From an optimization exercise on the open Yosys and OpenROAD flow, aimed at small area; shortcuts taken in it are not production practice.
RTL that was checked went through simulation tests only; none was proved equivalent to the original.
The series may have gaps, and a smaller design here may also do less where the tests do not look.
No functional check of the RTL was part of runs 3 to 5.
Power is estimated from default activity; no workload was simulated.

==> design/flow/run.sh <==
#!/bin/bash
# synth_recipe.tcl (not shown) runs the flow's synth.tcl, then flattens the netlist and writes it again
# the make line also repeats each setting of config.mk as NAME=value (left out here)
make -C /OpenROAD-flow-scripts/flow DESIGN_CONFIG=/design/flow/config.mk WORK_HOME=/design/flow/orfs CLKGATE_MAP_FILE= SYNTH_SCRIPT=/design/flow/synth_recipe.tcl finish
==> design/flow/config.mk <==
export PLATFORM = sky130hd
export DESIGN_NAME = VectorExec
export DESIGN_NICKNAME = VectorExec
export VERILOG_FILES = /design/flow/design.v
export SDC_FILE = /design/flow/constraint.sdc
export NUM_CORES = 8
export LEC_CHECK = 0
export CAP_MARGIN = 20
export CORE_MARGIN = 2
export CORE_UTILIZATION = 55
export PLACE_DENSITY = 0.65
export SLEW_MARGIN = 20
export SYNTH_HIERARCHICAL = 1
export SYNTH_MINIMUM_KEEP_SIZE = 0
==> design/flow/constraint.sdc <==
create_clock -name core_clock -period 45.0 [get_ports {clk}]
set_input_delay 9.0000 -clock core_clock [delete_from_list [all_inputs] [get_ports {clk}]]
set_output_delay 9.0000 -clock core_clock [all_outputs]
set_load 0.01 [all_outputs]
==> design/flow/design.v <==
module VE_BPP (x1, x2, one, two, pp);
	input  logic x1, x2, one, two;
	output logic pp;
	assign pp = (one & x1) | (two & x2);
endmodule
module VE_Scalar (a, b, imm, sMul, sAdd, sSub, sMov, y);
	input  logic [20:0] a;     
	input  logic [20:0] b;     
	input  logic [7:0] imm;
	input  logic sMul, sAdd, sSub, sMov;
	output logic [20:0] y;
	logic [22:0] bb;
	assign bb = {2'b00, b[20:1] & {20{sMul}}, (b[0] & sMul) | sAdd | sSub};
	logic one0, two0, neg0;
	logic [20:0] xa0;
	assign one0 = bb[0] ^ 1'b0;
	assign two0 = (bb[1] & ~bb[0] & ~1'b0) | (~bb[1] & bb[0] & 1'b0);
	assign neg0 = bb[1] & ~(bb[0] & 1'b0);
	assign xa0 = a[20:0] ^ {21{neg0}};
	logic p0_0; VE_BPP up0_0 (xa0[0], neg0, one0, two0, p0_0);
	logic p0_1; VE_BPP up0_1 (xa0[1], xa0[0], one0, two0, p0_1);
	logic p0_2; VE_BPP up0_2 (xa0[2], xa0[1], one0, two0, p0_2);
	logic p0_3; VE_BPP up0_3 (xa0[3], xa0[2], one0, two0, p0_3);
	logic p0_4; VE_BPP up0_4 (xa0[4], xa0[3], one0, two0, p0_4);
	logic p0_5; VE_BPP up0_5 (xa0[5], xa0[4], one0, two0, p0_5);
	logic p0_6; VE_BPP up0_6 (xa0[6], xa0[5], one0, two0, p0_6);
	logic p0_7; VE_BPP up0_7 (xa0[7], xa0[6], one0, two0, p0_7);
	logic p0_8; VE_BPP up0_8 (xa0[8], xa0[7], one0, two0, p0_8);
	logic p0_9; VE_BPP up0_9 (xa0[9], xa0[8], one0, two0, p0_9);
	logic p0_10; VE_BPP up0_10 (xa0[10], xa0[9], one0, two0, p0_10);
	logic p0_11; VE_BPP up0_11 (xa0[11], xa0[10], one0, two0, p0_11);
	logic p0_12; VE_BPP up0_12 (xa0[12], xa0[11], one0, two0, p0_12);
	logic p0_13; VE_BPP up0_13 (xa0[13], xa0[12], one0, two0, p0_13);
	logic p0_14; VE_BPP up0_14 (xa0[14], xa0[13], one0, two0, p0_14);
	logic p0_15; VE_BPP up0_15 (xa0[15], xa0[14], one0, two0, p0_15);
	logic p0_16; VE_BPP up0_16 (xa0[16], xa0[15], one0, two0, p0_16);
	logic p0_17; VE_BPP up0_17 (xa0[17], xa0[16], one0, two0, p0_17);
	logic p0_18; VE_BPP up0_18 (xa0[18], xa0[17], one0, two0, p0_18);
	logic p0_19; VE_BPP up0_19 (xa0[19], xa0[18], one0, two0, p0_19);
	logic p0_20; VE_BPP up0_20 (xa0[20], xa0[19], one0, two0, p0_20);
	logic one1, two1, neg1;
	logic [18:0] xa1;
	assign one1 = bb[2] ^ bb[1];
	assign two1 = (bb[3] & ~bb[2] & ~bb[1]) | (~bb[3] & bb[2] & bb[1]);
	assign neg1 = bb[3] & ~(bb[2] & bb[1]);
	assign xa1 = a[18:0] ^ {19{neg1}};
	logic p1_0; VE_BPP up1_0 (xa1[0], neg1, one1, two1, p1_0);
	logic p1_1; VE_BPP up1_1 (xa1[1], xa1[0], one1, two1, p1_1);
	logic p1_2; VE_BPP up1_2 (xa1[2], xa1[1], one1, two1, p1_2);
	logic p1_3; VE_BPP up1_3 (xa1[3], xa1[2], one1, two1, p1_3);
	logic p1_4; VE_BPP up1_4 (xa1[4], xa1[3], one1, two1, p1_4);
	logic p1_5; VE_BPP up1_5 (xa1[5], xa1[4], one1, two1, p1_5);
	logic p1_6; VE_BPP up1_6 (xa1[6], xa1[5], one1, two1, p1_6);
	logic p1_7; VE_BPP up1_7 (xa1[7], xa1[6], one1, two1, p1_7);
	logic p1_8; VE_BPP up1_8 (xa1[8], xa1[7], one1, two1, p1_8);
	logic p1_9; VE_BPP up1_9 (xa1[9], xa1[8], one1, two1, p1_9);
	logic p1_10; VE_BPP up1_10 (xa1[10], xa1[9], one1, two1, p1_10);
	logic p1_11; VE_BPP up1_11 (xa1[11], xa1[10], one1, two1, p1_11);
	logic p1_12; VE_BPP up1_12 (xa1[12], xa1[11], one1, two1, p1_12);
	logic p1_13; VE_BPP up1_13 (xa1[13], xa1[12], one1, two1, p1_13);
	logic p1_14; VE_BPP up1_14 (xa1[14], xa1[13], one1, two1, p1_14);
	logic p1_15; VE_BPP up1_15 (xa1[15], xa1[14], one1, two1, p1_15);
	logic p1_16; VE_BPP up1_16 (xa1[16], xa1[15], one1, two1, p1_16);
	logic p1_17; VE_BPP up1_17 (xa1[17], xa1[16], one1, two1, p1_17);
	logic p1_18; VE_BPP up1_18 (xa1[18], xa1[17], one1, two1, p1_18);
	logic one2, two2, neg2;
	logic [16:0] xa2;
	assign one2 = bb[4] ^ bb[3];
	assign two2 = (bb[5] & ~bb[4] & ~bb[3]) | (~bb[5] & bb[4] & bb[3]);
	assign neg2 = bb[5] & ~(bb[4] & bb[3]);
	assign xa2 = a[16:0] ^ {17{neg2}};
	logic p2_0; VE_BPP up2_0 (xa2[0], neg2, one2, two2, p2_0);
	logic p2_1; VE_BPP up2_1 (xa2[1], xa2[0], one2, two2, p2_1);
	logic p2_2; VE_BPP up2_2 (xa2[2], xa2[1], one2, two2, p2_2);
	logic p2_3; VE_BPP up2_3 (xa2[3], xa2[2], one2, two2, p2_3);
	logic p2_4; VE_BPP up2_4 (xa2[4], xa2[3], one2, two2, p2_4);
	logic p2_5; VE_BPP up2_5 (xa2[5], xa2[4], one2, two2, p2_5);
	logic p2_6; VE_BPP up2_6 (xa2[6], xa2[5], one2, two2, p2_6);
	logic p2_7; VE_BPP up2_7 (xa2[7], xa2[6], one2, two2, p2_7);
	logic p2_8; VE_BPP up2_8 (xa2[8], xa2[7], one2, two2, p2_8);
	logic p2_9; VE_BPP up2_9 (xa2[9], xa2[8], one2, two2, p2_9);
	logic p2_10; VE_BPP up2_10 (xa2[10], xa2[9], one2, two2, p2_10);
	logic p2_11; VE_BPP up2_11 (xa2[11], xa2[10], one2, two2, p2_11);
	logic p2_12; VE_BPP up2_12 (xa2[12], xa2[11], one2, two2, p2_12);
	logic p2_13; VE_BPP up2_13 (xa2[13], xa2[12], one2, two2, p2_13);
	logic p2_14; VE_BPP up2_14 (xa2[14], xa2[13], one2, two2, p2_14);
	logic p2_15; VE_BPP up2_15 (xa2[15], xa2[14], one2, two2, p2_15);
	logic p2_16; VE_BPP up2_16 (xa2[16], xa2[15], one2, two2, p2_16);
	logic one3, two3, neg3;
	logic [14:0] xa3;
	assign one3 = bb[6] ^ bb[5];
	assign two3 = (bb[7] & ~bb[6] & ~bb[5]) | (~bb[7] & bb[6] & bb[5]);
	assign neg3 = bb[7] & ~(bb[6] & bb[5]);
	assign xa3 = a[14:0] ^ {15{neg3}};
	logic p3_0; VE_BPP up3_0 (xa3[0], neg3, one3, two3, p3_0);
	logic p3_1; VE_BPP up3_1 (xa3[1], xa3[0], one3, two3, p3_1);
	logic p3_2; VE_BPP up3_2 (xa3[2], xa3[1], one3, two3, p3_2);
	logic p3_3; VE_BPP up3_3 (xa3[3], xa3[2], one3, two3, p3_3);
	logic p3_4; VE_BPP up3_4 (xa3[4], xa3[3], one3, two3, p3_4);
	logic p3_5; VE_BPP up3_5 (xa3[5], xa3[4], one3, two3, p3_5);
	logic p3_6; VE_BPP up3_6 (xa3[6], xa3[5], one3, two3, p3_6);
	logic p3_7; VE_BPP up3_7 (xa3[7], xa3[6], one3, two3, p3_7);
	logic p3_8; VE_BPP up3_8 (xa3[8], xa3[7], one3, two3, p3_8);
	logic p3_9; VE_BPP up3_9 (xa3[9], xa3[8], one3, two3, p3_9);
	logic p3_10; VE_BPP up3_10 (xa3[10], xa3[9], one3, two3, p3_10);
	logic p3_11; VE_BPP up3_11 (xa3[11], xa3[10], one3, two3, p3_11);
	logic p3_12; VE_BPP up3_12 (xa3[12], xa3[11], one3, two3, p3_12);
	logic p3_13; VE_BPP up3_13 (xa3[13], xa3[12], one3, two3, p3_13);
	logic p3_14; VE_BPP up3_14 (xa3[14], xa3[13], one3, two3, p3_14);
	logic one4, two4, neg4;
	logic [12:0] xa4;
	assign one4 = bb[8] ^ bb[7];
	assign two4 = (bb[9] & ~bb[8] & ~bb[7]) | (~bb[9] & bb[8] & bb[7]);
	assign neg4 = bb[9] & ~(bb[8] & bb[7]);
	assign xa4 = a[12:0] ^ {13{neg4}};
	logic p4_0; VE_BPP up4_0 (xa4[0], neg4, one4, two4, p4_0);
	logic p4_1; VE_BPP up4_1 (xa4[1], xa4[0], one4, two4, p4_1);
	logic p4_2; VE_BPP up4_2 (xa4[2], xa4[1], one4, two4, p4_2);
	logic p4_3; VE_BPP up4_3 (xa4[3], xa4[2], one4, two4, p4_3);
	logic p4_4; VE_BPP up4_4 (xa4[4], xa4[3], one4, two4, p4_4);
	logic p4_5; VE_BPP up4_5 (xa4[5], xa4[4], one4, two4, p4_5);
	logic p4_6; VE_BPP up4_6 (xa4[6], xa4[5], one4, two4, p4_6);
	logic p4_7; VE_BPP up4_7 (xa4[7], xa4[6], one4, two4, p4_7);
	logic p4_8; VE_BPP up4_8 (xa4[8], xa4[7], one4, two4, p4_8);
	logic p4_9; VE_BPP up4_9 (xa4[9], xa4[8], one4, two4, p4_9);
	logic p4_10; VE_BPP up4_10 (xa4[10], xa4[9], one4, two4, p4_10);
	logic p4_11; VE_BPP up4_11 (xa4[11], xa4[10], one4, two4, p4_11);
	logic p4_12; VE_BPP up4_12 (xa4[12], xa4[11], one4, two4, p4_12);
	logic one5, two5, neg5;
	logic [10:0] xa5;
	assign one5 = bb[10] ^ bb[9];
	assign two5 = (bb[11] & ~bb[10] & ~bb[9]) | (~bb[11] & bb[10] & bb[9]);
	assign neg5 = bb[11] & ~(bb[10] & bb[9]);
	assign xa5 = a[10:0] ^ {11{neg5}};
	logic p5_0; VE_BPP up5_0 (xa5[0], neg5, one5, two5, p5_0);
	logic p5_1; VE_BPP up5_1 (xa5[1], xa5[0], one5, two5, p5_1);
	logic p5_2; VE_BPP up5_2 (xa5[2], xa5[1], one5, two5, p5_2);
	logic p5_3; VE_BPP up5_3 (xa5[3], xa5[2], one5, two5, p5_3);
	logic p5_4; VE_BPP up5_4 (xa5[4], xa5[3], one5, two5, p5_4);
	logic p5_5; VE_BPP up5_5 (xa5[5], xa5[4], one5, two5, p5_5);
	logic p5_6; VE_BPP up5_6 (xa5[6], xa5[5], one5, two5, p5_6);
	logic p5_7; VE_BPP up5_7 (xa5[7], xa5[6], one5, two5, p5_7);
	logic p5_8; VE_BPP up5_8 (xa5[8], xa5[7], one5, two5, p5_8);
	logic p5_9; VE_BPP up5_9 (xa5[9], xa5[8], one5, two5, p5_9);
	logic p5_10; VE_BPP up5_10 (xa5[10], xa5[9], one5, two5, p5_10);
	logic one6, two6, neg6;
	logic [8:0] xa6;
	assign one6 = bb[12] ^ bb[11];
	assign two6 = (bb[13] & ~bb[12] & ~bb[11]) | (~bb[13] & bb[12] & bb[11]);
	assign neg6 = bb[13] & ~(bb[12] & bb[11]);
	assign xa6 = a[8:0] ^ {9{neg6}};
	logic p6_0; VE_BPP up6_0 (xa6[0], neg6, one6, two6, p6_0);
	logic p6_1; VE_BPP up6_1 (xa6[1], xa6[0], one6, two6, p6_1);
	logic p6_2; VE_BPP up6_2 (xa6[2], xa6[1], one6, two6, p6_2);
	logic p6_3; VE_BPP up6_3 (xa6[3], xa6[2], one6, two6, p6_3);
	logic p6_4; VE_BPP up6_4 (xa6[4], xa6[3], one6, two6, p6_4);
	logic p6_5; VE_BPP up6_5 (xa6[5], xa6[4], one6, two6, p6_5);
	logic p6_6; VE_BPP up6_6 (xa6[6], xa6[5], one6, two6, p6_6);
	logic p6_7; VE_BPP up6_7 (xa6[7], xa6[6], one6, two6, p6_7);
	logic p6_8; VE_BPP up6_8 (xa6[8], xa6[7], one6, two6, p6_8);
	logic one7, two7, neg7;
	logic [6:0] xa7;
	assign one7 = bb[14] ^ bb[13];
	assign two7 = (bb[15] & ~bb[14] & ~bb[13]) | (~bb[15] & bb[14] & bb[13]);
	assign neg7 = bb[15] & ~(bb[14] & bb[13]);
	assign xa7 = a[6:0] ^ {7{neg7}};
	logic p7_0; VE_BPP up7_0 (xa7[0], neg7, one7, two7, p7_0);
	logic p7_1; VE_BPP up7_1 (xa7[1], xa7[0], one7, two7, p7_1);
	logic p7_2; VE_BPP up7_2 (xa7[2], xa7[1], one7, two7, p7_2);
	logic p7_3; VE_BPP up7_3 (xa7[3], xa7[2], one7, two7, p7_3);
	logic p7_4; VE_BPP up7_4 (xa7[4], xa7[3], one7, two7, p7_4);
	logic p7_5; VE_BPP up7_5 (xa7[5], xa7[4], one7, two7, p7_5);
	logic p7_6; VE_BPP up7_6 (xa7[6], xa7[5], one7, two7, p7_6);
	logic one8, two8, neg8;
	logic [4:0] xa8;
	assign one8 = bb[16] ^ bb[15];
	assign two8 = (bb[17] & ~bb[16] & ~bb[15]) | (~bb[17] & bb[16] & bb[15]);
	assign neg8 = bb[17] & ~(bb[16] & bb[15]);
	assign xa8 = a[4:0] ^ {5{neg8}};
	logic p8_0; VE_BPP up8_0 (xa8[0], neg8, one8, two8, p8_0);
	logic p8_1; VE_BPP up8_1 (xa8[1], xa8[0], one8, two8, p8_1);
	logic p8_2; VE_BPP up8_2 (xa8[2], xa8[1], one8, two8, p8_2);
	logic p8_3; VE_BPP up8_3 (xa8[3], xa8[2], one8, two8, p8_3);
	logic p8_4; VE_BPP up8_4 (xa8[4], xa8[3], one8, two8, p8_4);
	logic one9, two9, neg9;
	logic [2:0] xa9;
	assign one9 = bb[18] ^ bb[17];
	assign two9 = (bb[19] & ~bb[18] & ~bb[17]) | (~bb[19] & bb[18] & bb[17]);
	assign neg9 = bb[19] & ~(bb[18] & bb[17]);
	assign xa9 = a[2:0] ^ {3{neg9}};
	logic p9_0; VE_BPP up9_0 (xa9[0], neg9, one9, two9, p9_0);
	logic p9_1; VE_BPP up9_1 (xa9[1], xa9[0], one9, two9, p9_1);
	logic p9_2; VE_BPP up9_2 (xa9[2], xa9[1], one9, two9, p9_2);
	logic one10, two10, neg10;
	logic [0:0] xa10;
	assign one10 = bb[20] ^ bb[19];
	assign two10 = (bb[21] & ~bb[20] & ~bb[19]) | (~bb[21] & bb[20] & bb[19]);
	assign neg10 = bb[21] & ~(bb[20] & bb[19]);
	assign xa10 = a[0:0] ^ {1{neg10}};
	logic p10_0; VE_BPP up10_0 (xa10[0], neg10, one10, two10, p10_0);
	logic n0; assign n0 = (imm[0] & (sAdd | sMov)) | (~imm[0] & sSub);
	logic n1; assign n1 = (imm[1] & (sAdd | sMov)) | (~imm[1] & sSub);
	logic n2; assign n2 = (imm[2] & (sAdd | sMov)) | (~imm[2] & sSub);
	logic n3; assign n3 = (imm[3] & (sAdd | sMov)) | (~imm[3] & sSub);
	logic n4; assign n4 = (imm[4] & (sAdd | sMov)) | (~imm[4] & sSub);
	logic n5; assign n5 = (imm[5] & (sAdd | sMov)) | (~imm[5] & sSub);
	logic n6; assign n6 = (imm[6] & (sAdd | sMov)) | (~imm[6] & sSub);
	logic n7; assign n7 = (imm[7] & (sAdd | sMov)) | (~imm[7] & sSub);
	logic s8, c8; VE_FA us8 (p0_0, neg0, n0, s8, c8);
	logic s9, c10; assign s9 = sSub ^ s8; assign c10 = sSub & s8;
	assign y[0] = s9;
	logic s11, c11; VE_FA us11 (p0_1, n1, c8, s11, c11);
	logic s12, c13; assign s12 = c10 ^ s11; assign c13 = c10 & s11;
	assign y[1] = s12;
	logic s14, c14; VE_FA us14 (p0_2, p1_0, neg1, s14, c14);
	logic s15, c15; VE_FA us15 (n2, c11, c13, s15, c15);
	logic s16, c17; assign s16 = s14 ^ s15; assign c17 = s14 & s15;
	assign y[2] = s16;
	logic s18, c18; VE_FA us18 (p0_3, p1_1, n3, s18, c18);
	logic s19, c19; VE_FA us19 (c14, c15, c17, s19, c19);
	logic s20, c21; assign s20 = s18 ^ s19; assign c21 = s18 & s19;
	assign y[3] = s20;
	logic s22, c22; VE_FA us22 (p0_4, p1_2, p2_0, s22, c22);
	logic s23, c23; VE_FA us23 (neg2, n4, c18, s23, c23);
	logic s24, c24; VE_FA us24 (c19, c21, s22, s24, c24);
	logic s25, c26; assign s25 = s23 ^ s24; assign c26 = s23 & s24;
	assign y[4] = s25;
	logic s27, c27; VE_FA us27 (p0_5, p1_3, p2_1, s27, c27);
	logic s28, c28; VE_FA us28 (n5, c22, c23, s28, c28);
	logic s29, c29; VE_FA us29 (c24, c26, s27, s29, c29);
	logic s30, c31; assign s30 = s28 ^ s29; assign c31 = s28 & s29;
	assign y[5] = s30;
	logic s32, c32; VE_FA us32 (p0_6, p1_4, p2_2, s32, c32);
	logic s33, c33; VE_FA us33 (p3_0, neg3, n6, s33, c33);
	logic s34, c34; VE_FA us34 (c27, c28, c29, s34, c34);
	logic s35, c35; VE_FA us35 (c31, s32, s33, s35, c35);
	logic s36, c37; assign s36 = s34 ^ s35; assign c37 = s34 & s35;
	assign y[6] = s36;
	logic s38, c38; VE_FA us38 (p0_7, p1_5, p2_3, s38, c38);
	logic s39, c39; VE_FA us39 (p3_1, n7, c32, s39, c39);
	logic s40, c40; VE_FA us40 (c33, c34, c35, s40, c40);
	logic s41, c41; VE_FA us41 (c37, s38, s39, s41, c41);
	logic s42, c43; assign s42 = s40 ^ s41; assign c43 = s40 & s41;
	assign y[7] = s42;
	logic s44, c44; VE_FA us44 (p0_8, p1_6, p2_4, s44, c44);
	logic s45, c45; VE_FA us45 (p3_2, p4_0, neg4, s45, c45);
	logic s46, c46; VE_FA us46 (sSub, c38, c39, s46, c46);
	logic s47, c47; VE_FA us47 (c40, c41, c43, s47, c47);
	logic s48, c48; VE_FA us48 (s44, s45, s46, s48, c48);
	logic s49, c50; assign s49 = s47 ^ s48; assign c50 = s47 & s48;
	assign y[8] = s49;
	logic s51, c51; VE_FA us51 (p0_9, p1_7, p2_5, s51, c51);
	logic s52, c52; VE_FA us52 (p3_3, p4_1, sSub, s52, c52);
	logic s53, c53; VE_FA us53 (c44, c45, c46, s53, c53);
	logic s54, c54; VE_FA us54 (c47, c48, c50, s54, c54);
	logic s55, c55; VE_FA us55 (s51, s52, s53, s55, c55);
	logic s56, c57; assign s56 = s54 ^ s55; assign c57 = s54 & s55;
	assign y[9] = s56;
	logic s58, c58; VE_FA us58 (p0_10, p1_8, p2_6, s58, c58);
	logic s59, c59; VE_FA us59 (p3_4, p4_2, p5_0, s59, c59);
	logic s60, c60; VE_FA us60 (neg5, sSub, c51, s60, c60);
	logic s61, c61; VE_FA us61 (c52, c53, c54, s61, c61);
	logic s62, c62; VE_FA us62 (c55, c57, s58, s62, c62);
	logic s63, c63; VE_FA us63 (s59, s60, s61, s63, c63);
	logic s64, c65; assign s64 = s62 ^ s63; assign c65 = s62 & s63;
	assign y[10] = s64;
	logic s66, c66; VE_FA us66 (p0_11, p1_9, p2_7, s66, c66);
	logic s67, c67; VE_FA us67 (p3_5, p4_3, p5_1, s67, c67);
	logic s68, c68; VE_FA us68 (sSub, c58, c59, s68, c68);
	logic s69, c69; VE_FA us69 (c60, c61, c62, s69, c69);
	logic s70, c70; VE_FA us70 (c63, c65, s66, s70, c70);
	logic s71, c71; VE_FA us71 (s67, s68, s69, s71, c71);
	logic s72, c73; assign s72 = s70 ^ s71; assign c73 = s70 & s71;
	assign y[11] = s72;
	logic s74, c74; VE_FA us74 (p0_12, p1_10, p2_8, s74, c74);
	logic s75, c75; VE_FA us75 (p3_6, p4_4, p5_2, s75, c75);
	logic s76, c76; VE_FA us76 (p6_0, neg6, sSub, s76, c76);
	logic s77, c77; VE_FA us77 (c66, c67, c68, s77, c77);
	logic s78, c78; VE_FA us78 (c69, c70, c71, s78, c78);
	logic s79, c79; VE_FA us79 (c73, s74, s75, s79, c79);
	logic s80, c80; VE_FA us80 (s76, s77, s78, s80, c80);
	logic s81, c82; assign s81 = s79 ^ s80; assign c82 = s79 & s80;
	assign y[12] = s81;
	logic s83, c83; VE_FA us83 (p0_13, p1_11, p2_9, s83, c83);
	logic s84, c84; VE_FA us84 (p3_7, p4_5, p5_3, s84, c84);
	logic s85, c85; VE_FA us85 (p6_1, sSub, c74, s85, c85);
	logic s86, c86; VE_FA us86 (c75, c76, c77, s86, c86);
	logic s87, c87; VE_FA us87 (c78, c79, c80, s87, c87);
	logic s88, c88; VE_FA us88 (c82, s83, s84, s88, c88);
	logic s89, c89; VE_FA us89 (s85, s86, s87, s89, c89);
	logic s90, c91; assign s90 = s88 ^ s89; assign c91 = s88 & s89;
	assign y[13] = s90;
	logic s92, c92; VE_FA us92 (p0_14, p1_12, p2_10, s92, c92);
	logic s93, c93; VE_FA us93 (p3_8, p4_6, p5_4, s93, c93);
	logic s94, c94; VE_FA us94 (p6_2, p7_0, neg7, s94, c94);
	logic s95, c95; VE_FA us95 (sSub, c83, c84, s95, c95);
	logic s96, c96; VE_FA us96 (c85, c86, c87, s96, c96);
	logic s97, c97; VE_FA us97 (c88, c89, c91, s97, c97);
	logic s98, c98; VE_FA us98 (s92, s93, s94, s98, c98);
	logic s99, c99; VE_FA us99 (s95, s96, s97, s99, c99);
	logic s100, c101; assign s100 = s98 ^ s99; assign c101 = s98 & s99;
	assign y[14] = s100;
	logic s102, c102; VE_FA us102 (p0_15, p1_13, p2_11, s102, c102);
	logic s103, c103; VE_FA us103 (p3_9, p4_7, p5_5, s103, c103);
	logic s104, c104; VE_FA us104 (p6_3, p7_1, sSub, s104, c104);
	logic s105, c105; VE_FA us105 (c92, c93, c94, s105, c105);
	logic s106, c106; VE_FA us106 (c95, c96, c97, s106, c106);
	logic s107, c107; VE_FA us107 (c98, c99, c101, s107, c107);
	logic s108, c108; VE_FA us108 (s102, s103, s104, s108, c108);
	logic s109, c109; VE_FA us109 (s105, s106, s107, s109, c109);
	logic s110, c111; assign s110 = s108 ^ s109; assign c111 = s108 & s109;
	assign y[15] = s110;
	logic s112, c112; VE_FA us112 (p0_16, p1_14, p2_12, s112, c112);
	logic s113, c113; VE_FA us113 (p3_10, p4_8, p5_6, s113, c113);
	logic s114, c114; VE_FA us114 (p6_4, p7_2, p8_0, s114, c114);
	logic s115, c115; VE_FA us115 (neg8, sSub, c102, s115, c115);
	logic s116, c116; VE_FA us116 (c103, c104, c105, s116, c116);
	logic s117, c117; VE_FA us117 (c106, c107, c108, s117, c117);
	logic s118, c118; VE_FA us118 (c109, c111, s112, s118, c118);
	logic s119, c119; VE_FA us119 (s113, s114, s115, s119, c119);
	logic s120, c120; VE_FA us120 (s116, s117, s118, s120, c120);
	logic s121, c122; assign s121 = s119 ^ s120; assign c122 = s119 & s120;
	assign y[16] = s121;
	logic s123, c123; VE_FA us123 (p0_17, p1_15, p2_13, s123, c123);
	logic s124, c124; VE_FA us124 (p3_11, p4_9, p5_7, s124, c124);
	logic s125, c125; VE_FA us125 (p6_5, p7_3, p8_1, s125, c125);
	logic s126, c126; VE_FA us126 (sSub, c112, c113, s126, c126);
	logic s127, c127; VE_FA us127 (c114, c115, c116, s127, c127);
	logic s128, c128; VE_FA us128 (c117, c118, c119, s128, c128);
	logic s129, c129; VE_FA us129 (c120, c122, s123, s129, c129);
	logic s130, c130; VE_FA us130 (s124, s125, s126, s130, c130);
	logic s131, c131; VE_FA us131 (s127, s128, s129, s131, c131);
	logic s132, c133; assign s132 = s130 ^ s131; assign c133 = s130 & s131;
	assign y[17] = s132;
	logic s134, c134; VE_FA us134 (p0_18, p1_16, p2_14, s134, c134);
	logic s135, c135; VE_FA us135 (p3_12, p4_10, p5_8, s135, c135);
	logic s136, c136; VE_FA us136 (p6_6, p7_4, p8_2, s136, c136);
	logic s137, c137; VE_FA us137 (p9_0, neg9, sSub, s137, c137);
	logic s138, c138; VE_FA us138 (c123, c124, c125, s138, c138);
	logic s139, c139; VE_FA us139 (c126, c127, c128, s139, c139);
	logic s140, c140; VE_FA us140 (c129, c130, c131, s140, c140);
	logic s141, c141; VE_FA us141 (c133, s134, s135, s141, c141);
	logic s142, c142; VE_FA us142 (s136, s137, s138, s142, c142);
	logic s143, c143; VE_FA us143 (s139, s140, s141, s143, c143);
	logic s144, c145; assign s144 = s142 ^ s143; assign c145 = s142 & s143;
	assign y[18] = s144;
	logic s146, c146; VE_FA us146 (p0_19, p1_17, p2_15, s146, c146);
	logic s147, c147; VE_FA us147 (p3_13, p4_11, p5_9, s147, c147);
	logic s148, c148; VE_FA us148 (p6_7, p7_5, p8_3, s148, c148);
	logic s149, c149; VE_FA us149 (p9_1, sSub, c134, s149, c149);
	logic s150, c150; VE_FA us150 (c135, c136, c137, s150, c150);
	logic s151, c151; VE_FA us151 (c138, c139, c140, s151, c151);
	logic s152, c152; VE_FA us152 (c141, c142, c143, s152, c152);
	logic s153, c153; VE_FA us153 (c145, s146, s147, s153, c153);
	logic s154, c154; VE_FA us154 (s148, s149, s150, s154, c154);
	logic s155, c155; VE_FA us155 (s151, s152, s153, s155, c155);
	logic s156, c157; assign s156 = s154 ^ s155; assign c157 = s154 & s155;
	assign y[19] = s156;
	logic s158, c158; VE_FA us158 (p0_20, p1_18, p2_16, s158, c158);
	logic s159, c159; VE_FA us159 (p3_14, p4_12, p5_10, s159, c159);
	logic s160, c160; VE_FA us160 (p6_8, p7_6, p8_4, s160, c160);
	logic s161, c161; VE_FA us161 (p9_2, p10_0, sSub, s161, c161);
	logic s162, c162; VE_FA us162 (c146, c147, c148, s162, c162);
	logic s163, c163; VE_FA us163 (c149, c150, c151, s163, c163);
	logic s164, c164; VE_FA us164 (c152, c153, c154, s164, c164);
	logic s165, c165; VE_FA us165 (c155, c157, s158, s165, c165);
	logic s166, c166; VE_FA us166 (s159, s160, s161, s166, c166);
	logic s167, c167; VE_FA us167 (s162, s163, s164, s167, c167);
	logic s168, c168; VE_FA us168 (s165, s166, s167, s168, c168);
	assign y[20] = s168;
endmodule
module VE_FA (a, b, c, s, co);
	input  logic a, b, c;
	output logic s, co;
	assign s = a ^ b ^ c;
	assign co = (a & b) | (a & c) | (b & c);
endmodule
module VE_MXI (a, b, s, y);
	input  logic a, b, s;
	output logic y;
	assign y = ~(s ? b : a);
endmodule
module VE_OUT (q, t, en, bc, y);
	input  logic q, t, en, bc;
	output logic y;
	assign y = q | (t & en) | bc;
endmodule
module VE_Lane (a, b, D, Dn, Mm1, D0, hzd, mDiv, mMul, mAdd, bc, y);
	input  logic [7:0] a;       
	input  logic [7:0] b;       
	input  logic [7:0] D;       
	input  logic [7:0] Dn;      
	input  logic [7:0] Mm1;     
	input  logic [7:0] D0;      
	input  logic [7:0] hzd;     
	input  logic mDiv, mMul, mAdd;
	input  logic [7:0] bc;      
	output logic [7:0] y;
	logic [7:0] q;
	logic [7:0] t0;
	logic [7:0] y0;
	logic ten;
	logic [7:0] r [8:1];
	assign y0 = (b & {8{mAdd}}) | (Mm1 & {8{a[0]}}) | D0;
	assign ten = mMul | mAdd;
	genvar i, j;
	for (i = 7; i >= 0; i = i - 1) begin : row
		localparam int W = 8 - i;
		localparam bit NEG = (i % 2) == 1;
		logic [W-1:0] s, yy, t;
		logic [W:0] c;
		logic xi;
		assign xi = NEG ? ~a[i] : a[i];
		if (i == 7) begin : s7
			assign s = xi;
		end else begin : sn
			assign s = {r[i+1][W-2:0], xi};
		end
		assign c[0] = NEG ? ~mDiv : mDiv;
		for (j = 0; j < W; j = j + 1) begin : bitc
			if (i == 0) assign yy[j] = y0[j];
			else if (NEG) assign yy[j] = Dn[j];
			else assign yy[j] = D[j];
			VE_FA fa (s[j], yy[j], c[j], t[j], c[j+1]);
		end
		assign q[i] = (NEG ? ~c[W] : c[W]) & hzd[i];
		if (i > 0) begin : rn
			logic sel;
			assign sel = (a[i] & mMul) | q[i];
			for (j = 0; j < W; j = j + 1) begin : mx
				VE_MXI m (s[j], t[j], sel, r[i][j]);
			end
			if (W < 8) assign r[i][7:W] = '0;
		end else begin : r0
			assign t0 = t;
		end
	end
	for (j = 0; j < 8; j = j + 1) begin : yo
		VE_OUT o (q[j], t0[j], ten, bc[j], y[j]);
	end
endmodule
module VE_HOLD (p, q, ld, hd, d);
	input  logic p, q, ld, hd;
	output logic d;
	assign d = (p & ld) | (q & hd);
endmodule
module VectorExec(clk, rst, op, imm, r1e, r2e, r1v, r2v, res_e, res_v);
	input logic clk;
	input logic rst;
	input logic [3:0] op;
	input logic [7:0] imm;
	input logic [20:0] r1e;
	input logic [20:0] r2e;
	input logic [191:0] r1v;
	input logic [191:0] r2v;
	output logic [20:0] res_e;
	output logic [191:0] res_v;
	logic en, isS, isV, mBc, mMul, mAdd, mDiv, sMov, sAdd, sSub, sMul;
	assign en   = ~op[3];
	assign sMov = en & (op[2:0] == 3'b000);
	assign mBc  = en & (op[2:0] == 3'b001);
	assign sAdd = en & (op[2:0] == 3'b010);
	assign sSub = en & (op[2:0] == 3'b011);
	assign mMul = en & (op[2:0] == 3'b100);
	assign mAdd = en & (op[2:0] == 3'b101);
	assign mDiv = en & (op[2:0] == 3'b110);
	assign sMul = en & (op[2:0] == 3'b111);
	assign isS = sMov | sAdd | sSub | sMul;
	assign isV = mBc | mMul | mAdd | mDiv;
	logic [7:0] D, Mm1, D0, hzd, bc, m1;
	assign m1 = r2e[7:0] - 8'd1;
	assign Mm1 = m1 & {8{mMul}};
	assign D0 = ~r2e[7:0] & {8{mDiv}};
	assign D = Mm1 | D0;
	assign bc = r2e[7:0] & {8{mBc}};
	genvar k;
	for (k = 0; k < 8; k = k + 1) begin : shc
		assign hzd[k] = mDiv & (r2e[20:8-k] == '0);
	end
	logic [191:0] vres;
	genvar l;
	for (l = 0; l < 24; l = l + 1) begin : lane
		VE_Lane u (.a(r2v[8*l +: 8]), .b(r1v[8*l +: 8]), .D(D), .Dn(~D), .Mm1(Mm1), .D0(D0), .hzd(hzd), .bc(bc),
			.mDiv(mDiv), .mMul(mMul), .mAdd(mAdd), .y(vres[8*l +: 8]));
	end
	logic [20:0] sres;
	VE_Scalar scal (.a(r1e), .b(r2e), .imm(imm), .sMul(sMul), .sAdd(sAdd), .sSub(sSub),
		.sMov(sMov), .y(sres));
	logic [191:0] P;
	logic tE, tV;
	logic [20:0] Re;
	logic [191:0] Rv;
	logic ldE, hdE, ldV, hdV;
	assign ldE = ~rst & tE;
	assign hdE = ~rst & ~tE;
	assign ldV = ~rst & tV;
	assign hdV = ~rst & ~tV;
	logic [20:0] ReD;
	logic [191:0] RvD;
	genvar h;
	for (h = 0; h < 21; h = h + 1) begin : hE
		VE_HOLD u (P[h], Re[h], ldE, hdE, ReD[h]);
	end
	for (h = 0; h < 192; h = h + 1) begin : hV
		VE_HOLD u (P[h], Rv[h], ldV, hdV, RvD[h]);
	end
	always @(posedge clk) begin
		P <= {vres[191:21], (sres & {21{isS}}) | (vres[20:0] & {21{~isS}})};
		tE <= ~rst & isS;
		tV <= ~rst & isV;
		Re <= ReD;
		Rv <= RvD;
	end
	assign res_e = Re;
	assign res_v = Rv;
endmodule
Run 1, power grid:
Pins as bars on the die edge.
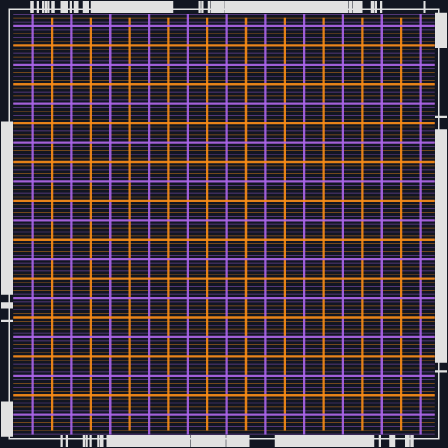
Key: orange = VDD; purple = VSS
The core has 108 rows. 21 straps on met4. 21 straps on met5.
height of the chip: 299 um
Die X: 299 um
peak supply drop: 0.0352 mV

Run 1, placement by cell class:
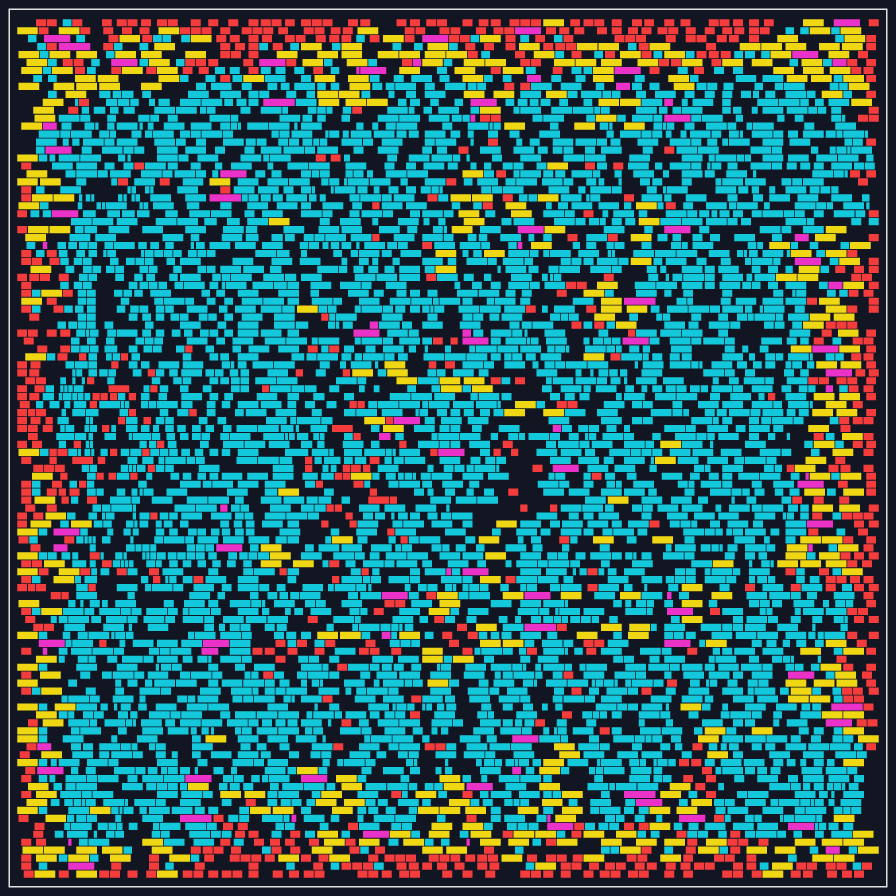
Key: red = other buffers and delay cells [cells 736]; cyan = all other logic [cells 3242]; yellow = flip-flops [cells 407]; magenta = clock drivers and dummy loads [cells 90]

==> out/summary.md, run 1 <==
The logs give 0 for the sum of overflow across all layers after global routing and 86600 um2 for the area of the core. Summing over every cut layer, the via total after detailed routing is 37109. The run gives 653 as the I/O pin count. The tools report the count of final hold-check violations as 0.

The largest individual stage delay along the critical path comes from the cell sky130_fd_sc_hd__clkdlybuf4s50_1. The floorplan step defined a die boundary enclosing 89700 um2. The clock-pin slew on the worst setup and hold paths works out to 0.07 ns. The logs give 146 for the maximum number of pins on one net before global-route repair and 0 for the remaining number of nets flagged by the antenna check after routing.

Static timing analysis puts the maximum clock frequency at 34.8 MHz. The final worst-path setup slack is 16.24 ns. For the number of pins with negative max-slew slack in the final report, the log shows 0. After synthesis, the mean cell area works out to 12.7 um2. For this configuration, the core starts out at a cell density of 55.4%. For the worst setup path, the data required time is 45.56 ns. The number of placed instances, taps included, is 5540.

For the final routed database, the setup TNS stands at 0 ns. The worst endpoint data arrival time is 29.32 ns. The cell that appears most often on the critical path is sky130_fd_sc_hd__fa_1. The number of levels the H-tree was split into came out at 2.

Cells with a size suffix above 1 make up 6.26% of the layout. Post-detailed-route wirelength per cell: 32.5 um. The number of gates resized after CTS was 0. Post-layout minimum cycle time: 28.76 ns.

TritonCTS built the clock tree. Once detailed placement completed, the half-perimeter wirelength came to 129 mm. Once the clock tree was built, the setup fixing pass inserted 0 buffers. The worst hold-check slack is 0.418 ns. Yosys printed 10 warnings. The setup path with the least slack is of type in2reg. Setup violations remaining at the end of the flow were counted as 0. For the final database, setup skew stands at 0.0394 ns.

From synthesis to final layout, the design area changed by 20.3%. For the final non-filler cell area, the log shows 57800 um2. In this run the cell area measured after placement is 55900 um2. The highest fanout seen on the critical path was 30; the area of the mapped netlist was 48000 um2.

The power per unit of standard cell area is 20.5 nW/um2, and the critical path's largest stage delay is 0.79 ns. The run finished with no timing, DRC or antenna violations. For this run, design rule violations remaining after detail routing come to 0. Startpoint kind of the worst setup timing path: an input port. STA classifies the critical path endpoint as a register. The initial antenna violation count was 46.

The average vias per placed instance is 6.54. The total of fill cells in the finished design was 6788. At the later pin of the worst-skew pair, clock insertion delay measures 0.68 ns. Synthesis handed over a netlist of 3786 instances.

Dividing the final minimum period by the clock period gives 63.9%. The logs give 39237 for the via count of the first global-routing pass and 1190 uW for the total power. The first routing iteration left 3525 violations.

The number of buffers inserted by port buffering is 652, and the utilization after layout is 66.7%. The number of max-cap violations came out at 0. Setup repair after global routing left no endpoint under its margin.

The analysis attributes to cell leakage a power of 0.0240 uW. The placement row count was 108; the overall track demand over capacity in global routing was 41.4%. The number of nets in the final layout was 5884; the number of hold buffers added after cts was 0. Type of the worst min-delay path: reg2reg. The pre-antenna-repair detailed-routing pass consisted of 5 iterations. The longest clock path from root to sink contains 3 buffers.

The transition time at the pin with the least slew margin is 1.12 ns. The first global-routing pass estimated 268 mm of wire. The logs give 24.9% for the tightest slew margin relative to the limit and 184 mm for the final wirelength. For the worst setup slack after placement, the log shows 15.58 ns. Non-filler instance count after layout: 5671.

The tools report the last weighted congestion value of the routability-driven placer as 0.960.
Run 1, the clock tree on the layout:
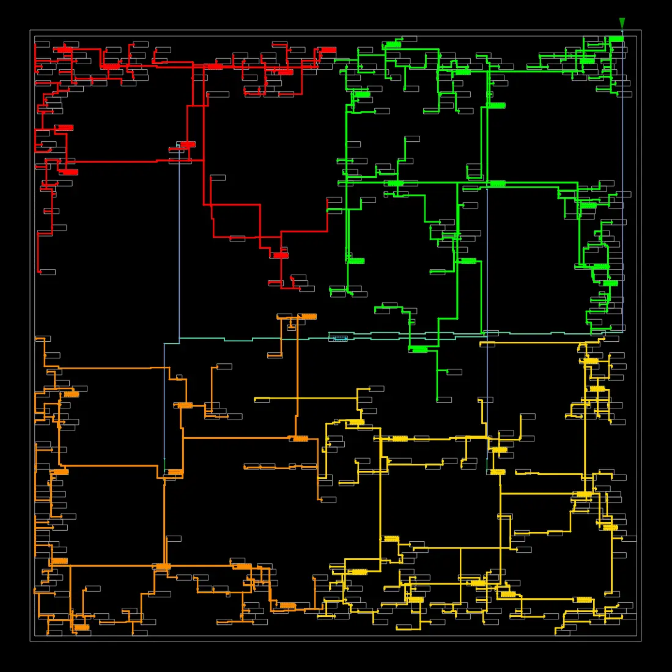
clock buffer count from CTS: 49
clock root buffer: sky130_fd_sc_hd__clkbuf_16
sequential cell count of the final layout: 407
number of sinks handled by clock tree synthesis: 407

## run 1: flip-flops by register name (all words and copies together) (netlist names)
| signal | cells |
|---|---|
| P | 192 |
| Rv | 192 |
| Re | 21 |
| tE | 1 |
| tV | 1 |
## run 1: final cells by class
cell class | instances | area [um2] | share of cell area [%]
diodes | 41 | 103 | 0.178
clock buffers | 63 | 1370 | 2.37
clock inverters | 27 | 384 | 0.665
inverters | 133 | 522 | 0.903
multi-input cells | 3109 | 38600 | 66.8
flip-flops and latches | 407 | 8150 | 14.1
well taps | 1155 | 1450 | 2.50
repair buffers | 736 | 7210 | 12.5
## run 1: power by group
group	total (uW)	leakage, uW	internal [uW]	switching (uW)
sequential	383	0.00331	375	7.99
combinational	357	0.0198	155	202
clock	445	0.000860	257	188
total	1190	0.0240	788	398
## run 1: metal layers
| layer | vias to the layer above | share of wire [%] | track usage, % |
|---|---|---|---|
| li1 | 15236 | - | - |
| met1 | 19100 | 38 | 54.4 |
| met2 | 2249 | 45 | 62.8 |
| met3 | 500 | 12 | 12.4 |
| met4 | 24 | 5.6 | 20.6 |
| met5 | - | 0.097 | 0 |
## run 1: cell usage in the layout, fill, tap and decap left out, drive strengths merged, types with 2 or more instances in the layout
master / instances
bufinv: 7
a211o: 193
o21ai: 3
nor2: 39
mux2: 22
diode: 41
nor3b: 5
and2: 116
ha: 23
a21o: 168
nor4: 8
a221o: 192
dfxtp: 407
a22o: 334
inv: 139
xnor2: 102
xor2: 30
a21boi: 5
or4: 2
fa: 985
mux2i: 674
o21a: 4
clkinv: 12
or3b: 7
o22ai: 2
buf: 84
and3: 5
nor2b: 99
clkdlybuf4s50: 652
or3: 4
nand3b: 6
nor3: 10
nand2: 17
or2: 26
a21oi: 13
nand2b: 2
nand3: 5
clkbuf: 63
clkinvlp: 2
## run 1: worst max-delay path: cells and delay by family
kind,cells,cell delay [ns]
simple gates,3,0.75
mux,1,0.27
compound gates,1,0.26
buf+inv,2,1.10
fa+ha+maj,47,17.65
xor+xnor,1,0.28
## run 1: worst paths after layout
| kind | from | to | slack (ns) | cells past startpoint |
|---|---|---|---|---|
| setup / recovery | op[1] | P[20] | 16.24 | 55 |
| hold / removal | P[189] | Rv[189] | 0.42 | 1 |
| setup reg to reg | tV | Rv[55] | 41.94 | 4 |
| hold reg to reg | P[189] | Rv[189] | 0.42 | 1 |
Run 1, signal wires on met2:
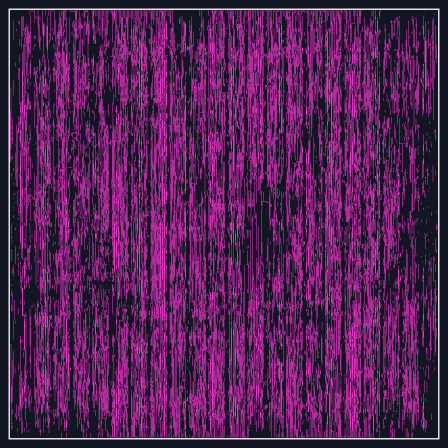

--- run 2 (diff from run 1) ---
==> design/flow/flow/run.sh (new file) <==
#!/bin/bash
# Own layout flow: the standard flow (standard.sh) step by step, with
# the port buffers made from the smallest buffer cell instead of the one
# buffer_ports picks by default.  Each step's full output goes to its own
# log file in the work folder.
set -euo pipefail
export BUFFER_PORTS_ARGS="-buffer_cell sky130_fd_sc_hd__buf_1"
bash standard.sh synth > synth.log 2>&1
bash standard.sh floorplan > floorplan.log 2>&1
bash standard.sh place > place.log 2>&1
bash standard.sh cts > cts.log 2>&1
bash standard.sh route > route.log 2>&1
bash standard.sh finish > finish.log 2>&1
==> design/flow/standard.sh (new file) <==
#!/bin/bash
# synth_recipe.tcl (not shown) runs the flow's synth.tcl, then flattens the netlist and writes it again
# the make line also repeats each setting of config.mk as NAME=value (left out here)
make -C /OpenROAD-flow-scripts/flow DESIGN_CONFIG=/design/flow/config.mk WORK_HOME=/design/flow/orfs CLKGATE_MAP_FILE= SYNTH_SCRIPT=/design/flow/synth_recipe.tcl "${@:-finish}"
removed: design/flow/run.sh
Run 2, signal wires on met2:
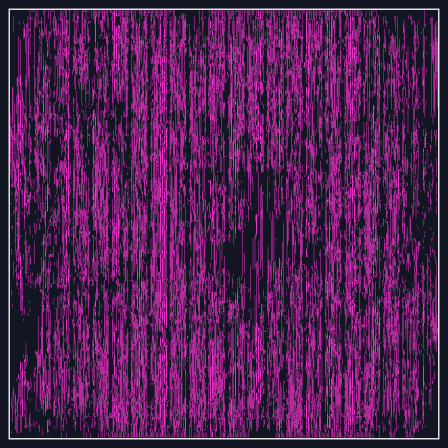
5293 nets have wire on it. The wires run mostly vertical. The layer carries 79.2 mm of wire. The longest straight run is 103 um.
global routing usage on met2: 59.9%
Post-Route WL: 179 mm
DR vias: 36965

Run 2, placement by cell class:
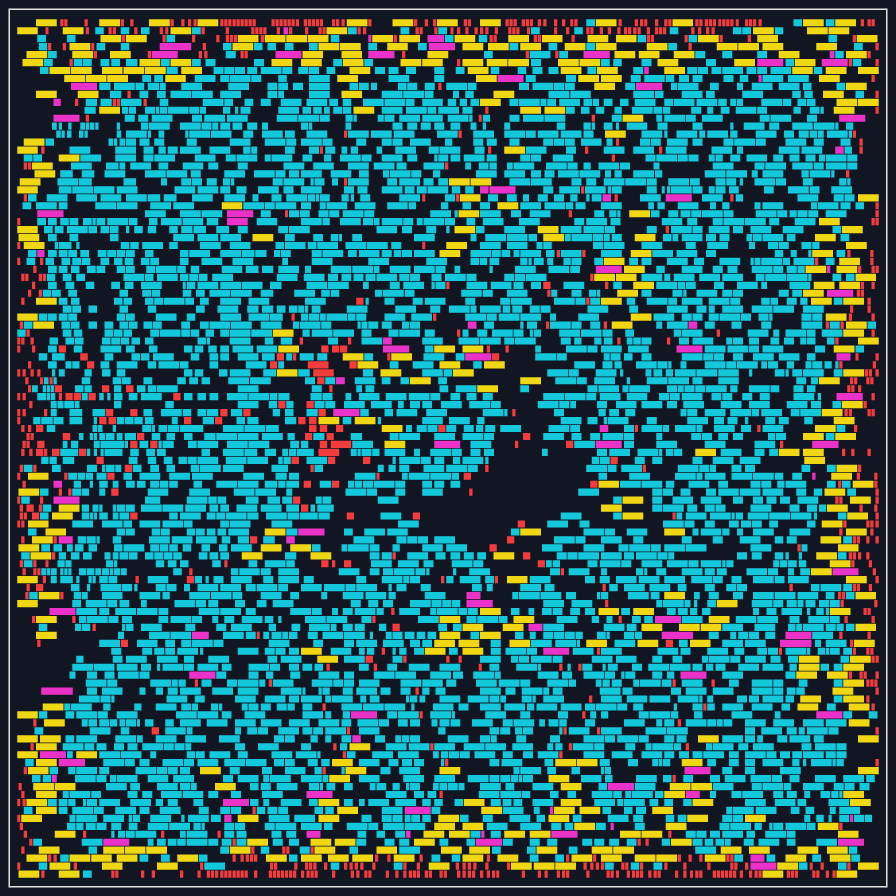
Key: red = other buffers and delay cells [cells 741]; yellow = flip-flops [cells 407]; cyan = all other logic [cells 3242]; magenta = clock drivers and dummy loads [cells 91]

==> run 2 against run 1 <==
Critical path depth unchanged. Critical endpoint unchanged. Still clean. Sequential power is essentially flat. Final area fell by 7.1%. Largest power group unchanged.
==> out/summary.md, run 2 <==
The run finished with no timing, DRC or antenna violations. The maximum ir drop on the vdd rail is 0.0415 mV (+18%). Number of pins with negative max-slew slack in the final report: 0 (unchanged). The yosys synthesis warning count was 10 (unchanged); the post-layout minimum cycle time was 28.49 ns (-0.270 ns). For the overall track demand over capacity in global routing, the log shows 40.5% (-0.90 points). Area of the mapped netlist: 48000 um2 (unchanged). The instance area at placement is 51900 um2 (-7.2%), and the post-CTS repair timing setup buffer count is 0 (unchanged). The sum of overflow across all layers after global routing was 0 (unchanged); the maximum number of pins on one net before global-route repair was 193 (+32%). The relative area change from synthesis to final layout came out at 11.8%. TritonCTS built the clock tree. The floorplan die area came out at 89700 um2 (unchanged). Leaving out fill and tap cells, the most frequent cell in the layout is sky130_fd_sc_hd__fa_1. The HPWL after detailed placement is 125 mm (-2.9%).

The post-synthesis cell count was 3786 (unchanged). Critical path data required time: 45.53 ns (-0.03 ns). Final non-filler cell area: 53700 um2 (-7.1%).

The startpoint kind of the worst setup timing path is an input port. The family of cells with the greatest summed delay on the critical path is adder cells. The last weighted congestion value of the routability-driven placer is 0.969 (+0.86%). The average vias per placed instance was 6.52 (-0.34%); the maximum number of buffers from clock root to sink was 3 (unchanged). Post-detailed-route wirelength per cell: 31.7 um (-2.5%). The critical-path cell with the highest stage delay was sky130_fd_sc_hd__fa_1. Number of buffers inserted by port buffering: 652 (unchanged). The height of the die is 299 um (unchanged). The tightest min-delay check is of the reg2reg type.

The library cells used most frequently in the layout, excluding fill and tap cells, are sky130_fd_sc_hd__fa_1 (985), sky130_fd_sc_hd__mux2i_1 (672), sky130_fd_sc_hd__buf_1 (652), sky130_fd_sc_hd__dfxtp_1 (407), sky130_fd_sc_hd__a22o_1 (334). The DRC violation total after the first TritonRoute iteration is 3675 (+4.3%), and the highest fanout seen on the critical path is 30 (unchanged). Setup repair after global routing left no endpoint under its margin. Placement row count: 108 (unchanged). The clock latency on the worst-skew pair came out at 0.67 ns (about the same). The fraction of final layout cells sized beyond drive strength 1 works out to 6.32% (+0.059 points). The tools report the number of max-cap violations as 0 (unchanged).

The tools report the buffer cell driving the clock tree root as sky130_fd_sc_hd__clkbuf_16. Wire length of the first global-routing pass: 262 mm (-2.2%). The utilization after layout was 62.0% (-4.8 points); the total power was 1140 uW (-4.3%). The number of buffers and inverters on the critical path is 2 (unchanged).

The initial antenna violation count came out at 34 (-26%). The run gives 0 ns (unchanged) as the aggregate negative setup slack. The logs give 5890 (+0.10%) for the number of nets in the final layout and 24.9% (-0.043 points) for the tightest slew margin relative to the limit. The post-route fraction of the period consumed by the critical path is 63.3% (-0.60 points). The remaining number of nets flagged by the antenna check after routing came out at 0 (unchanged).

The tools report the via count of the first global-routing pass as 38544 (-1.8%). The width of the die works out to 299 um (unchanged). The clock-pin slew on the worst setup and hold paths is 0.06 ns (about the same). For the number of gates resized after cts, the log shows 0 (unchanged).

The setup violation total in the final timing report is 0 (unchanged), and the final worst-path setup slack is 16.51 ns (+0.270 ns). Number of sinks on the clock net: 407 (unchanged). The critical path's largest stage delay was 0.56 ns (-0.23 ns); the area of the core was 86600 um2 (unchanged).

The transition time at the pin with the least slew margin is 1.13 ns (+0.00303 ns), and the count of final hold-check violations is 0 (unchanged). The clock skew came out at 0.0312 ns (-0.00816 ns). The worst endpoint data arrival time is 29.02 ns (-0.30 ns). The run gives 653 (unchanged) as the I/O pin count.

The run gives 35.1 MHz (+0.95%) as the fmax.
Run 2, M1 wires:
Bar = 100 um.
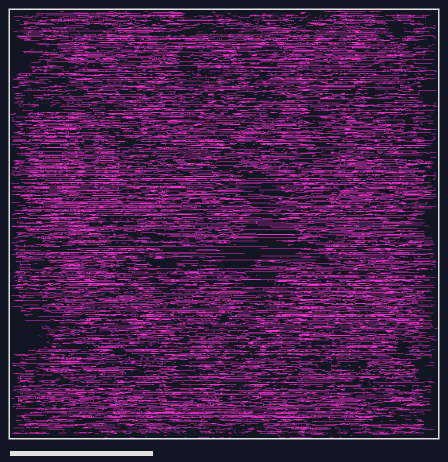
The layer holds 38% of the routed length. The longest straight run is 122 um. 5456 nets have wire on it. The wires run mostly horizontal. The layer carries 69.0 mm of wire.
M1 GR Usage: 53.8%

Run 2, the clock tree on the layout:
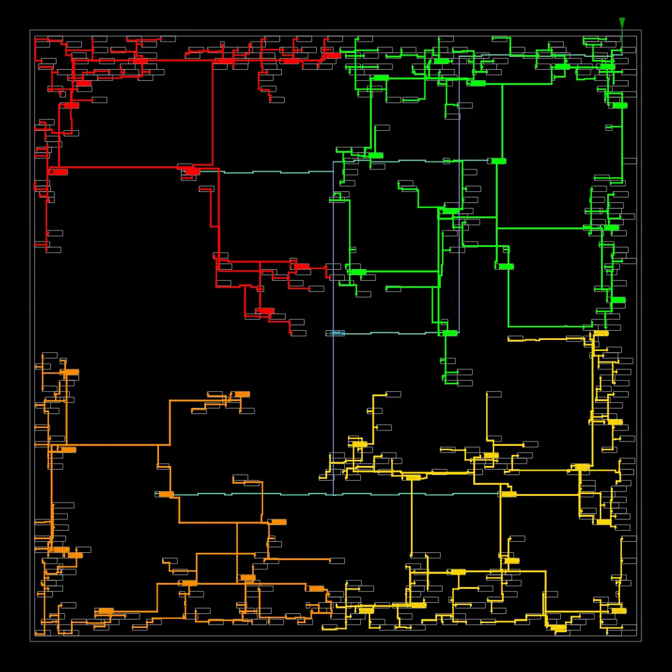
clock buffer count from CTS: 50
maximum level of the CTS H-tree: 2

-- run 2: changes by cell type in the layout (fill, tap and decap cells not counted), sizes merged --
cell / change
clkbuf: +2
clkinvlp: +1
clkdlybuf4s50: -652
diode: -9
clkinv: +1
bufinv: -3
buf: +657
-- run 2: worst paths after layout --
kind	startpoint	endpoint	slack [ns]	cells after the start
worst max-delay path	op[1]	P[20]	16.51	55
worst min-delay path	P[189]	Rv[189]	0.42	1
worst max register to register	tV	Rv[14]	43.20	3
worst min register to register	P[189]	Rv[189]	0.42	1
-- run 2: worst register-to-register path: stages (launching register included) --
cell and delay (ns):
sky130_fd_sc_hd__dfxtp_1 0.38, sky130_fd_sc_hd__nor2b_4 0.18, sky130_fd_sc_hd__buf_12 0.67, sky130_fd_sc_hd__a22o_1 0.50
-- run 2: report_power, final --
group          switching (uW)  internal [uW]  total (uW)
combinational             200            125         326
clock                     184            242         426
sequential               7.94            375         383
total                     392            743        1140
-- run 2: routing by layer --
| layer | wire length, um | part of all wire, % | vias up | global-route usage [%] |
|---|---|---|---|---|
| met5 | 98 | 0.055 | - | 0 |
| met4 | 9580 | 5.3 | 16 | 18.6 |
| met3 | 21600 | 12 | 510 | 14.1 |
| met2 | 79200 | 44 | 2176 | 59.9 |
| met1 | 69000 | 38 | 19017 | 53.8 |
| li1 | - | - | 15246 | - |
-- run 2: area by class of cell --
type                       instances  area (um2)
multi-input combinational       3109       38600
fill                            7148       33000
sequential                       407        8150
timing repair buffer             741        3170
tap                             1155        1450
clock buffer                      65        1380
inverter                         133         522
clock inverter                    26         317
antenna                           32        80.1
-- run 2: metrics by stage --
stage	hold WS [ns]	instances
floorplan	0.433	3786
global placement	0.435	5545
detailed placement	0.440	5545
CTS	0.419	5636
global route	0.460	5654
finish	0.425	5668
--- run 3 (diff from run 2) ---
--- a/design/flow/design.v
+++ b/design/flow/design.v
@@ -382,8 +382,3 @@
 endmodule
-module VE_OUT (q, t, en, bc, y);
-	input  logic q, t, en, bc;
-	output logic y;
-	assign y = q | (t & en) | bc;
-endmodule
-module VE_Lane (a, b, D, Dn, Mm1, D0, hzd, mDiv, mMul, mAdd, bc, y);
+module VE_Lane (a, b, D, Dn, Mm, D0, hzd, mDiv, mMul, mAdd, y);
 	input  logic [7:0] a;       
@@ -392,3 +387,3 @@
 	input  logic [7:0] Dn;      
-	input  logic [7:0] Mm1;     
+	input  logic [7:0] Mm;      
 	input  logic [7:0] D0;      
@@ -396,11 +391,9 @@
 	input  logic mDiv, mMul, mAdd;
-	input  logic [7:0] bc;      
 	output logic [7:0] y;
 	logic [7:0] q;
-	logic [7:0] t0;
-	logic [7:0] y0;
-	logic ten;
+	logic [7:0] t0n;
+	logic [7:0] x, y0n;
 	logic [7:0] r [8:1];
-	assign y0 = (b & {8{mAdd}}) | (Mm1 & {8{a[0]}}) | D0;
-	assign ten = mMul | mAdd;
+	assign x = (a & {8{mDiv}}) | (b & {8{mAdd}});
+	assign y0n = ~((a & {8{mAdd}}) | (Mm & {8{a[0]}}) | D0);
 	genvar i, j;
@@ -408,3 +401,3 @@
 		localparam int W = 8 - i;
-		localparam bit NEG = (i % 2) == 1;
+		localparam bit NEG = (i % 2) == 0;
 		logic [W-1:0] s, yy, t;
@@ -412,3 +405,3 @@
 		logic xi;
-		assign xi = NEG ? ~a[i] : a[i];
+		assign xi = NEG ? ~x[i] : x[i];
 		if (i == 7) begin : s7
@@ -420,3 +413,3 @@
 		for (j = 0; j < W; j = j + 1) begin : bitc
-			if (i == 0) assign yy[j] = y0[j];
+			if (i == 0) assign yy[j] = y0n[j];
 			else if (NEG) assign yy[j] = Dn[j];
@@ -434,8 +427,6 @@
 		end else begin : r0
-			assign t0 = t;
+			assign t0n = t;
 		end
 	end
-	for (j = 0; j < 8; j = j + 1) begin : yo
-		VE_OUT o (q[j], t0[j], ten, bc[j], y[j]);
-	end
+	assign y = q | ~(t0n | {8{mDiv}});
 endmodule
@@ -469,10 +460,8 @@
 	assign isV = mBc | mMul | mAdd | mDiv;
-	logic [7:0] D, Mm1, D0, hzd, bc, m1;
-	assign m1 = r2e[7:0] - 8'd1;
-	assign Mm1 = m1 & {8{mMul}};
-	assign D0 = ~r2e[7:0] & {8{mDiv}};
-	assign D = Mm1 | D0;
-	assign bc = r2e[7:0] & {8{mBc}};
+	logic [7:0] D, Mm, D0, hzd;
 	genvar k;
 	for (k = 0; k < 8; k = k + 1) begin : shc
+		assign Mm[k] = mMul & r2e[k];
+		assign D0[k] = (mDiv & ~r2e[k]) | (mBc & r2e[k]);
+		assign D[k] = Mm[k] | D0[k];
 		assign hzd[k] = mDiv & (r2e[20:8-k] == '0);
@@ -482,3 +471,3 @@
 	for (l = 0; l < 24; l = l + 1) begin : lane
-		VE_Lane u (.a(r2v[8*l +: 8]), .b(r1v[8*l +: 8]), .D(D), .Dn(~D), .Mm1(Mm1), .D0(D0), .hzd(hzd), .bc(bc),
+		VE_Lane u (.a(r2v[8*l +: 8]), .b(r1v[8*l +: 8]), .D(D), .Dn(~D), .Mm(Mm), .D0(D0), .hzd(hzd),
 			.mDiv(mDiv), .mMul(mMul), .mAdd(mAdd), .y(vres[8*l +: 8]));
==> design/flow/run.sh (new file) <==
#!/bin/bash
# synth_recipe.tcl (not shown) runs the flow's synth.tcl, then flattens the netlist and writes it again
# the make line also repeats each setting of config.mk as NAME=value (left out here)
make -C /OpenROAD-flow-scripts/flow DESIGN_CONFIG=/design/flow/config.mk WORK_HOME=/design/flow/orfs CLKGATE_MAP_FILE= SYNTH_SCRIPT=/design/flow/synth_recipe.tcl finish
removed: design/flow/flow/run.sh
removed: design/flow/standard.sh
Run 3, M1 wires:
Bar = 100 um.
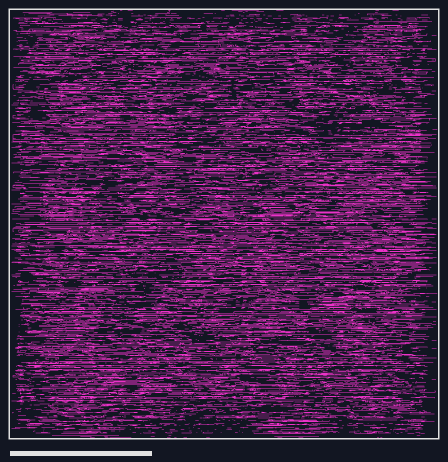
The layer holds 38% of the routed length. 5608 nets have wire on it. The layer carries 68.8 mm of wire. The wires run mostly horizontal.
DR vias: 38232
M1 GR Usage: 52.7%
Post-Route WL: 180 mm

Run 3, power grid:
Pins as bars on the die edge.
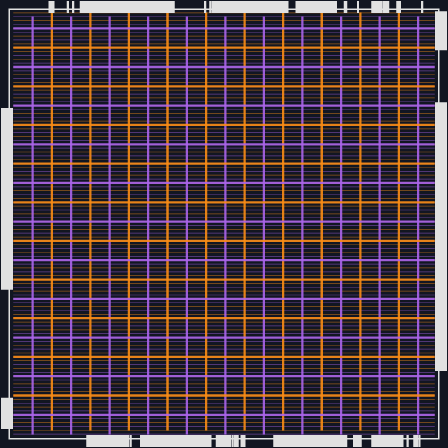
Key: orange = VDD; purple = VSS
21 straps on met4. 653 signal pins sit on the boundary. 110 met1 rails follow the rows. The core has 109 rows. 21 straps on met5.
height of the chip: 301 um
core area: 88000 um2
peak supply drop: 0.0303 mV
Die X: 301 um

==> run 3 against run 2 <==
Critical path depth decreased by 1. Sequential share of layout area decreased by 1.1 points. Still clean on timing, DRC and antenna. First-iteration DRC count decreased by 1.2%. Clock skew decreased by 0.013 ns. Critical path type unchanged. Via count increased by 3.4%. Sequential cell count unchanged. Wire length increased by 0.36%. Clock power increased by 3%. Worst setup slack got worse by 0.56 ns. Maximum frequency decreased by 1.9%. Power increased by 0.37%. Non-clock buffer count increased by 4.
==> out/summary.md, run 3 <==
The flow ran to the end and the layout has no timing, DRC or antenna violations. For this configuration, the core starts out at a cell density of 55.2%. The area of the mapped netlist was 48600 um2 (+1.2%). The relative area change from synthesis to final layout is 18.9%. Summed over all cells, the static leakage comes to 0.0202 uW. The transition time at the pin with the least slew margin works out to 1.04 ns (-0.0874 ns).

The setup violation total in the final timing report came out at 0 (unchanged). The slowest stage of the critical path is the sky130_fd_sc_hd__clkdlybuf4s50_1 cell. The sum of overflow across all layers after global routing is 0 (unchanged). The tools report the remaining number of nets flagged by the antenna check after routing as 0 (unchanged). The tools report the wire length of the first global-routing pass as 267 mm (+2.1%). Number of pins with negative max-slew slack in the final report: 0 (unchanged). The post-detailed-route wirelength per cell works out to 30.5 um (-3.7%). The yosys synthesis warning count is 10 (unchanged). The DRC violation total after the first TritonRoute iteration was 3632 (-1.2%). Via count of the first global-routing pass: 39821 (+3.3%). The fraction of final layout cells sized beyond drive strength 1 came out at 6.37% (+0.056 points).

The tools report the critical path capture point type as a register. The type of the worst min-delay path was reg2reg. The worst hold-check slack was 0.451 ns (+0.0269 ns); the area taken by flip-flops and latches was 8150 um2 (unchanged). Setup repair after global routing left no endpoint under its margin.

Leading cell type in the layout, fill and taps excluded: sky130_fd_sc_hd__fa_1. The number of buffers inserted by port buffering was 652 (unchanged); the worst endpoint data arrival time was 29.61 ns (+0.59 ns). The tools report the count of placed standard cells including taps as 5796 (+4.5%). The critical path's largest stage delay came out at 1.10 ns (+0.54 ns). The floorplan die area was 90700 um2 (+1.2%). For the HPWL after detailed placement, the log shows 128 mm (+2.2%). The logs give 0 (unchanged) for the number of gates resized after cts and 4068 (+7.4%) for the post-synthesis cell count. The tightest slew margin relative to the limit came out at 30.7% (+5.8 points). The logs give 34.4 MHz (-1.9%) for the fmax and 0.0181 ns (-0.0131 ns) for the clock skew. In the routed design, unresolved DRC markers number 0. The non-filler instance count after layout was 5909 (+4.3%); the power per unit of standard cell area was 19.7 nW/um2. The number of CTS-inserted buffers came out at 50 (unchanged). For the total of fill cells in the finished design, the log shows 7110 (-0.53%). The first TritonRoute pass finished after 5 iterations. The highest fanout seen on the critical path works out to 24 (-20%). In the layout the commonest cells are sky130_fd_sc_hd__fa_1 (985), sky130_fd_sc_hd__mux2i_1 (672), sky130_fd_sc_hd__clkdlybuf4s50_1 (652), sky130_fd_sc_hd__nand2_1 (442), sky130_fd_sc_hd__a22o_1 (430). The overall track demand over capacity in global routing is 40.3% (-0.24 points). The run gives 38900 um2 (+0.69%) as the combined area of the multi-input logic cells.

Buffer cell driving the clock tree root: sky130_fd_sc_hd__clkbuf_16. The post-CTS repair timing setup buffer count came out at 0 (unchanged). The run gives 2 (unchanged) as the number of levels the H-tree was split into. The most numerous cell type found on the critical path is sky130_fd_sc_hd__fa_1.

In this run, post-CTS hold repair placed 0 buffers. The critical path data required time is 45.56 ns (+0.03 ns). The number of nets in the final layout is 6130 (+4.1%), and the count of final hold-check violations is 0 (unchanged).

The run gives 0 (unchanged) as the number of max-cap violations. The run gives 0.952 (-1.7%) as the last weighted congestion value of the routability-driven placer. The average vias per placed instance came out at 6.47 (-0.79%). The largest registers in the layout are P x192, Rv x192, Re x21. Clock-pin slew on the worst setup and hold paths: 0.06 ns (about the same). The worst setup path is of the in2reg kind. Placement row count: 109 (+0.93%).

The run gives 653 (unchanged) as the I/O pin count. The initial antenna violation count was 30 (-12%); the number of sinks on the clock net was 407 (unchanged). The post-layout minimum cycle time works out to 29.05 ns (+0.556 ns).

The maximum number of pins on one net before global-route repair came out at 132 (-32%). The maximum number of buffers from clock root to sink was 3 (unchanged); the clock latency on the worst-skew pair was 0.67 ns (about the same). The post-route fraction of the period consumed by the critical path is 64.5% (+1.2 points). The run gives 0 ns (unchanged) as the aggregate negative setup slack. Startpoint kind of the worst setup timing path: an input port. In this run the mean area of a mapped cell was 11.9 um2. TritonCTS built the clock tree.
Run 3, placement by cell class:
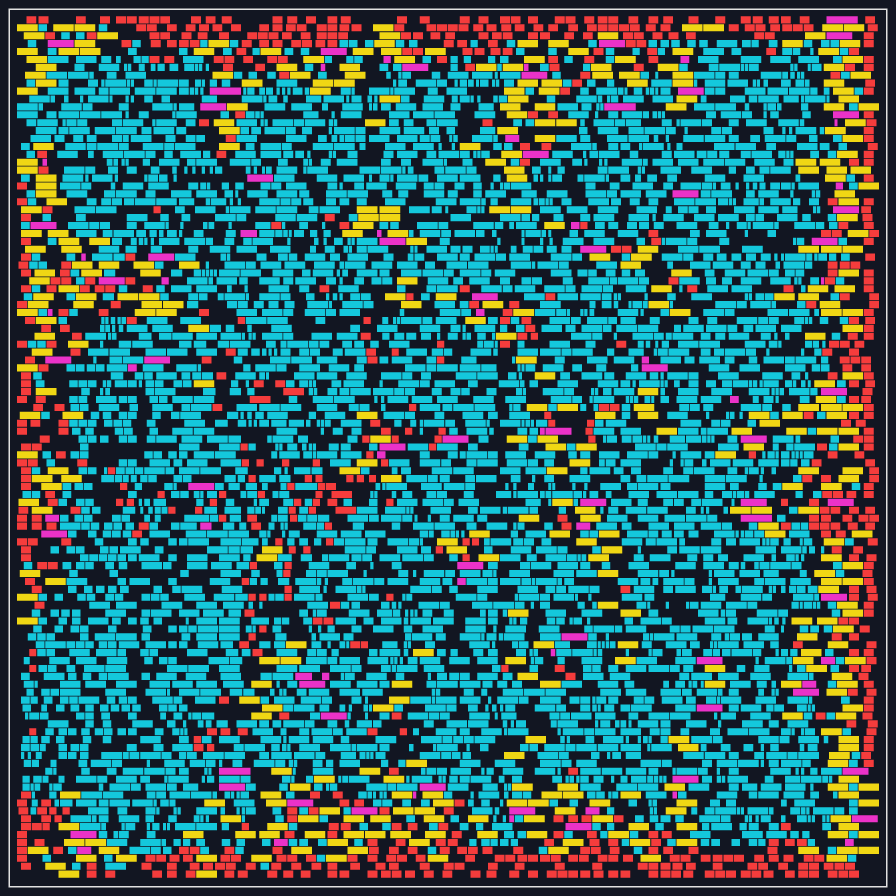
Key: cyan = all other logic [cells 3479]; red = other buffers and delay cells [cells 745]; magenta = clock drivers and dummy loads [cells 93]; yellow = flip-flops [cells 407]

Run 3, signal wires on met2:
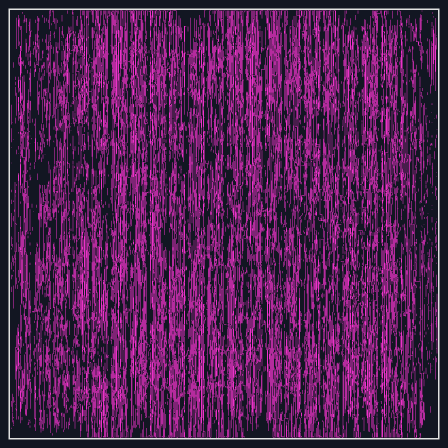
5392 nets have wire on it. The longest straight run is 111 um. The wires run mostly vertical. The layer carries 81.3 mm of wire. The layer holds 45% of the routed length.
global routing usage on met2: 61.7%

## run 3: through the flow
stage	instance area [um2]	worst slack (ns)	total power, uW	util (%)
after CTS	57700	15.98	1140	65.6
after global placement	56000	15.56	701	63.6
after global routing	57700	15.25	1190	65.6
after floorplan	48600	11.77	582	-
after detailed placement	56000	15.30	707	63.6
final	57800	15.95	1140	65.7
## run 3: critical path, delay by kind of cell
family	cells	cell delay (ns)
adder cells (fa/ha/maj)	47	17.73
AND/OR/NAND/NOR	2	0.33
multiplexers	1	0.28
buffers and inverters	2	1.36
AO/OA/AOI/OAI	2	0.88
## run 3: path summary, 6_finish.rpt
check	start	end	slack [ns]	cells past startpoint
min	P[108]	Rv[108]	0.45	1
max	op[3]	P[20]	15.95	54
max reg2reg	tV	Rv[44]	42.66	4
min reg2reg	P[108]	Rv[108]	0.45	1
## run 3: metal layers
layer	share of wire [%]	global-route usage, %	vias up
met4	5.9	20.2	20
met1	38	52.7	19551
li1	-	-	15976
met2	45	61.7	2134
met5	0.064	0	-
met3	11	11.2	551
## run 3: final cells by class
cell class	instances	area share, %
timing repair buffer	745	12.6
sequential	407	14.1
clock inverter	31	0.609
inverter	55	0.357
multi-input combinational	3424	67.3
tap	1165	2.52
antenna	20	0.0866
clock buffer	62	2.42
## run 3: where the power goes
group	internal, uW	leakage (uW)	switching, uW
registers	387	0.00332	13.2
logic	125	0.0161	178
clock network	251	0.000855	185
Run 3, the clock tree on the layout:
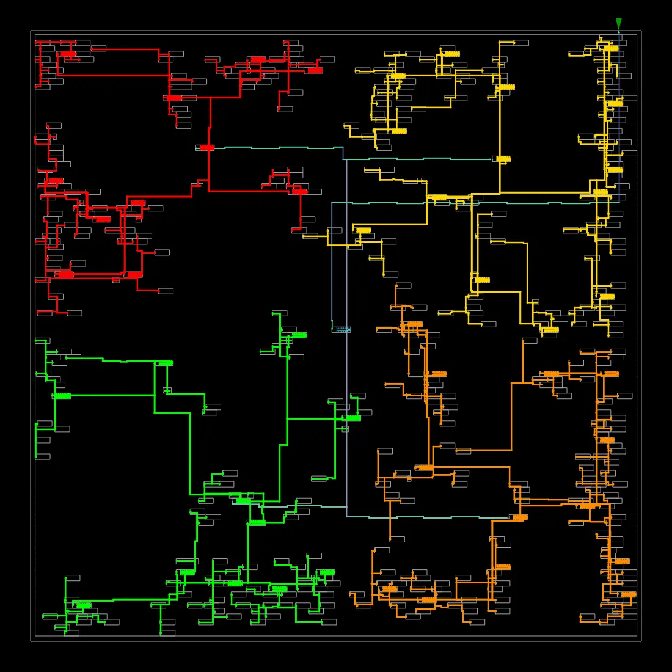

==> run 4: a larger rewrite; changed files in full <==
==> design/flow/design.v <==
module extendZero(input[7:0] in, output[20:0] out);
	assign out[7:0] = in[7:0];
	assign out[20:8] = '0;
endmodule
module MUX_ALU (inp0, inp1, select, out);
	input logic [20:0] inp0, inp1;
	input logic select;
	output logic [20:0] out;
	assign out = select ? inp1 : inp0;
endmodule
module ALU_Control (exec, opALU, aluSrc, operALUe, operALUve, operSum);
	input logic [3:0] exec;
	output logic [2:0] opALU;
	output logic aluSrc;
	output logic operALUe;
	output logic operALUve;
	output logic operSum;
	logic func;
	logic [2:0] opcode;
	assign func = exec[3];
	assign opcode = exec[2:0];
	always @(*) begin
		opALU = opcode;
		aluSrc = 1'b0;
		operALUe = 1'b0;
		operALUve = 1'b0;
		operSum = 1'b0;
		case(func)
			1'b0: begin
				case(opcode)
					3'b000: begin												 
						aluSrc = 1'b1;
						operALUe = 1'b1;
					end
					3'b001: begin												 
						operALUve = 1'b1;
					end
					3'b010: begin												 
						aluSrc = 1'b1;
						operALUe = 1'b1;
					end
					3'b011: begin												 
						aluSrc = 1'b1;
						operALUe = 1'b1;
					end
					3'b100: begin												 
						operALUve = 1'b1;
					end
					3'b101: begin												 
						operSum = 1'b1;
					end
					3'b110: begin												 
						operALUve = 1'b1;
					end
					3'b111: begin												 
						operALUe = 1'b1;
					end
				endcase
			end
			1'b1: begin															 
				opALU = 3'b111;
			end
		endcase
	end
endmodule
module ALU (op1, op2, funct, result);
	input logic [20: 0] op1;
	input logic [20: 0] op2;
	input logic [2: 0] funct;
	output logic [20: 0] result;
	always @(*) begin
		case(funct)
			3'b000:  
				result = op2;
			3'b010:  
				result = op1 + op2;
			3'b011:  
				result = op1 - op2;
			3'b111:  
				result = op1 * op2;
			default:
				result = '0;
		endcase
	end 
endmodule
module ALU_VE (op1, op2, funct, result);
	input logic [191: 0] op1;
	input logic [20: 0] op2;
	input logic [2: 0] funct;
	output logic [191:0] result;
	integer i;
	always @(*) begin
		result = '0;
		case(funct)
			3'b001: begin											 
				for (i = 0; i < 24; i = i + 1)
					result[8*i +: 8] = op2;
			end
			3'b100: begin											 
				for (i = 0; i < 24; i = i + 1)
					result[8*i +: 8] = op1[8*i +: 8] * op2;
			end
			3'b110: begin											 
				for (i = 0; i < 24; i = i + 1)
					result[8*i +: 8] = (op2 == 21'd0) ? 8'hFF : op1[8*i +: 8] / op2;
			end
			default: ;
		endcase
	end
endmodule
module ADDER_VV (op1, op2, result);
	input logic [191: 0] op1;
	input logic [191: 0] op2;
	output logic [191:0] result;
	integer i;
	always @(*) begin
		for (i = 0; i < 24; i = i + 1)
			result[8*i +: 8] = op1[8*i +: 8] + op2[8*i +: 8];
	end
endmodule
module MUX_MEM (inp0, inp1, opcode, out);
	input logic [191:0] inp0, inp1;
	input logic [2:0] opcode;
	output logic [191:0] out;
	always @(*) begin
		case(opcode)
			3'b101: begin
				out = inp0;
			end
			default: begin
				out = inp1;
			end
		endcase
	end
endmodule
module ID_EX(clk, rst, exc, r1e, r2e, r1v, r2v, imm,
						exc_out, r1e_out, r2e_out, r1v_out, r2v_out, imm_out);
	input logic clk;
	input logic rst;
	input logic [3:0] exc;
	input logic [20:0] r1e;
	input logic [20:0] r2e;
	input logic [191:0] r1v;
	input logic [191:0] r2v;
	input logic [20:0] imm;
	output logic [3:0] exc_out;
	output logic [20:0] r1e_out;
	output logic [20:0] r2e_out;
	output logic [191:0] r1v_out;
	output logic [191:0] r2v_out;
	output logic [20:0] imm_out;
	always @(posedge clk) begin
		if (rst)
			exc_out <= 4'b1000;					 
		else
			exc_out <= exc;
		r1e_out <= r1e;
		r2e_out <= r2e;
		r1v_out <= r1v;
		r2v_out <= r2v;
		imm_out <= imm;
	end
endmodule
module EX_MEM (clk, rst, weE, weV, resALUe, resV, resALUe_out, resV_out);
	input logic clk;
	input logic rst;
	input logic weE;
	input logic weV;
	input logic [20:0] resALUe;
	input logic [191:0] resV;
	output logic [20:0] resALUe_out;
	output logic [191:0] resV_out;
	always @(posedge clk) begin
		if (rst) begin
			resALUe_out <= '0;
			resV_out <= '0;
		end else begin
			if (weE)
				resALUe_out <= resALUe;
			if (weV)
				resV_out <= resV;
		end
	end
endmodule
module EXEC_Stage (exc, r1e, r2e, r1v, r2v, imm, resALUe, resV, weE, weV);
	input logic [3:0] exc; 
	input logic [20:0] r1e;
	input logic [20:0] r2e;
	input logic [191:0] r1v;
	input logic [191:0] r2v;
	input logic [20:0] imm;
	output logic [20:0] resALUe;
	output logic [191:0] resV;
	output logic weE;
	output logic weV;
	logic [20:0] muxAlu;
	logic [2:0] operAlu;
	logic aluSrc;
	logic [191:0] resALUve;
	logic [191:0] resSum;
	logic flagALUe;
	logic flagALUve;
	logic flagSum;
	ALU_Control controlALU (exc, operAlu, aluSrc, flagALUe, flagALUve, flagSum);
	MUX_ALU exMux (r2e, imm, aluSrc, muxAlu);
	ALU aluE(r1e, muxAlu, operAlu, resALUe);
	ALU_VE aluve(r2v, muxAlu, operAlu, resALUve);
	ADDER_VV addVV(r1v, r2v, resSum);
	MUX_MEM muxXmem(resSum, resALUve, operAlu, resV);
	assign weE = flagALUe;
	assign weV = flagALUve | flagSum;
endmodule
module VectorExec(clk, rst, op, imm, r1e, r2e, r1v, r2v, res_e, res_v);
	input logic clk;
	input logic rst;
	input logic [3:0] op;
	input logic [7:0] imm;
	input logic [20:0] r1e;
	input logic [20:0] r2e;
	input logic [191:0] r1v;
	input logic [191:0] r2v;
	output logic [20:0] res_e;
	output logic [191:0] res_v;
	logic [20:0] imm21;
	logic [3:0] exc_out;
	logic [20:0] r1e_out;
	logic [20:0] r2e_out;
	logic [191:0] r1v_out;
	logic [191:0] r2v_out;
	logic [20:0] imm_out;
	logic [20:0] resALUe;
	logic [191:0] resV;
	logic weE, weV;
	extendZero zeroExt (imm, imm21);
	ID_EX pipeIdex(clk, rst, op, r1e, r2e, r1v, r2v, imm21,
			exc_out, r1e_out, r2e_out, r1v_out, r2v_out, imm_out);
	EXEC_Stage execS(exc_out, r1e_out, r2e_out, r1v_out, r2v_out, imm_out, resALUe, resV, weE, weV);
	EX_MEM pipeExecMem(clk, rst, weE, weV, resALUe, resV, res_e, res_v);
endmodule
==> design/flow/config.mk <==
export PLATFORM = sky130hd
export DESIGN_NAME = VectorExec
export DESIGN_NICKNAME = VectorExec
export VERILOG_FILES = /design/flow/design.v
export SDC_FILE = /design/flow/constraint.sdc
export NUM_CORES = 8
export LEC_CHECK = 0
export CAP_MARGIN = 20
export CORE_MARGIN = 2
export CORE_UTILIZATION = 30
export PLACE_DENSITY = 0.45
export SLEW_MARGIN = 20
Run 4, the clock tree on the layout:
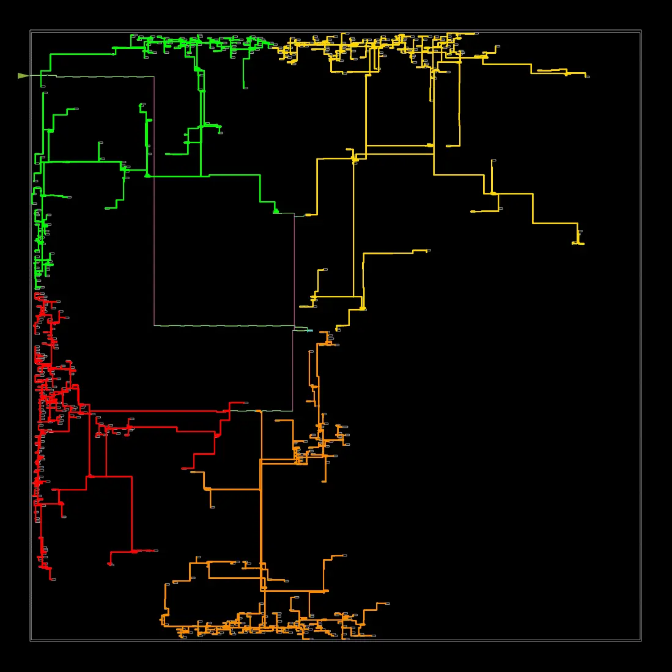
maximum level of the CTS H-tree: 3
clock buffer count from CTS: 105
sequential cell count of the final layout: 655

Run 4, signal wires on met2:
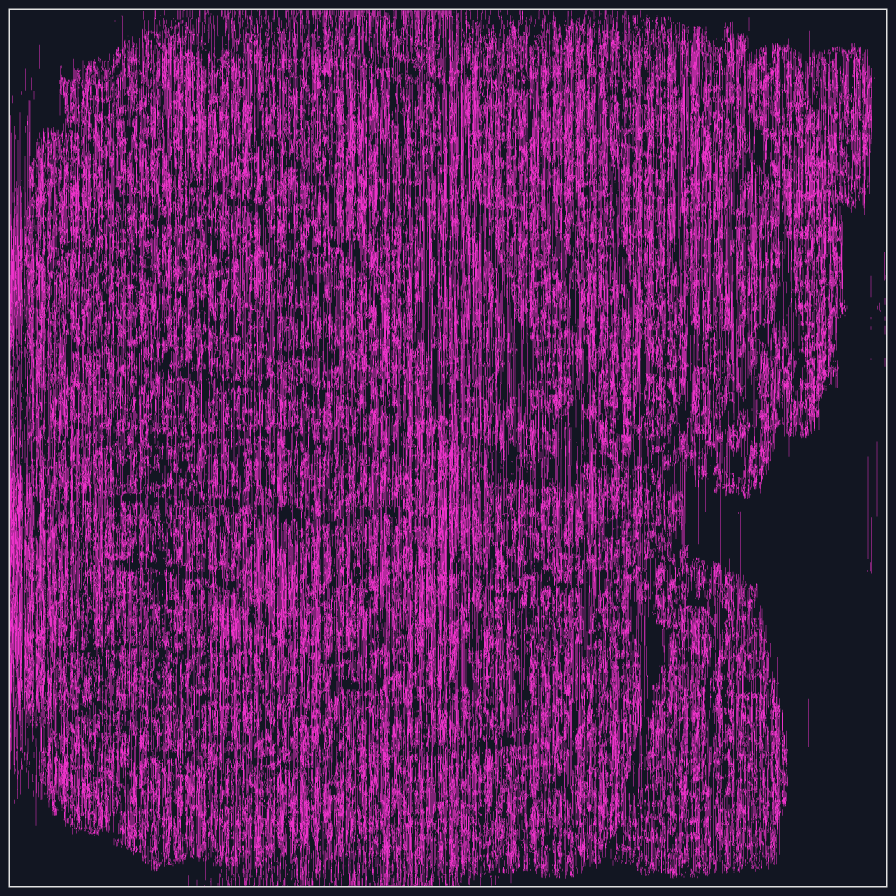
The layer carries 708 mm of wire. The wires run mostly vertical.

Run 4, power grid:
Pins as bars on the die edge.
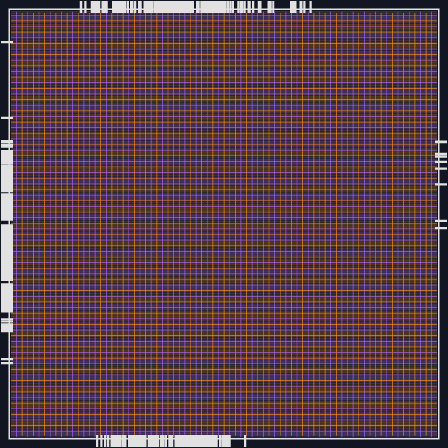
Key: purple = VSS; orange = VDD
653 signal pins sit on the boundary. 379 met1 rails follow the rows. 75 straps on met5.

Run 4, M1 wires:
Bar = 200 um.
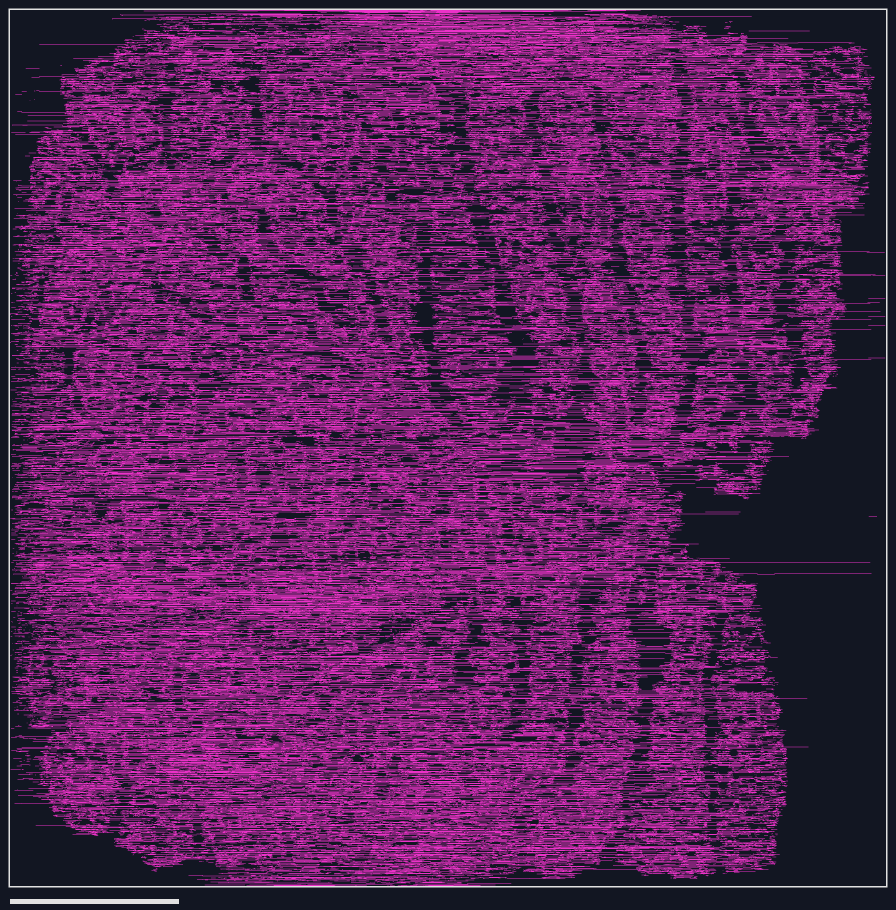
The wires run mostly horizontal. 51250 nets have wire on it. The longest straight run is 331 um.

==> run 4 against run 3 <==
Synthesized area grew to 6.6 times the previous value. Power grew to 5.4 times the previous value. Worst setup slack worse by 14 ns. Sequential share of layout area is 11 points lower. Cell count grew to 10 times the previous value. Critical path type is now reg2reg. Sequential power is 67% higher. Clock skew is 0.12 ns higher.
==> out/summary.md, run 4 <==
The flow ran to the end and the layout has no timing, DRC or antenna violations. The run gives 369000 um2 (+540%) as the final non-filler cell area. The maximum ir drop on the vdd rail is 0.0819 mV (+170%).

The non-filler instance count after layout came out at 60463 (+920%). The run gives 0 (unchanged) as the number of hold buffers added after cts. The DRC violation total after the first TritonRoute iteration is 28583 (+690%), and the average vias per placed instance is 5.81 (-10%). For the static leakage, the log shows 0.179 uW (+790%). met2 is the most crowded layer.

The height of the die was 1.04 mm (+240%); the share of power burned in the clock network was 14.7% (-24 points). The share of power burned in registers is 10.8% (-24 points). The count of final hold-check violations was 0 (unchanged). The number of sinks on the clock net was 655 (+61%); the post-detailed-route wirelength per cell was 26.8 um (-12%).

The worst register-to-register path begins at pipeIdex.exc_out[3]. The net switching share of the total power was 52.1% (+19 points); the transition time at the pin with the least slew margin was 1.28 ns (+0.245 ns). The worst hold-check slack came out at 0.490 ns (+0.0387 ns).

The number of instances on the worst hold path is 2 (+1), and the worst endpoint data arrival time is 43.66 ns (+14.05 ns). The logs give 378 (+250%) for the placement row count and 333747 (+740%) for the via count of the first global-routing pass. Buffer cell driving the clock tree root: sky130_fd_sc_hd__clkbuf_16. The fmax is 23.3 MHz (-32%), and the relative area change from synthesis to final layout is 15.6%. The critical path's largest stage delay was 0.68 ns (-0.42 ns). The startpoint identified for the worst hold timing path is pipeExecMem.resALUe_out[0]. The run gives 2960 uW (+290%) as the total internal power.

The path with the worst hold slack has its endpoint at pipeExecMem.resALUe_out[0]. Number of cells on the worst reg-to-reg path: 180 (+176). The wire length of the first global-routing pass came out at 2310 mm (+760%). The tools report the I/O pin count as 653 (unchanged).

For the area of the mapped netlist, the log shows 319000 um2 (+560%). The clock latency on the worst-skew pair is 1.01 ns (+0.34 ns). The share of total power in combinational logic is 74.5% (+48 points). The setup slack of the most critical reg-to-reg path came out at 2.07 ns (-40.59 ns).

The largest registers in the layout are pipeExecMem.resV_out x192, pipeIdex.r1v_out x192, pipeIdex.r2v_out x192. Final wirelength: 1620 mm (+800%). The library cells used most frequently in the layout, excluding fill and tap cells, are sky130_fd_sc_hd__ha_1 (6283), sky130_fd_sc_hd__nor2_1 (4417), sky130_fd_sc_hd__nand2_1 (3629), sky130_fd_sc_hd__a21oi_1 (3057), sky130_fd_sc_hd__buf_4 (2239).

The post-route fraction of the period consumed by the critical path came out at 95.4% (+31 points). Floorplan die area: 1070000 um2 (+1100%). STA classifies the critical path endpoint as a register.

TritonCTS built the clock tree. The average size of a mapped cell is 7.25 um2 (-39%), and the first-pass iteration count of the detailed router is 6 (+1). The tools report the met1 usage in global routing as 39.7% (-13 points). The maximum number of buffers from clock root to sink was 4 (+1); the via count of the routed design was 351246 (+820%). The logs give 0 (unchanged) for the remaining number of nets flagged by the antenna check after routing and 3230 uW (+760%) for the switching power summed over all nets. The number of nets in the final layout is 53240 (+770%). The tools report the global routing usage on met2 as 45.6% (-16 points).

The number of pins with negative max-slew slack in the final report was 0 (unchanged); the setup violation total in the final timing report was 0 (unchanged). The final worst-path setup slack is 2.07 ns (-13.89 ns). The logs give 272 (+810%) for the initial antenna violation count and 28.6% (-12 points) for the overall track demand over capacity in global routing. The logs give 0 ns (unchanged) for the aggregate negative setup slack and 59775 (+930%) for the count of placed standard cells including taps. Among the stages of the critical path, the cell type that occurs most often is sky130_fd_sc_hd__ha_1. The tightest slew margin relative to the limit is 13.5% (-17 points). The maximum number of pins on one net before global-route repair was 78 (-41%). For the utilization after layout, the log shows 34.8% (-31 points). The DRC violations left is 0 (unchanged), and the highest fanout seen on the critical path is 14 (-42%). The post-synthesis cell count was 44026 (+980%); the post-CTS repair timing setup buffer count was 17 (+17).

For the total power, the log shows 6190 uW (+440%). The power per unit of standard cell area was 16.8 nW/um2 (-15%); the post-layout minimum cycle time was 42.93 ns (+13.89 ns). The global-route track usage on met3 is 3.47% (-7.7 points), and the width of the die is 1.04 mm (+240%).

In this run the critical register-to-register path is captured at pipeExecMem.resV_out[48]. The initial core utilization was 30.1% (-25 points); the sum of overflow across all layers after global routing was 0 (unchanged). The number of max-cap violations came out at 0 (unchanged).

The startpoint-to-endpoint class of the critical path was reg2reg.
## run 4: power groups by stage
stage | Sequential, uW | Clock [uW] | Combinational, uW
2_1_floorplan | 652 | 0 | 3120
3_3_place_gp | 678 | 0 | 4430
3_5_place_dp | 677 | 0 | 4460
4_1_cts | 665 | 935 | 4510
5_1_grt | 668 | 943 | 5070
6_report | 667 | 909 | 4610
## run 4: how the worst max path moves through the flow
| stage | endpoint | from | slack (ns) | depth (start not counted) |
|---|---|---|---|---|
| 4_1_cts | pipeExecMem.resV_out[88] | register | 0.0008 | 181 |
| 2_1_floorplan | pipeExecMem.resV_out[56] | pipeIdex.exc_out[3] | -0.33 | 208 |
| 5_1_grt | pipeExecMem.resV_out[160] | register | -0.23 | 197 |
| 6_report | pipeExecMem.resV_out[48] | pipeIdex.exc_out[3] | 2.07 | 180 |
| 3_5_place_dp | pipeExecMem.resV_out[0] | register | -2.25 | 186 |
| 3_3_place_gp | pipeExecMem.resV_out[0] | register | -2.71 | 185 |
## run 4: critical path, delay by kind of cell, from the launching register on
kind	cells	cell delay, ns
AOI/OAI and AO/OA	96	21.82
DFF	1	0.36
muxes	6	2.03
buffers and inverters	16	2.45
and+or+nand+nor	42	10.07
adders and majority gates	20	5.91
## run 4: cell type report
cell class	instances	area [um2]	share of cell area (%)
multi-input cells	40141	301000	81.6
repair buffers	2989	24900	6.74
well taps	14060	17600	4.77
flip-flops and latches	655	13100	3.56
inverters	2156	8210	2.23
clock buffers	129	2820	0.764
diodes	278	696	0.189
clock inverters	55	682	0.185
## run 4: cell families (layout without fill, tap and decap cells)
| logic type | count (synthesis) | in the layout | synth area share, % |
|---|---|---|---|
| AO/OA/AOI/OAI | 13624 | 13629 | 28.5 |
| other | 1 | 566 | 0.00118 |
| buffers and inverters | 3523 | 5329 | 4.19 |
| AND/OR/NAND/NOR | 14813 | 14814 | 22.0 |
| adder cells (fa/ha/maj) | 6752 | 6752 | 27.6 |
| flip-flops | 655 | 655 | 4.11 |
| multiplexers | 1233 | 1233 | 4.23 |
| XOR/XNOR | 3425 | 3425 | 9.40 |
## run 4: metal layers
metal | vias to the layer above | share of wire, %
met5 | - | 0.014
met4 | 30 | 3.8
met3 | 1712 | 6.5
met2 | 11039 | 44
met1 | 171176 | 46
li1 | 167289 | -
Run 4, placement by cell class:
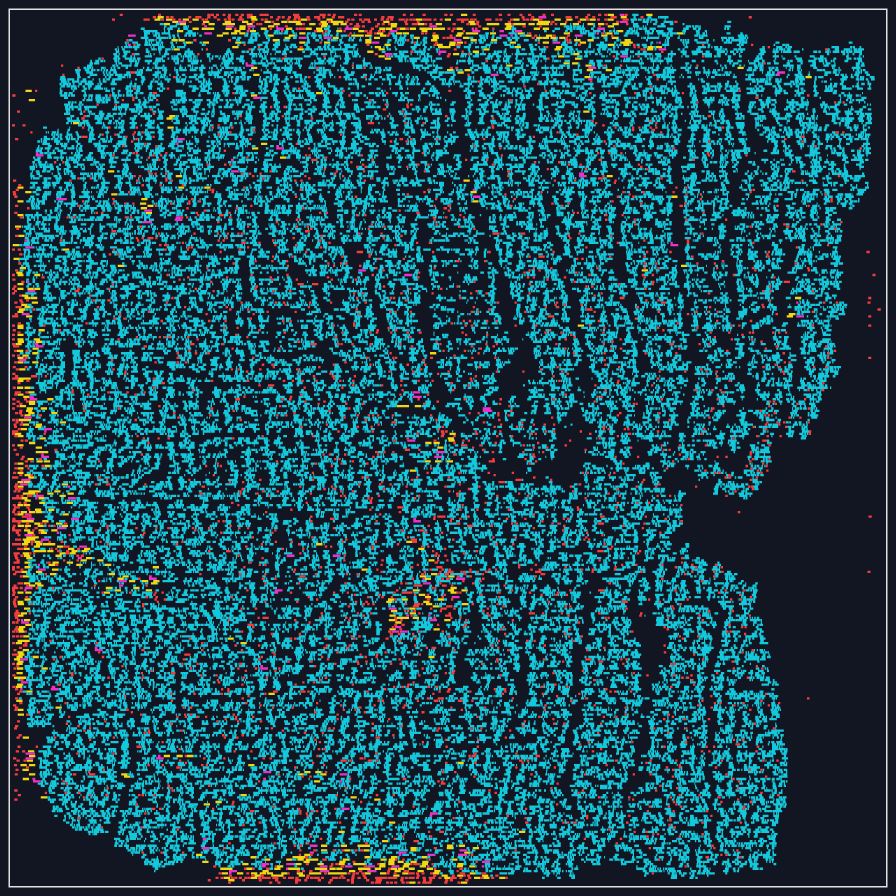

--- run 5 (changed files replaced; the others as in run 4) ---
removed: design/flow/run.sh
==> design/flow/design.v <==
module VE_Scalar (p, a, bb, imm, sAdd, sSub, sMov, y);
	input  logic [119:0] p;    
	input  logic [20:0] a;     
	input  logic [20:0] bb;    
	input  logic [7:0] imm;
	input  logic sAdd, sSub, sMov;
	output logic [20:0] y;
	logic h0; assign h0 = a[0] & bb[20];
	logic h1; assign h1 = a[4] & bb[16];
	logic h2; assign h2 = a[8] & bb[12];
	logic h3; assign h3 = a[12] & bb[8];
	logic h4; assign h4 = a[16] & bb[4];
	logic h5; assign h5 = a[20] & bb[0];
	logic cb0; assign cb0 = (imm[0] & (sAdd | sMov)) | (~imm[0] & sSub);
	logic cb1; assign cb1 = (imm[1] & (sAdd | sMov)) | (~imm[1] & sSub);
	logic cb2; assign cb2 = (imm[2] & (sAdd | sMov)) | (~imm[2] & sSub);
	logic cb3; assign cb3 = (imm[3] & (sAdd | sMov)) | (~imm[3] & sSub);
	logic cb4; assign cb4 = (imm[4] & (sAdd | sMov)) | (~imm[4] & sSub);
	logic cb5; assign cb5 = (imm[5] & (sAdd | sMov)) | (~imm[5] & sSub);
	logic cb6; assign cb6 = (imm[6] & (sAdd | sMov)) | (~imm[6] & sSub);
	logic cb7; assign cb7 = (imm[7] & (sAdd | sMov)) | (~imm[7] & sSub);
	logic s0, c0; VE_FA us0 (sSub, cb0, p[0], s0, c0);
	assign y[0] = s0;
	logic s1, c1; VE_FA us1 (cb1, p[1], c0, s1, c1);
	assign y[1] = s1;
	logic s2, c2; VE_FA us2 (cb2, p[2], c1, s2, c2);
	assign y[2] = s2;
	logic s3, c3; VE_FA us3 (cb3, p[3], c2, s3, c3);
	assign y[3] = s3;
	logic s4, c4; VE_FA us4 (cb4, p[40], p[4], s4, c4);
	logic s5, c5; VE_FA us5 (p[8], s4, c3, s5, c5);
	assign y[4] = s5;
	logic s6, c6; VE_FA us6 (cb5, p[41], p[5], s6, c6);
	logic s7, c7; VE_FA us7 (p[9], c4, s6, s7, c7);
	logic s8, c9; assign s8 = c5 ^ s7; assign c9 = c5 & s7;
	assign y[5] = s8;
	logic s10, c10; VE_FA us10 (cb6, p[10], p[42], s10, c10);
	logic s11, c11; VE_FA us11 (p[6], c6, s10, s11, c11);
	logic s12, c12; VE_FA us12 (c7, s11, c9, s12, c12);
	assign y[6] = s12;
	logic s13, c13; VE_FA us13 (cb7, p[11], p[43], s13, c13);
	logic s14, c14; VE_FA us14 (p[7], c10, s13, s14, c14);
	logic s15, c15; VE_FA us15 (c11, s14, c12, s15, c15);
	assign y[7] = s15;
	logic s16, c16; VE_FA us16 (sSub, p[12], p[16], s16, c16);
	logic s17, c17; VE_FA us17 (p[44], p[48], p[72], s17, c17);
	logic s18, c18; VE_FA us18 (c13, s16, s17, s18, c18);
	logic s19, c19; VE_FA us19 (c14, s18, c15, s19, c19);
	assign y[8] = s19;
	logic s20, c20; VE_FA us20 (sSub, p[13], p[17], s20, c20);
	logic s21, c21; VE_FA us21 (p[45], p[49], p[73], s21, c21);
	logic s22, c22; VE_FA us22 (c16, c17, s20, s22, c22);
	logic s23, c23; VE_FA us23 (s21, c18, s22, s23, c23);
	logic s24, c25; assign s24 = c19 ^ s23; assign c25 = c19 & s23;
	assign y[9] = s24;
	logic s26, c26; VE_FA us26 (sSub, p[14], p[18], s26, c26);
	logic s27, c27; VE_FA us27 (p[46], p[50], p[74], s27, c27);
	logic s28, c28; VE_FA us28 (c20, c21, s26, s28, c28);
	logic s29, c29; VE_FA us29 (s27, c22, s28, s29, c29);
	logic s30, c30; VE_FA us30 (c23, s29, c25, s30, c30);
	assign y[10] = s30;
	logic s31, c31; VE_FA us31 (sSub, p[15], p[19], s31, c31);
	logic s32, c32; VE_FA us32 (p[47], p[51], p[75], s32, c32);
	logic s33, c33; VE_FA us33 (c26, c27, s31, s33, c33);
	logic s34, c34; VE_FA us34 (s32, c28, s33, s34, c34);
	logic s35, c35; VE_FA us35 (c29, s34, c30, s35, c35);
	assign y[11] = s35;
	logic s36, c36; VE_FA us36 (sSub, p[20], p[24], s36, c36);
	logic s37, c37; VE_FA us37 (p[52], p[56], p[76], s37, c37);
	logic s38, c38; VE_FA us38 (p[80], p[96], c31, s38, c38);
	logic s39, c39; VE_FA us39 (c32, s36, s37, s39, c39);
	logic s40, c40; VE_FA us40 (c33, s38, s39, s40, c40);
	logic s41, c41; VE_FA us41 (c34, s40, c35, s41, c41);
	assign y[12] = s41;
	logic s42, c42; VE_FA us42 (sSub, p[21], p[25], s42, c42);
	logic s43, c43; VE_FA us43 (p[53], p[57], p[77], s43, c43);
	logic s44, c44; VE_FA us44 (p[81], p[97], c36, s44, c44);
	logic s45, c45; VE_FA us45 (c37, s42, s43, s45, c45);
	logic s46, c46; VE_FA us46 (c38, c39, s44, s46, c46);
	logic s47, c47; VE_FA us47 (s45, c40, s46, s47, c47);
	logic s48, c49; assign s48 = c41 ^ s47; assign c49 = c41 & s47;
	assign y[13] = s48;
	logic s50, c50; VE_FA us50 (sSub, p[22], p[26], s50, c50);
	logic s51, c51; VE_FA us51 (p[54], p[58], p[78], s51, c51);
	logic s52, c52; VE_FA us52 (p[82], p[98], c42, s52, c52);
	logic s53, c53; VE_FA us53 (c43, s50, s51, s53, c53);
	logic s54, c54; VE_FA us54 (c44, c45, s52, s54, c54);
	logic s55, c55; VE_FA us55 (s53, c46, s54, s55, c55);
	logic s56, c56; VE_FA us56 (c47, s55, c49, s56, c56);
	assign y[14] = s56;
	logic s57, c57; VE_FA us57 (sSub, p[23], p[27], s57, c57);
	logic s58, c58; VE_FA us58 (p[55], p[59], p[79], s58, c58);
	logic s59, c59; VE_FA us59 (p[83], p[99], c50, s59, c59);
	logic s60, c60; VE_FA us60 (c51, s57, s58, s60, c60);
	logic s61, c61; VE_FA us61 (c52, c53, s59, s61, c61);
	logic s62, c62; VE_FA us62 (s60, c54, s61, s62, c62);
	logic s63, c63; VE_FA us63 (c55, s62, c56, s63, c63);
	assign y[15] = s63;
	logic s64, c64; VE_FA us64 (sSub, p[100], p[104], s64, c64);
	logic s65, c65; VE_FA us65 (p[112], p[28], p[32], s65, c65);
	logic s66, c66; VE_FA us66 (p[60], p[64], p[84], s66, c66);
	logic s67, c67; VE_FA us67 (p[88], c57, c58, s67, c67);
	logic s68, c68; VE_FA us68 (s64, s65, s66, s68, c68);
	logic s69, c69; VE_FA us69 (c59, c60, s67, s69, c69);
	logic s70, c70; VE_FA us70 (s68, c61, s69, s70, c70);
	logic s71, c71; VE_FA us71 (c62, s70, c63, s71, c71);
	assign y[16] = s71;
	logic s72, c72; VE_FA us72 (sSub, p[101], p[105], s72, c72);
	logic s73, c73; VE_FA us73 (p[113], p[29], p[33], s73, c73);
	logic s74, c74; VE_FA us74 (p[61], p[65], p[85], s74, c74);
	logic s75, c75; VE_FA us75 (p[89], c64, c65, s75, c75);
	logic s76, c76; VE_FA us76 (c66, s72, s73, s76, c76);
	logic s77, c77; VE_FA us77 (s74, c67, c68, s77, c77);
	logic s78, c78; VE_FA us78 (s75, s76, c69, s78, c78);
	logic s79, c79; VE_FA us79 (s77, c70, s78, s79, c79);
	logic s80, c81; assign s80 = c71 ^ s79; assign c81 = c71 & s79;
	assign y[17] = s80;
	logic s82, c82; VE_FA us82 (sSub, p[102], p[106], s82, c82);
	logic s83, c83; VE_FA us83 (p[114], p[30], p[34], s83, c83);
	logic s84, c84; VE_FA us84 (p[62], p[66], p[86], s84, c84);
	logic s85, c85; VE_FA us85 (p[90], c72, c73, s85, c85);
	logic s86, c86; VE_FA us86 (c74, s82, s83, s86, c86);
	logic s87, c87; VE_FA us87 (s84, c75, c76, s87, c87);
	logic s88, c88; VE_FA us88 (s85, s86, c77, s88, c88);
	logic s89, c89; VE_FA us89 (s87, c78, s88, s89, c89);
	logic s90, c90; VE_FA us90 (c79, s89, c81, s90, c90);
	assign y[18] = s90;
	logic s91, c91; VE_FA us91 (sSub, p[103], p[107], s91, c91);
	logic s92, c92; VE_FA us92 (p[115], p[31], p[35], s92, c92);
	logic s93, c93; VE_FA us93 (p[63], p[67], p[87], s93, c93);
	logic s94, c94; VE_FA us94 (p[91], c82, c83, s94, c94);
	logic s95, c95; VE_FA us95 (c84, s91, s92, s95, c95);
	logic s96, c96; VE_FA us96 (s93, c85, c86, s96, c96);
	logic s97, c97; VE_FA us97 (s94, s95, c87, s97, c97);
	logic s98, c98; VE_FA us98 (s96, c88, s97, s98, c98);
	logic s99, c99; VE_FA us99 (c89, s98, c90, s99, c99);
	assign y[19] = s99;
	logic s100, c100; VE_FA us100 (sSub, h0, h1, s100, c100);
	logic s101, c101; VE_FA us101 (h2, h3, h4, s101, c101);
	logic s102, c102; VE_FA us102 (h5, s100, s101, s102, c102);
	logic s103, c103; VE_FA us103 (s102, p[108], p[116], s103, c103);
	logic s104, c104; VE_FA us104 (p[36], p[68], p[92], s104, c104);
	logic s105, c105; VE_FA us105 (c91, c92, c93, s105, c105);
	logic s106, c106; VE_FA us106 (s103, s104, c94, s106, c106);
	logic s107, c107; VE_FA us107 (c95, s105, c96, s107, c107);
	logic s108, c108; VE_FA us108 (s106, c97, s107, s108, c108);
	logic s109, c109; VE_FA us109 (c98, s108, c99, s109, c109);
	assign y[20] = s109;
endmodule
module VE_FA (a, b, c, s, co);
	input  logic a, b, c;
	output logic s, co;
	assign s = a ^ b ^ c;
	assign co = (a & b) | (a & c) | (b & c);
endmodule
module VE_MXI (a, b, s, y);
	input  logic a, b, s;
	output logic y;
	assign y = ~(s ? b : a);
endmodule
module VE_OUT (q, t, en, bc, y);
	input  logic q, t, en, bc;
	output logic y;
	assign y = q | (t & en) | bc;
endmodule
module VE_Lane (a, b, D, Dn, Mm1, D0, hzd, mDiv, mMul, mAdd, bc, y);
	input  logic [7:0] a;       
	input  logic [7:0] b;       
	input  logic [7:0] D;       
	input  logic [7:0] Dn;      
	input  logic [7:0] Mm1;     
	input  logic [7:0] D0;      
	input  logic [7:0] hzd;     
	input  logic mDiv, mMul, mAdd;
	input  logic [7:0] bc;      
	output logic [7:0] y;
	logic [7:0] q;
	logic [7:0] t0;
	logic [7:0] y0;
	logic ten;
	logic [7:0] r [8:1];
	assign y0 = (b & {8{mAdd}}) | (Mm1 & {8{a[0]}}) | D0;
	assign ten = mMul | mAdd;
	genvar i, j;
	for (i = 7; i >= 0; i = i - 1) begin : row
		localparam int W = 8 - i;
		localparam bit NEG = (i % 2) == 1;
		logic [W-1:0] s, yy, t;
		logic [W:0] c;
		logic xi;
		assign xi = NEG ? ~a[i] : a[i];
		if (i == 7) begin : s7
			assign s = xi;
		end else begin : sn
			assign s = {r[i+1][W-2:0], xi};
		end
		assign c[0] = NEG ? ~mDiv : mDiv;
		for (j = 0; j < W; j = j + 1) begin : bitc
			if (i == 0) assign yy[j] = y0[j];
			else if (NEG) assign yy[j] = Dn[j];
			else assign yy[j] = D[j];
			VE_FA fa (s[j], yy[j], c[j], t[j], c[j+1]);
		end
		assign q[i] = (NEG ? ~c[W] : c[W]) & hzd[i];
		if (i > 0) begin : rn
			logic sel;
			assign sel = (a[i] & mMul) | q[i];
			for (j = 0; j < W; j = j + 1) begin : mx
				VE_MXI m (s[j], t[j], sel, r[i][j]);
			end
			if (W < 8) assign r[i][7:W] = '0;
		end else begin : r0
			assign t0 = t;
		end
	end
	for (j = 0; j < 8; j = j + 1) begin : yo
		VE_OUT o (q[j], t0[j], ten, bc[j], y[j]);
	end
endmodule
module VE_HOLD (p, q, ld, hd, d);
	input  logic p, q, ld, hd;
	output logic d;
	assign d = (p & ld) | (q & hd);
endmodule
module VectorExec(clk, rst, op, imm, r1e, r2e, r1v, r2v, res_e, res_v);
	input logic clk;
	input logic rst;
	input logic [3:0] op;
	input logic [7:0] imm;
	input logic [20:0] r1e;
	input logic [20:0] r2e;
	input logic [191:0] r1v;
	input logic [191:0] r2v;
	output logic [20:0] res_e;
	output logic [191:0] res_v;
	logic en, isS, isV, mBc, mMul, mAdd, mDiv, sMov, sAdd, sSub, sMul;
	assign en   = ~op[3];
	assign sMov = en & (op[2:0] == 3'b000);
	assign mBc  = en & (op[2:0] == 3'b001);
	assign sAdd = en & (op[2:0] == 3'b010);
	assign sSub = en & (op[2:0] == 3'b011);
	assign mMul = en & (op[2:0] == 3'b100);
	assign mAdd = en & (op[2:0] == 3'b101);
	assign mDiv = en & (op[2:0] == 3'b110);
	assign sMul = en & (op[2:0] == 3'b111);
	assign isS = sMov | sAdd | sSub | sMul;
	assign isV = mBc | mMul | mAdd | mDiv;
	logic [7:0] D, Mm1, D0, hzd, bc, m1;
	assign m1 = r2e[7:0] - 8'd1;
	assign Mm1 = m1 & {8{mMul}};
	assign D0 = ~r2e[7:0] & {8{mDiv}};
	assign D = Mm1 | D0;
	assign bc = r2e[7:0] & {8{mBc}};
	genvar k;
	for (k = 0; k < 8; k = k + 1) begin : shc
		assign hzd[k] = mDiv & (r2e[20:8-k] == '0);
	end
	logic [20:0] bb;
	assign bb = {r2e[20:1] & {20{sMul}}, (r2e[0] & sMul) | sAdd | sSub};
	logic [7:0] Mm1g [0:4];
	genvar g;
	for (g = 0; g < 5; g = g + 1) begin : grp
		logic [3:0] bj;
		assign bj = bb[4*g +: 4];
		assign Mm1g[g] = isS ? {{4{bj == 4'd0}}, bj - 4'd1} : Mm1;
	end
	logic [191:0] vres;
	logic [119:0] prod;
	genvar l;
	for (l = 0; l < 24; l = l + 1) begin : lane
		if (l < 15) begin : sc
			localparam int J = (l < 5) ? 0 : (l < 9) ? 1 : (l < 12) ? 2 : (l < 14) ? 3 : 4;
			localparam int I = l - ((l < 5) ? 0 : (l < 9) ? 5 : (l < 12) ? 9 : (l < 14) ? 12 : 14);
			logic [7:0] la, lD;
			assign la = isS ? {4'd0, r1e[4*I +: 4]} : r2v[8*l +: 8];
			assign lD = Mm1g[J] | D0;
			VE_Lane u (.a(la), .b(r1v[8*l +: 8]), .D(lD), .Dn(~lD), .Mm1(Mm1g[J]), .D0(D0),
				.hzd(hzd), .bc(bc), .mDiv(mDiv), .mMul(mMul | isS), .mAdd(mAdd),
				.y(vres[8*l +: 8]));
			assign prod[8*l +: 8] = vres[8*l +: 8];
		end else begin : vc
			VE_Lane u (.a(r2v[8*l +: 8]), .b(r1v[8*l +: 8]), .D(D), .Dn(~D), .Mm1(Mm1), .D0(D0),
				.hzd(hzd), .bc(bc), .mDiv(mDiv), .mMul(mMul), .mAdd(mAdd),
				.y(vres[8*l +: 8]));
		end
	end
	logic [20:0] sres;
	VE_Scalar scal (.p(prod), .a(r1e), .bb(bb), .imm(imm), .sAdd(sAdd), .sSub(sSub),
		.sMov(sMov), .y(sres));
	logic [191:0] P;
	logic tE, tV;
	logic [20:0] Re;
	logic [191:0] Rv;
	logic ldE, hdE, ldV, hdV;
	assign ldE = ~rst & tE;
	assign hdE = ~rst & ~tE;
	assign ldV = ~rst & tV;
	assign hdV = ~rst & ~tV;
	logic [20:0] ReD;
	logic [191:0] RvD;
	genvar h;
	for (h = 0; h < 21; h = h + 1) begin : hE
		VE_HOLD u (P[h], Re[h], ldE, hdE, ReD[h]);
	end
	for (h = 0; h < 192; h = h + 1) begin : hV
		VE_HOLD u (P[h], Rv[h], ldV, hdV, RvD[h]);
	end
	always @(posedge clk) begin
		P <= {vres[191:21], (sres & {21{isS}}) | (vres[20:0] & {21{~isS}})};
		tE <= ~rst & isS;
		tV <= ~rst & isV;
		Re <= ReD;
		Rv <= RvD;
	end
	assign res_e = Re;
	assign res_v = Rv;
endmodule
==> design/flow/flow/run.sh <==
#!/bin/bash
# Own layout flow: the standard flow (standard.sh) step by step, with
# the port buffers made from the smallest buffer cell instead of the one
# buffer_ports picks by default.  Each step's full output goes to its own
# log file in the work folder.
set -euo pipefail
export BUFFER_PORTS_ARGS="-buffer_cell sky130_fd_sc_hd__buf_1"
bash standard.sh synth > synth.log 2>&1
bash standard.sh floorplan > floorplan.log 2>&1
bash standard.sh place > place.log 2>&1
bash standard.sh cts > cts.log 2>&1
bash standard.sh route > route.log 2>&1
bash standard.sh finish > finish.log 2>&1
==> design/flow/standard.sh <==
#!/bin/bash
# synth_recipe.tcl (not shown) runs the flow's synth.tcl, then flattens the netlist and writes it again
# the make line also repeats each setting of config.mk as NAME=value (left out here)
make -C /OpenROAD-flow-scripts/flow DESIGN_CONFIG=/design/flow/config.mk WORK_HOME=/design/flow/orfs CLKGATE_MAP_FILE= SYNTH_SCRIPT=/design/flow/synth_recipe.tcl "${@:-finish}"
==> design/flow/config.mk <==
export PLATFORM = sky130hd
export DESIGN_NAME = VectorExec
export DESIGN_NICKNAME = VectorExec
export VERILOG_FILES = /design/flow/design.v
export SDC_FILE = /design/flow/constraint.sdc
export NUM_CORES = 8
export LEC_CHECK = 0
export CAP_MARGIN = 20
export CORE_MARGIN = 2
export CORE_UTILIZATION = 55
export PLACE_DENSITY = 0.65
export SLEW_MARGIN = 20
export SYNTH_HIERARCHICAL = 1
export SYNTH_MINIMUM_KEEP_SIZE = 0
Run 5, placement by cell class:
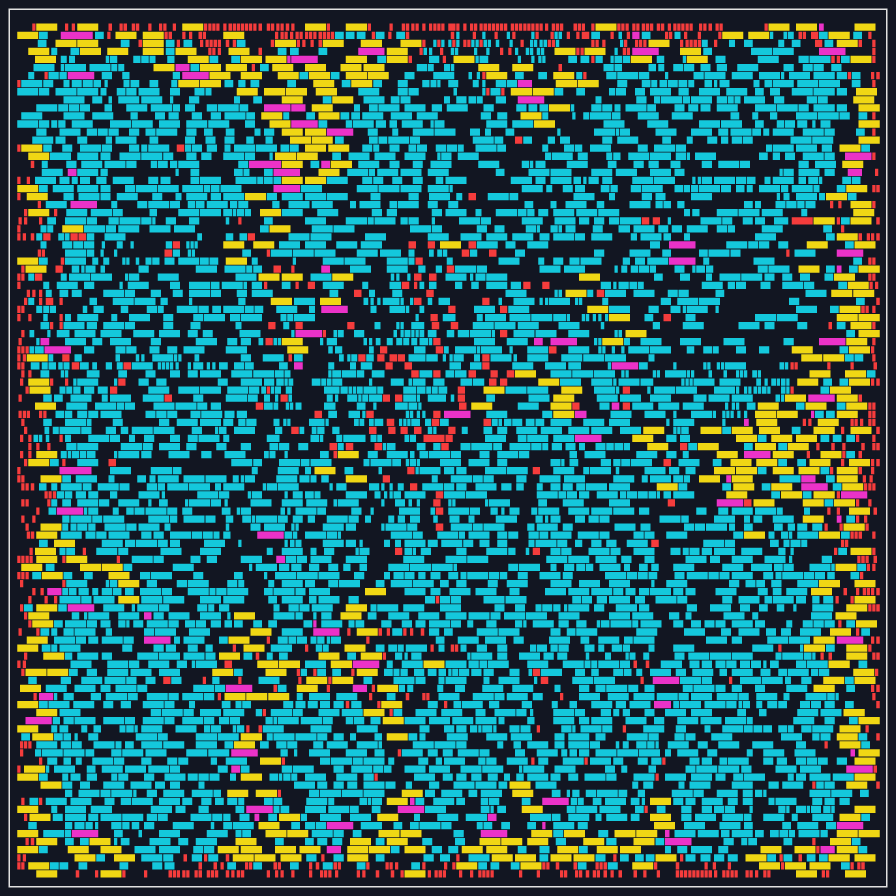
Key: cyan = all other logic [cells 3293]; red = other buffers and delay cells [cells 774]; yellow = flip-flops [cells 407]; magenta = clock drivers and dummy loads [cells 90]
placement row count: 106
utilization after layout: 62.5%
fraction of area in registers: 15.5%
final instance area: 52500 um2
core area: 84000 um2

Run 5, signal wires on met2:
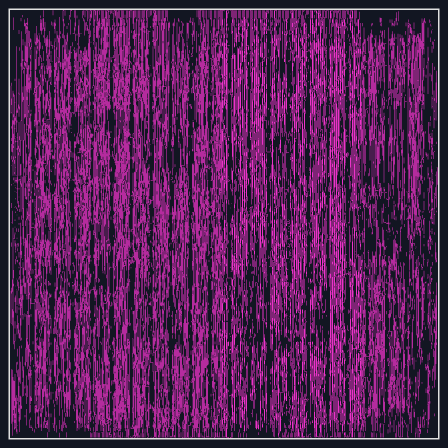
5330 nets have wire on it. The longest straight run is 116 um. The layer carries 84.9 mm of wire. The layer holds 43% of the routed length. The wires run mostly vertical.

Run 5, M1 wires:
Bar = 100 um.
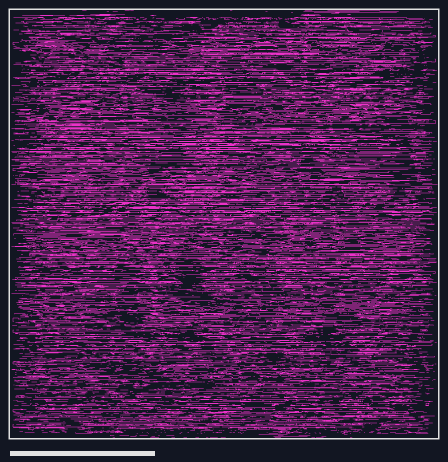
The wires run mostly horizontal. The layer carries 72.5 mm of wire.
DR vias: 37965
Post-Route WL: 198 mm
M1 GR Usage: 58.6%

Run 5, the clock tree on the layout:
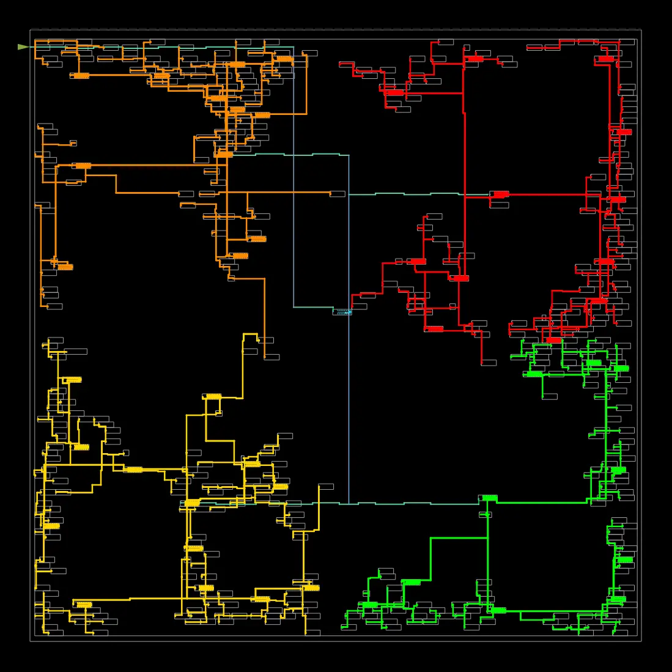
sequential cell count of the final layout: 407
clock buffer count from CTS: 48
maximum level of the CTS H-tree: 2

==> run 5 against run 4 <==
Critical path depth decreased by 98. Largest power group unchanged. Global-route usage grew 17 points. Highest routed layer unchanged. Count of clock-buffer cells in the layout shrank 65. Hold slack got worse by 0.041 ns. First-iteration DRC count down 86%. Via count is 89% lower. Still clean. Sequential cell count down 248. Cell count down 91%. Clock power fell by 54%.
==> out/summary.md, run 5 <==
The critical path is of the in2reg type. The maximum ir drop on the vdd rail was 0.0322 mV (-61%). The logs give 1670 uW (-73%) for the total power and 37200 um2 (-88%) for the combined area of the multi-input logic cells.

Number of pins with negative max-slew slack in the final report: 0 (unchanged). The logs give 0 (unchanged) for the sum of overflow across all layers after global routing and 22.1% (+8.6 points) for the tightest slew margin relative to the limit. The number of sinks on the clock net was 407 (-38%).

The post-detailed-route wirelength per cell works out to 34.6 um (+29%). The worst register-to-register path ends at Rv[174]. For the wire length of the first global-routing pass, the log shows 280 mm (-88%).

The buffer cell driving the clock tree root was sky130_fd_sc_hd__clkbuf_16. The critical path's largest stage delay came out at 0.61 ns (-0.07 ns). The initial antenna violation count was 30 (-89%). The DRC violations left was 0 (unchanged). In the layout the commonest cells are sky130_fd_sc_hd__fa_1 (966), sky130_fd_sc_hd__mux2i_1 (672), sky130_fd_sc_hd__buf_1 (652), sky130_fd_sc_hd__dfxtp_1 (407), sky130_fd_sc_hd__a22o_1 (213).

The run finished with no timing, DRC or antenna violations. The net switching share of the total power works out to 42.4% (-9.7 points). The count of final hold-check violations is 0 (unchanged).

The number of cells on the worst reg-to-reg path was 4 (-98%). Cell with the most instances on the worst path: sky130_fd_sc_hd__fa_1. For the floorplan die area, the log shows 87300 um2 (-92%). The kind of cell with the highest combined delay along the critical path is adder cells. In the final layout, the registers with the most flip-flops are P x192, Rv x192, Re x21. The share of power burned in registers came out at 25.2% (+14 points). The logs give 18.3% (+15 points) for the global-route track usage on met3 and 55.7% (+26 points) for the initial core utilization.

The DRC violation total after the first TritonRoute iteration came out at 3993 (-86%). The number of buffers and inverters on the critical path came out at 3 (-13). After global routing, the most crowded layer is met2. The launching point of the worst reg2reg path was tV. The switching power summed over all nets was 706 uW (-78%).

The logs give 193 (+150%) for the maximum number of pins on one net before global-route repair and 10.79 ns (+8.72 ns) for the final worst-path setup slack. Area taken by flip-flops and latches: 8150 um2 (-38%). The maximum number of buffers from clock root to sink was 3 (-1). The post-synthesis cell count was 3839 (-91%). The width of the die was 295 um (-71%); the total internal power was 959 uW (-68%).

Global routing usage on met2: 66.5% (+21 points). The highest fanout seen on the critical path came out at 32 (+18). The static leakage is 0.0224 uW (-87%), and the number of stages on the worst setup path is 82 (-54%).

The share of total power in combinational logic is 49.6% (-25 points). The average size of a mapped cell is 12.2 um2 (+68%), and the average vias per placed instance is 6.63 (+14%). The tools report the I/O pin count as 653 (unchanged). The post-layout minimum cycle time is 34.21 ns (-8.72 ns). The tools report the number of max-cap violations as 0 (unchanged).
run 5: through the flow:
stage	utilization, %	hold WS, ns	std cells
after floorplan	-	0.433	3839
after global placement	60.4	0.434	5608
after detailed placement	60.4	0.439	5608
after CTS	62.4	0.438	5698
after global routing	62.5	0.466	5710
final	62.5	0.449	5728
run 5: how the worst min path moves through the flow:
stage | startpoint | slack [ns] | to | cells past startpoint
floorplan | P[100] | 0.43 | Rv[100] | 1
detailed placement | P[47] | 0.44 | Rv[47] | 1
global route | P[141] | 0.47 | Rv[141] | 1
CTS | P[46] | 0.44 | Rv[46] | 1
finish | P[189] | 0.45 | Rv[189] | 1
global placement | P[54] | 0.43 | Rv[54] | 1
run 5: layout make-up:
type	count	share of cell area [%]
diodes	30	0.143
clock buffers	64	2.68
multi-input cells	3143	70.9
repair buffers	774	6.46
inverters	150	1.10
well taps	1134	2.70
clock inverters	26	0.503
flip-flops and latches	407	15.5
run 5: metal layers:
layer	vias up	wire [um]
met2	2613	84900
met3	643	27000
met1	19431	72500
met4	20	13800
li1	15258	-
met5	-	148
run 5: power by group through the flow:
stage                     clock network (uW)  registers, uW  logic [uW]
after floorplan                            0            417         619
after global placement                     0            426         784
after detailed placement                   0            426         800
after CTS                                421            419         806
after global routing                     436            421         914
final                                    419            419         827
Run 5, power grid:
Pins as bars on the die edge.
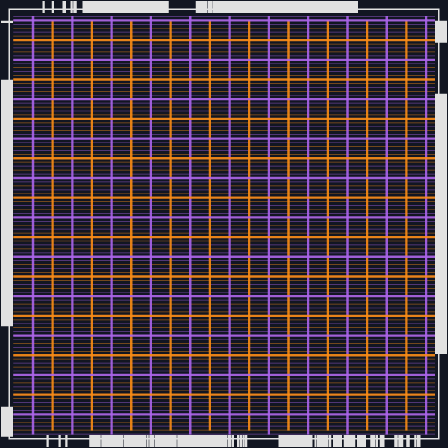

--- run 6 (diff from run 5) ---
--- a/design/flow/design.v
+++ b/design/flow/design.v
@@ -165,3 +165,3 @@
 endmodule
-module VE_Lane (a, b, D, Dn, Mm1, D0, hzd, mDiv, mMul, mAdd, bc, y);
+module VE_Lane (a, b, D, Dn, Mm1, D0, hzd, k7, h7, mDiv, mMul, mAdd, bc, y);
 	input  logic [7:0] a;       
@@ -173,2 +173,4 @@
 	input  logic [7:0] hzd;     
+	input  logic k7;            
+	input  logic h7;            
 	input  logic mDiv, mMul, mAdd;
@@ -183,4 +185,6 @@
 	assign ten = mMul | mAdd;
+	assign q[7] = (a[7] & hzd[7]) | h7;
+	assign r[7] = {7'd0, a[7] & ~k7};
 	genvar i, j;
-	for (i = 7; i >= 0; i = i - 1) begin : row
+	for (i = 6; i >= 0; i = i - 1) begin : row
 		localparam int W = 8 - i;
@@ -191,7 +195,3 @@
 		assign xi = NEG ? ~a[i] : a[i];
-		if (i == 7) begin : s7
-			assign s = xi;
-		end else begin : sn
-			assign s = {r[i+1][W-2:0], xi};
-		end
+		assign s = {r[i+1][W-2:0], xi};
 		assign c[0] = NEG ? ~mDiv : mDiv;
@@ -253,2 +253,4 @@
 	assign bc = r2e[7:0] & {8{mBc}};
+	logic h7;
+	assign h7 = hzd[7] & ~r2e[0];
 	genvar k;
@@ -277,3 +279,4 @@
 			VE_Lane u (.a(la), .b(r1v[8*l +: 8]), .D(lD), .Dn(~lD), .Mm1(Mm1g[J]), .D0(D0),
-				.hzd(hzd), .bc(bc), .mDiv(mDiv), .mMul(mMul | isS), .mAdd(mAdd),
+				.hzd(hzd), .k7((hzd[7] & r2e[0]) | Mm1g[J][0]), .h7(h7), .bc(bc),
+				.mDiv(mDiv), .mMul(mMul | isS), .mAdd(mAdd),
 				.y(vres[8*l +: 8]));
@@ -282,3 +285,4 @@
 			VE_Lane u (.a(r2v[8*l +: 8]), .b(r1v[8*l +: 8]), .D(D), .Dn(~D), .Mm1(Mm1), .D0(D0),
-				.hzd(hzd), .bc(bc), .mDiv(mDiv), .mMul(mMul), .mAdd(mAdd),
+				.hzd(hzd), .k7((hzd[7] & r2e[0]) | Mm1[0]), .h7(h7), .bc(bc),
+				.mDiv(mDiv), .mMul(mMul), .mAdd(mAdd),
 				.y(vres[8*l +: 8]));
--- a/design/flow/config.mk
+++ b/design/flow/config.mk
@@ -9,4 +9,7 @@
 export CORE_MARGIN = 2
-export CORE_UTILIZATION = 55
-export PLACE_DENSITY = 0.65
+export CORE_UTILIZATION = 50
+export CTS_BUF_LIST = sky130_fd_sc_hd__clkbuf_8
+export CTS_CLUSTER_DIAMETER = 60
+export CTS_CLUSTER_SIZE = 16
+export PLACE_DENSITY = 0.6
 export SLEW_MARGIN = 20
Run 6, power grid:
Pins as bars on the die edge.
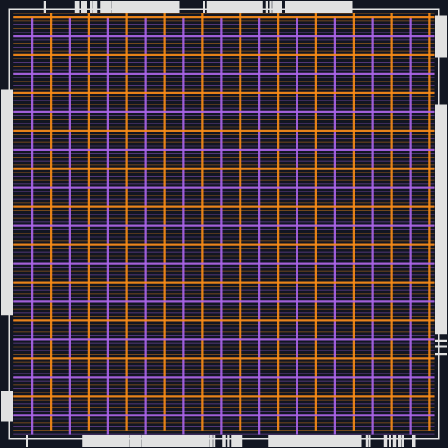
Key: purple = VSS; orange = VDD
112 met1 rails follow the rows. 22 straps on met4. The core has 111 rows.
peak supply drop: 0.0473 mV
Die X: 307 um
height of the chip: 307 um

Run 6, the clock tree on the layout:
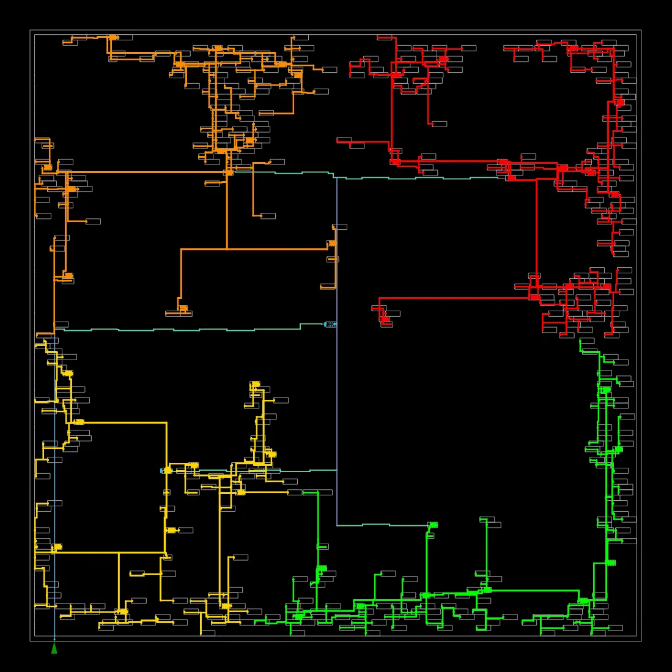
clock root buffer: sky130_fd_sc_hd__clkbuf_8
clock buffer count from CTS: 49

Run 6, M1 wires:
Bar = 100 um.
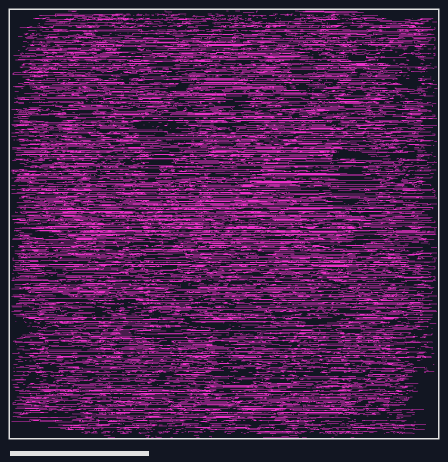
5458 nets have wire on it. The layer holds 39% of the routed length. The layer carries 79.2 mm of wire. The longest straight run is 139 um. The wires run mostly horizontal.

Run 6, placement by cell class:
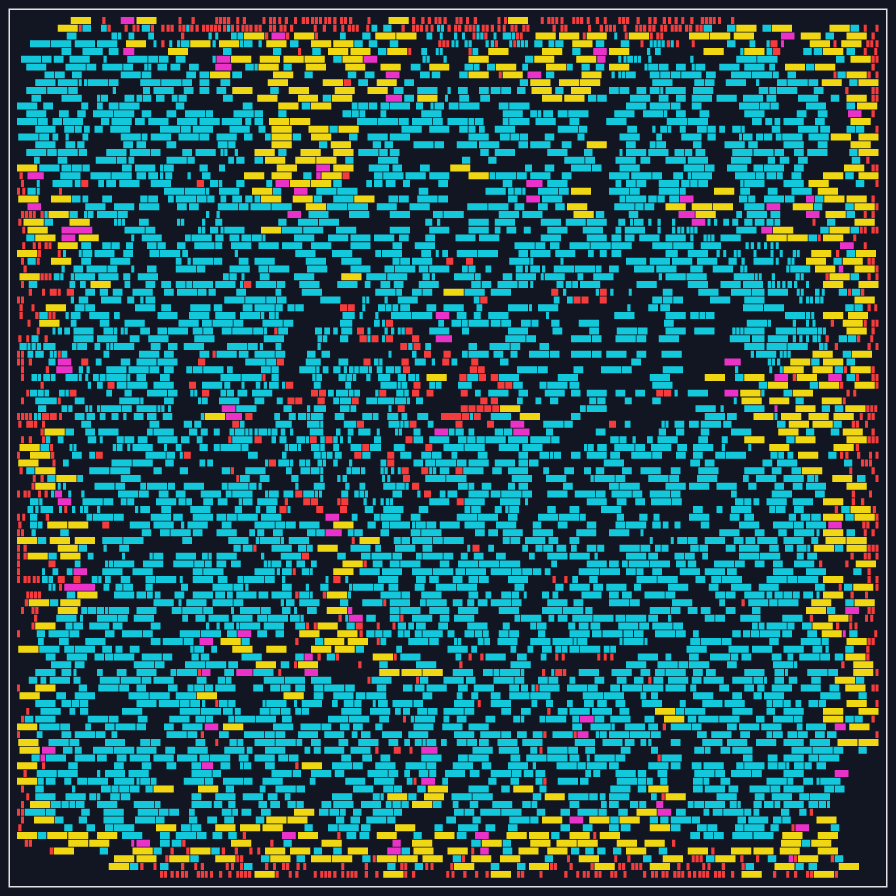
Key: magenta = clock drivers and dummy loads [cells 87]; cyan = all other logic [cells 3278]; red = other buffers and delay cells [cells 772]; yellow = flip-flops [cells 407]
placement row count: 111
final instance area: 51200 um2
utilization after layout: 56.1%
core area: 91200 um2

==> run 6 against run 5 <==
Worst setup slack improved by 0.19 ns. Sequential share of layout area increased by 0.38 points. Hold slack lost 0.013 ns. Synthesized cell count is 1.0% lower. Via count shrank 1.5%. Sequential power is 1% lower. Register-to-register slack got worse by 0.09 ns. Cell count grew 0.47%. Sequential cell count unchanged. Critical path type unchanged. Critical endpoint unchanged. Largest power group unchanged.
==> out/summary.md, run 6 <==
The DRC violation total after the first TritonRoute iteration is 4269 (+6.9%), and the post-detailed-route wirelength per cell is 35.0 um (+1.2%). The worst hold endpoint was Rv[43]. The run gives 0 (unchanged) as the DRC violations left.

Number of instances on the worst hold path: 1 (unchanged). The startpoint identified for the worst hold timing path is P[43]. The library cells used most frequently in the layout, excluding fill and tap cells, are sky130_fd_sc_hd__fa_1 (942), sky130_fd_sc_hd__buf_1 (652), sky130_fd_sc_hd__mux2i_1 (648), sky130_fd_sc_hd__dfxtp_1 (407), sky130_fd_sc_hd__nand2_1 (277). The logs give 653 (unchanged) for the I/O pin count and 37406 (-1.5%) for the via count of the routed design. The cell with the most instances on the worst path was sky130_fd_sc_hd__fa_1. The average vias per placed instance is 6.50 (-1.9%).

The number of levels the H-tree was split into is 2 (unchanged), and the number of max-cap violations is 0 (unchanged). The count of final hold-check violations came out at 0 (unchanged). The post-layout minimum cycle time is 34.02 ns (-0.186 ns).

The run gives 283 mm (+1.2%) as the wire length of the first global-routing pass. The run gives 53.4% (+3.8 points) as the share of total power in combinational logic. The run finished with no timing, DRC or antenna violations. The largest registers in the layout are P x192, Rv x192, Re x21. The tools report the post-synthesis cell count as 3800 (-1.0%). The net switching share of the total power is 45.7% (+3.3 points). Initial antenna violation count: 32 (+6.7%). The tools report the tightest slew margin relative to the limit as 30.4% (+8.3 points). The critical path in this run is classified as in2reg. The tools report the number of sinks on the clock net as 407 (unchanged).
-- run 6: through the flow --
step / setup WS [ns] / std cells / power, uW
final: 10.98 / 5755 / 1550
after global routing: 9.96 / 5741 / 1660
after CTS: 11.22 / 5730 / 1540
after detailed placement: 10.48 / 5643 / 1230
after global placement: 10.68 / 5643 / 1220
after floorplan: 9.36 / 3800 / 1020
-- run 6: per-layer routing --
metal	track usage [%]	vias to the layer above	part of all wire (%)
met5	0	-	0.050
met4	22.6	14	6.0
met3	14.0	564	12
met2	61.5	2481	43
met1	58.3	19220	39
li1	-	15127	-
-- run 6: cell type report --
cell class / instances / area (um2) / share of cell area [%]
Inverter: 129 / 490 / 0.958
Sequential cell: 407 / 8150 / 15.9
Clock buffer: 50 / 688 / 1.34
Timing Repair Buffer: 772 / 3360 / 6.56
Clock inverter: 37 / 435 / 0.850
Antenna cell: 25 / 62.6 / 0.122
Tap cell: 1186 / 1480 / 2.90
Multi-Input combinational cell: 3149 / 36500 / 71.4
-- run 6: worst max path at each step --
stage / slack [ns] / depth (start not counted) / end
global route: 9.96 / 80 / P[20]
global placement: 10.68 / 80 / P[20]
CTS: 11.22 / 80 / P[20]
detailed placement: 10.48 / 80 / P[20]
finish: 10.98 / 80 / P[20]
floorplan: 9.36 / 79 / P[20]
-- run 6: power groups by stage --
stage	clock network, uW	logic [uW]	registers [uW]
after floorplan	0	607	417
after global placement	0	795	422
after detailed placement	0	805	422
after CTS	315	809	414
after global routing	328	911	417
final	309	830	414
-- run 6: worst max-delay path, delay by kind of cell --
kind | cells | cell delay [ns]
adders and majority gates | 49 | 18.86
and+or+nand+nor | 11 | 2.07
AOI/OAI and AO/OA | 9 | 2.00
buffers and inverters | 5 | 1.78
muxes | 6 | 1.04

[afterwards: timing with drivers on the ports]
No port has a modelled driver above. Below, the same layouts with a new extraction and two added sets of constraints.
Step 1: set_driving_cell puts a clkbuf_16 on clk and a buf_2 on each other input, an assumption about the parent block.
Step 2 times the ports against the registers' clock, not the clock port: input delays grow and output delays shrink by t, the midpoint of the rising clock arrivals with the driver on.
Three values: no drivers, after step 1, after step 2; two values: the first two.
run	t (ns)	setup WS [ns]
run 1	0.738	16.239 / 16.291 / 15.553
run 2	0.734	16.509 / 16.558 / 15.824
run 3	0.734	15.953 / 15.968 / 15.233
run 4	1.113	2.066 / 2.067 / 2.067
run 5	0.716	10.789 / 10.732 / 10.016
run 6	0.834	10.975 / 10.923 / 10.089
After both steps every run listed still meets setup and hold.
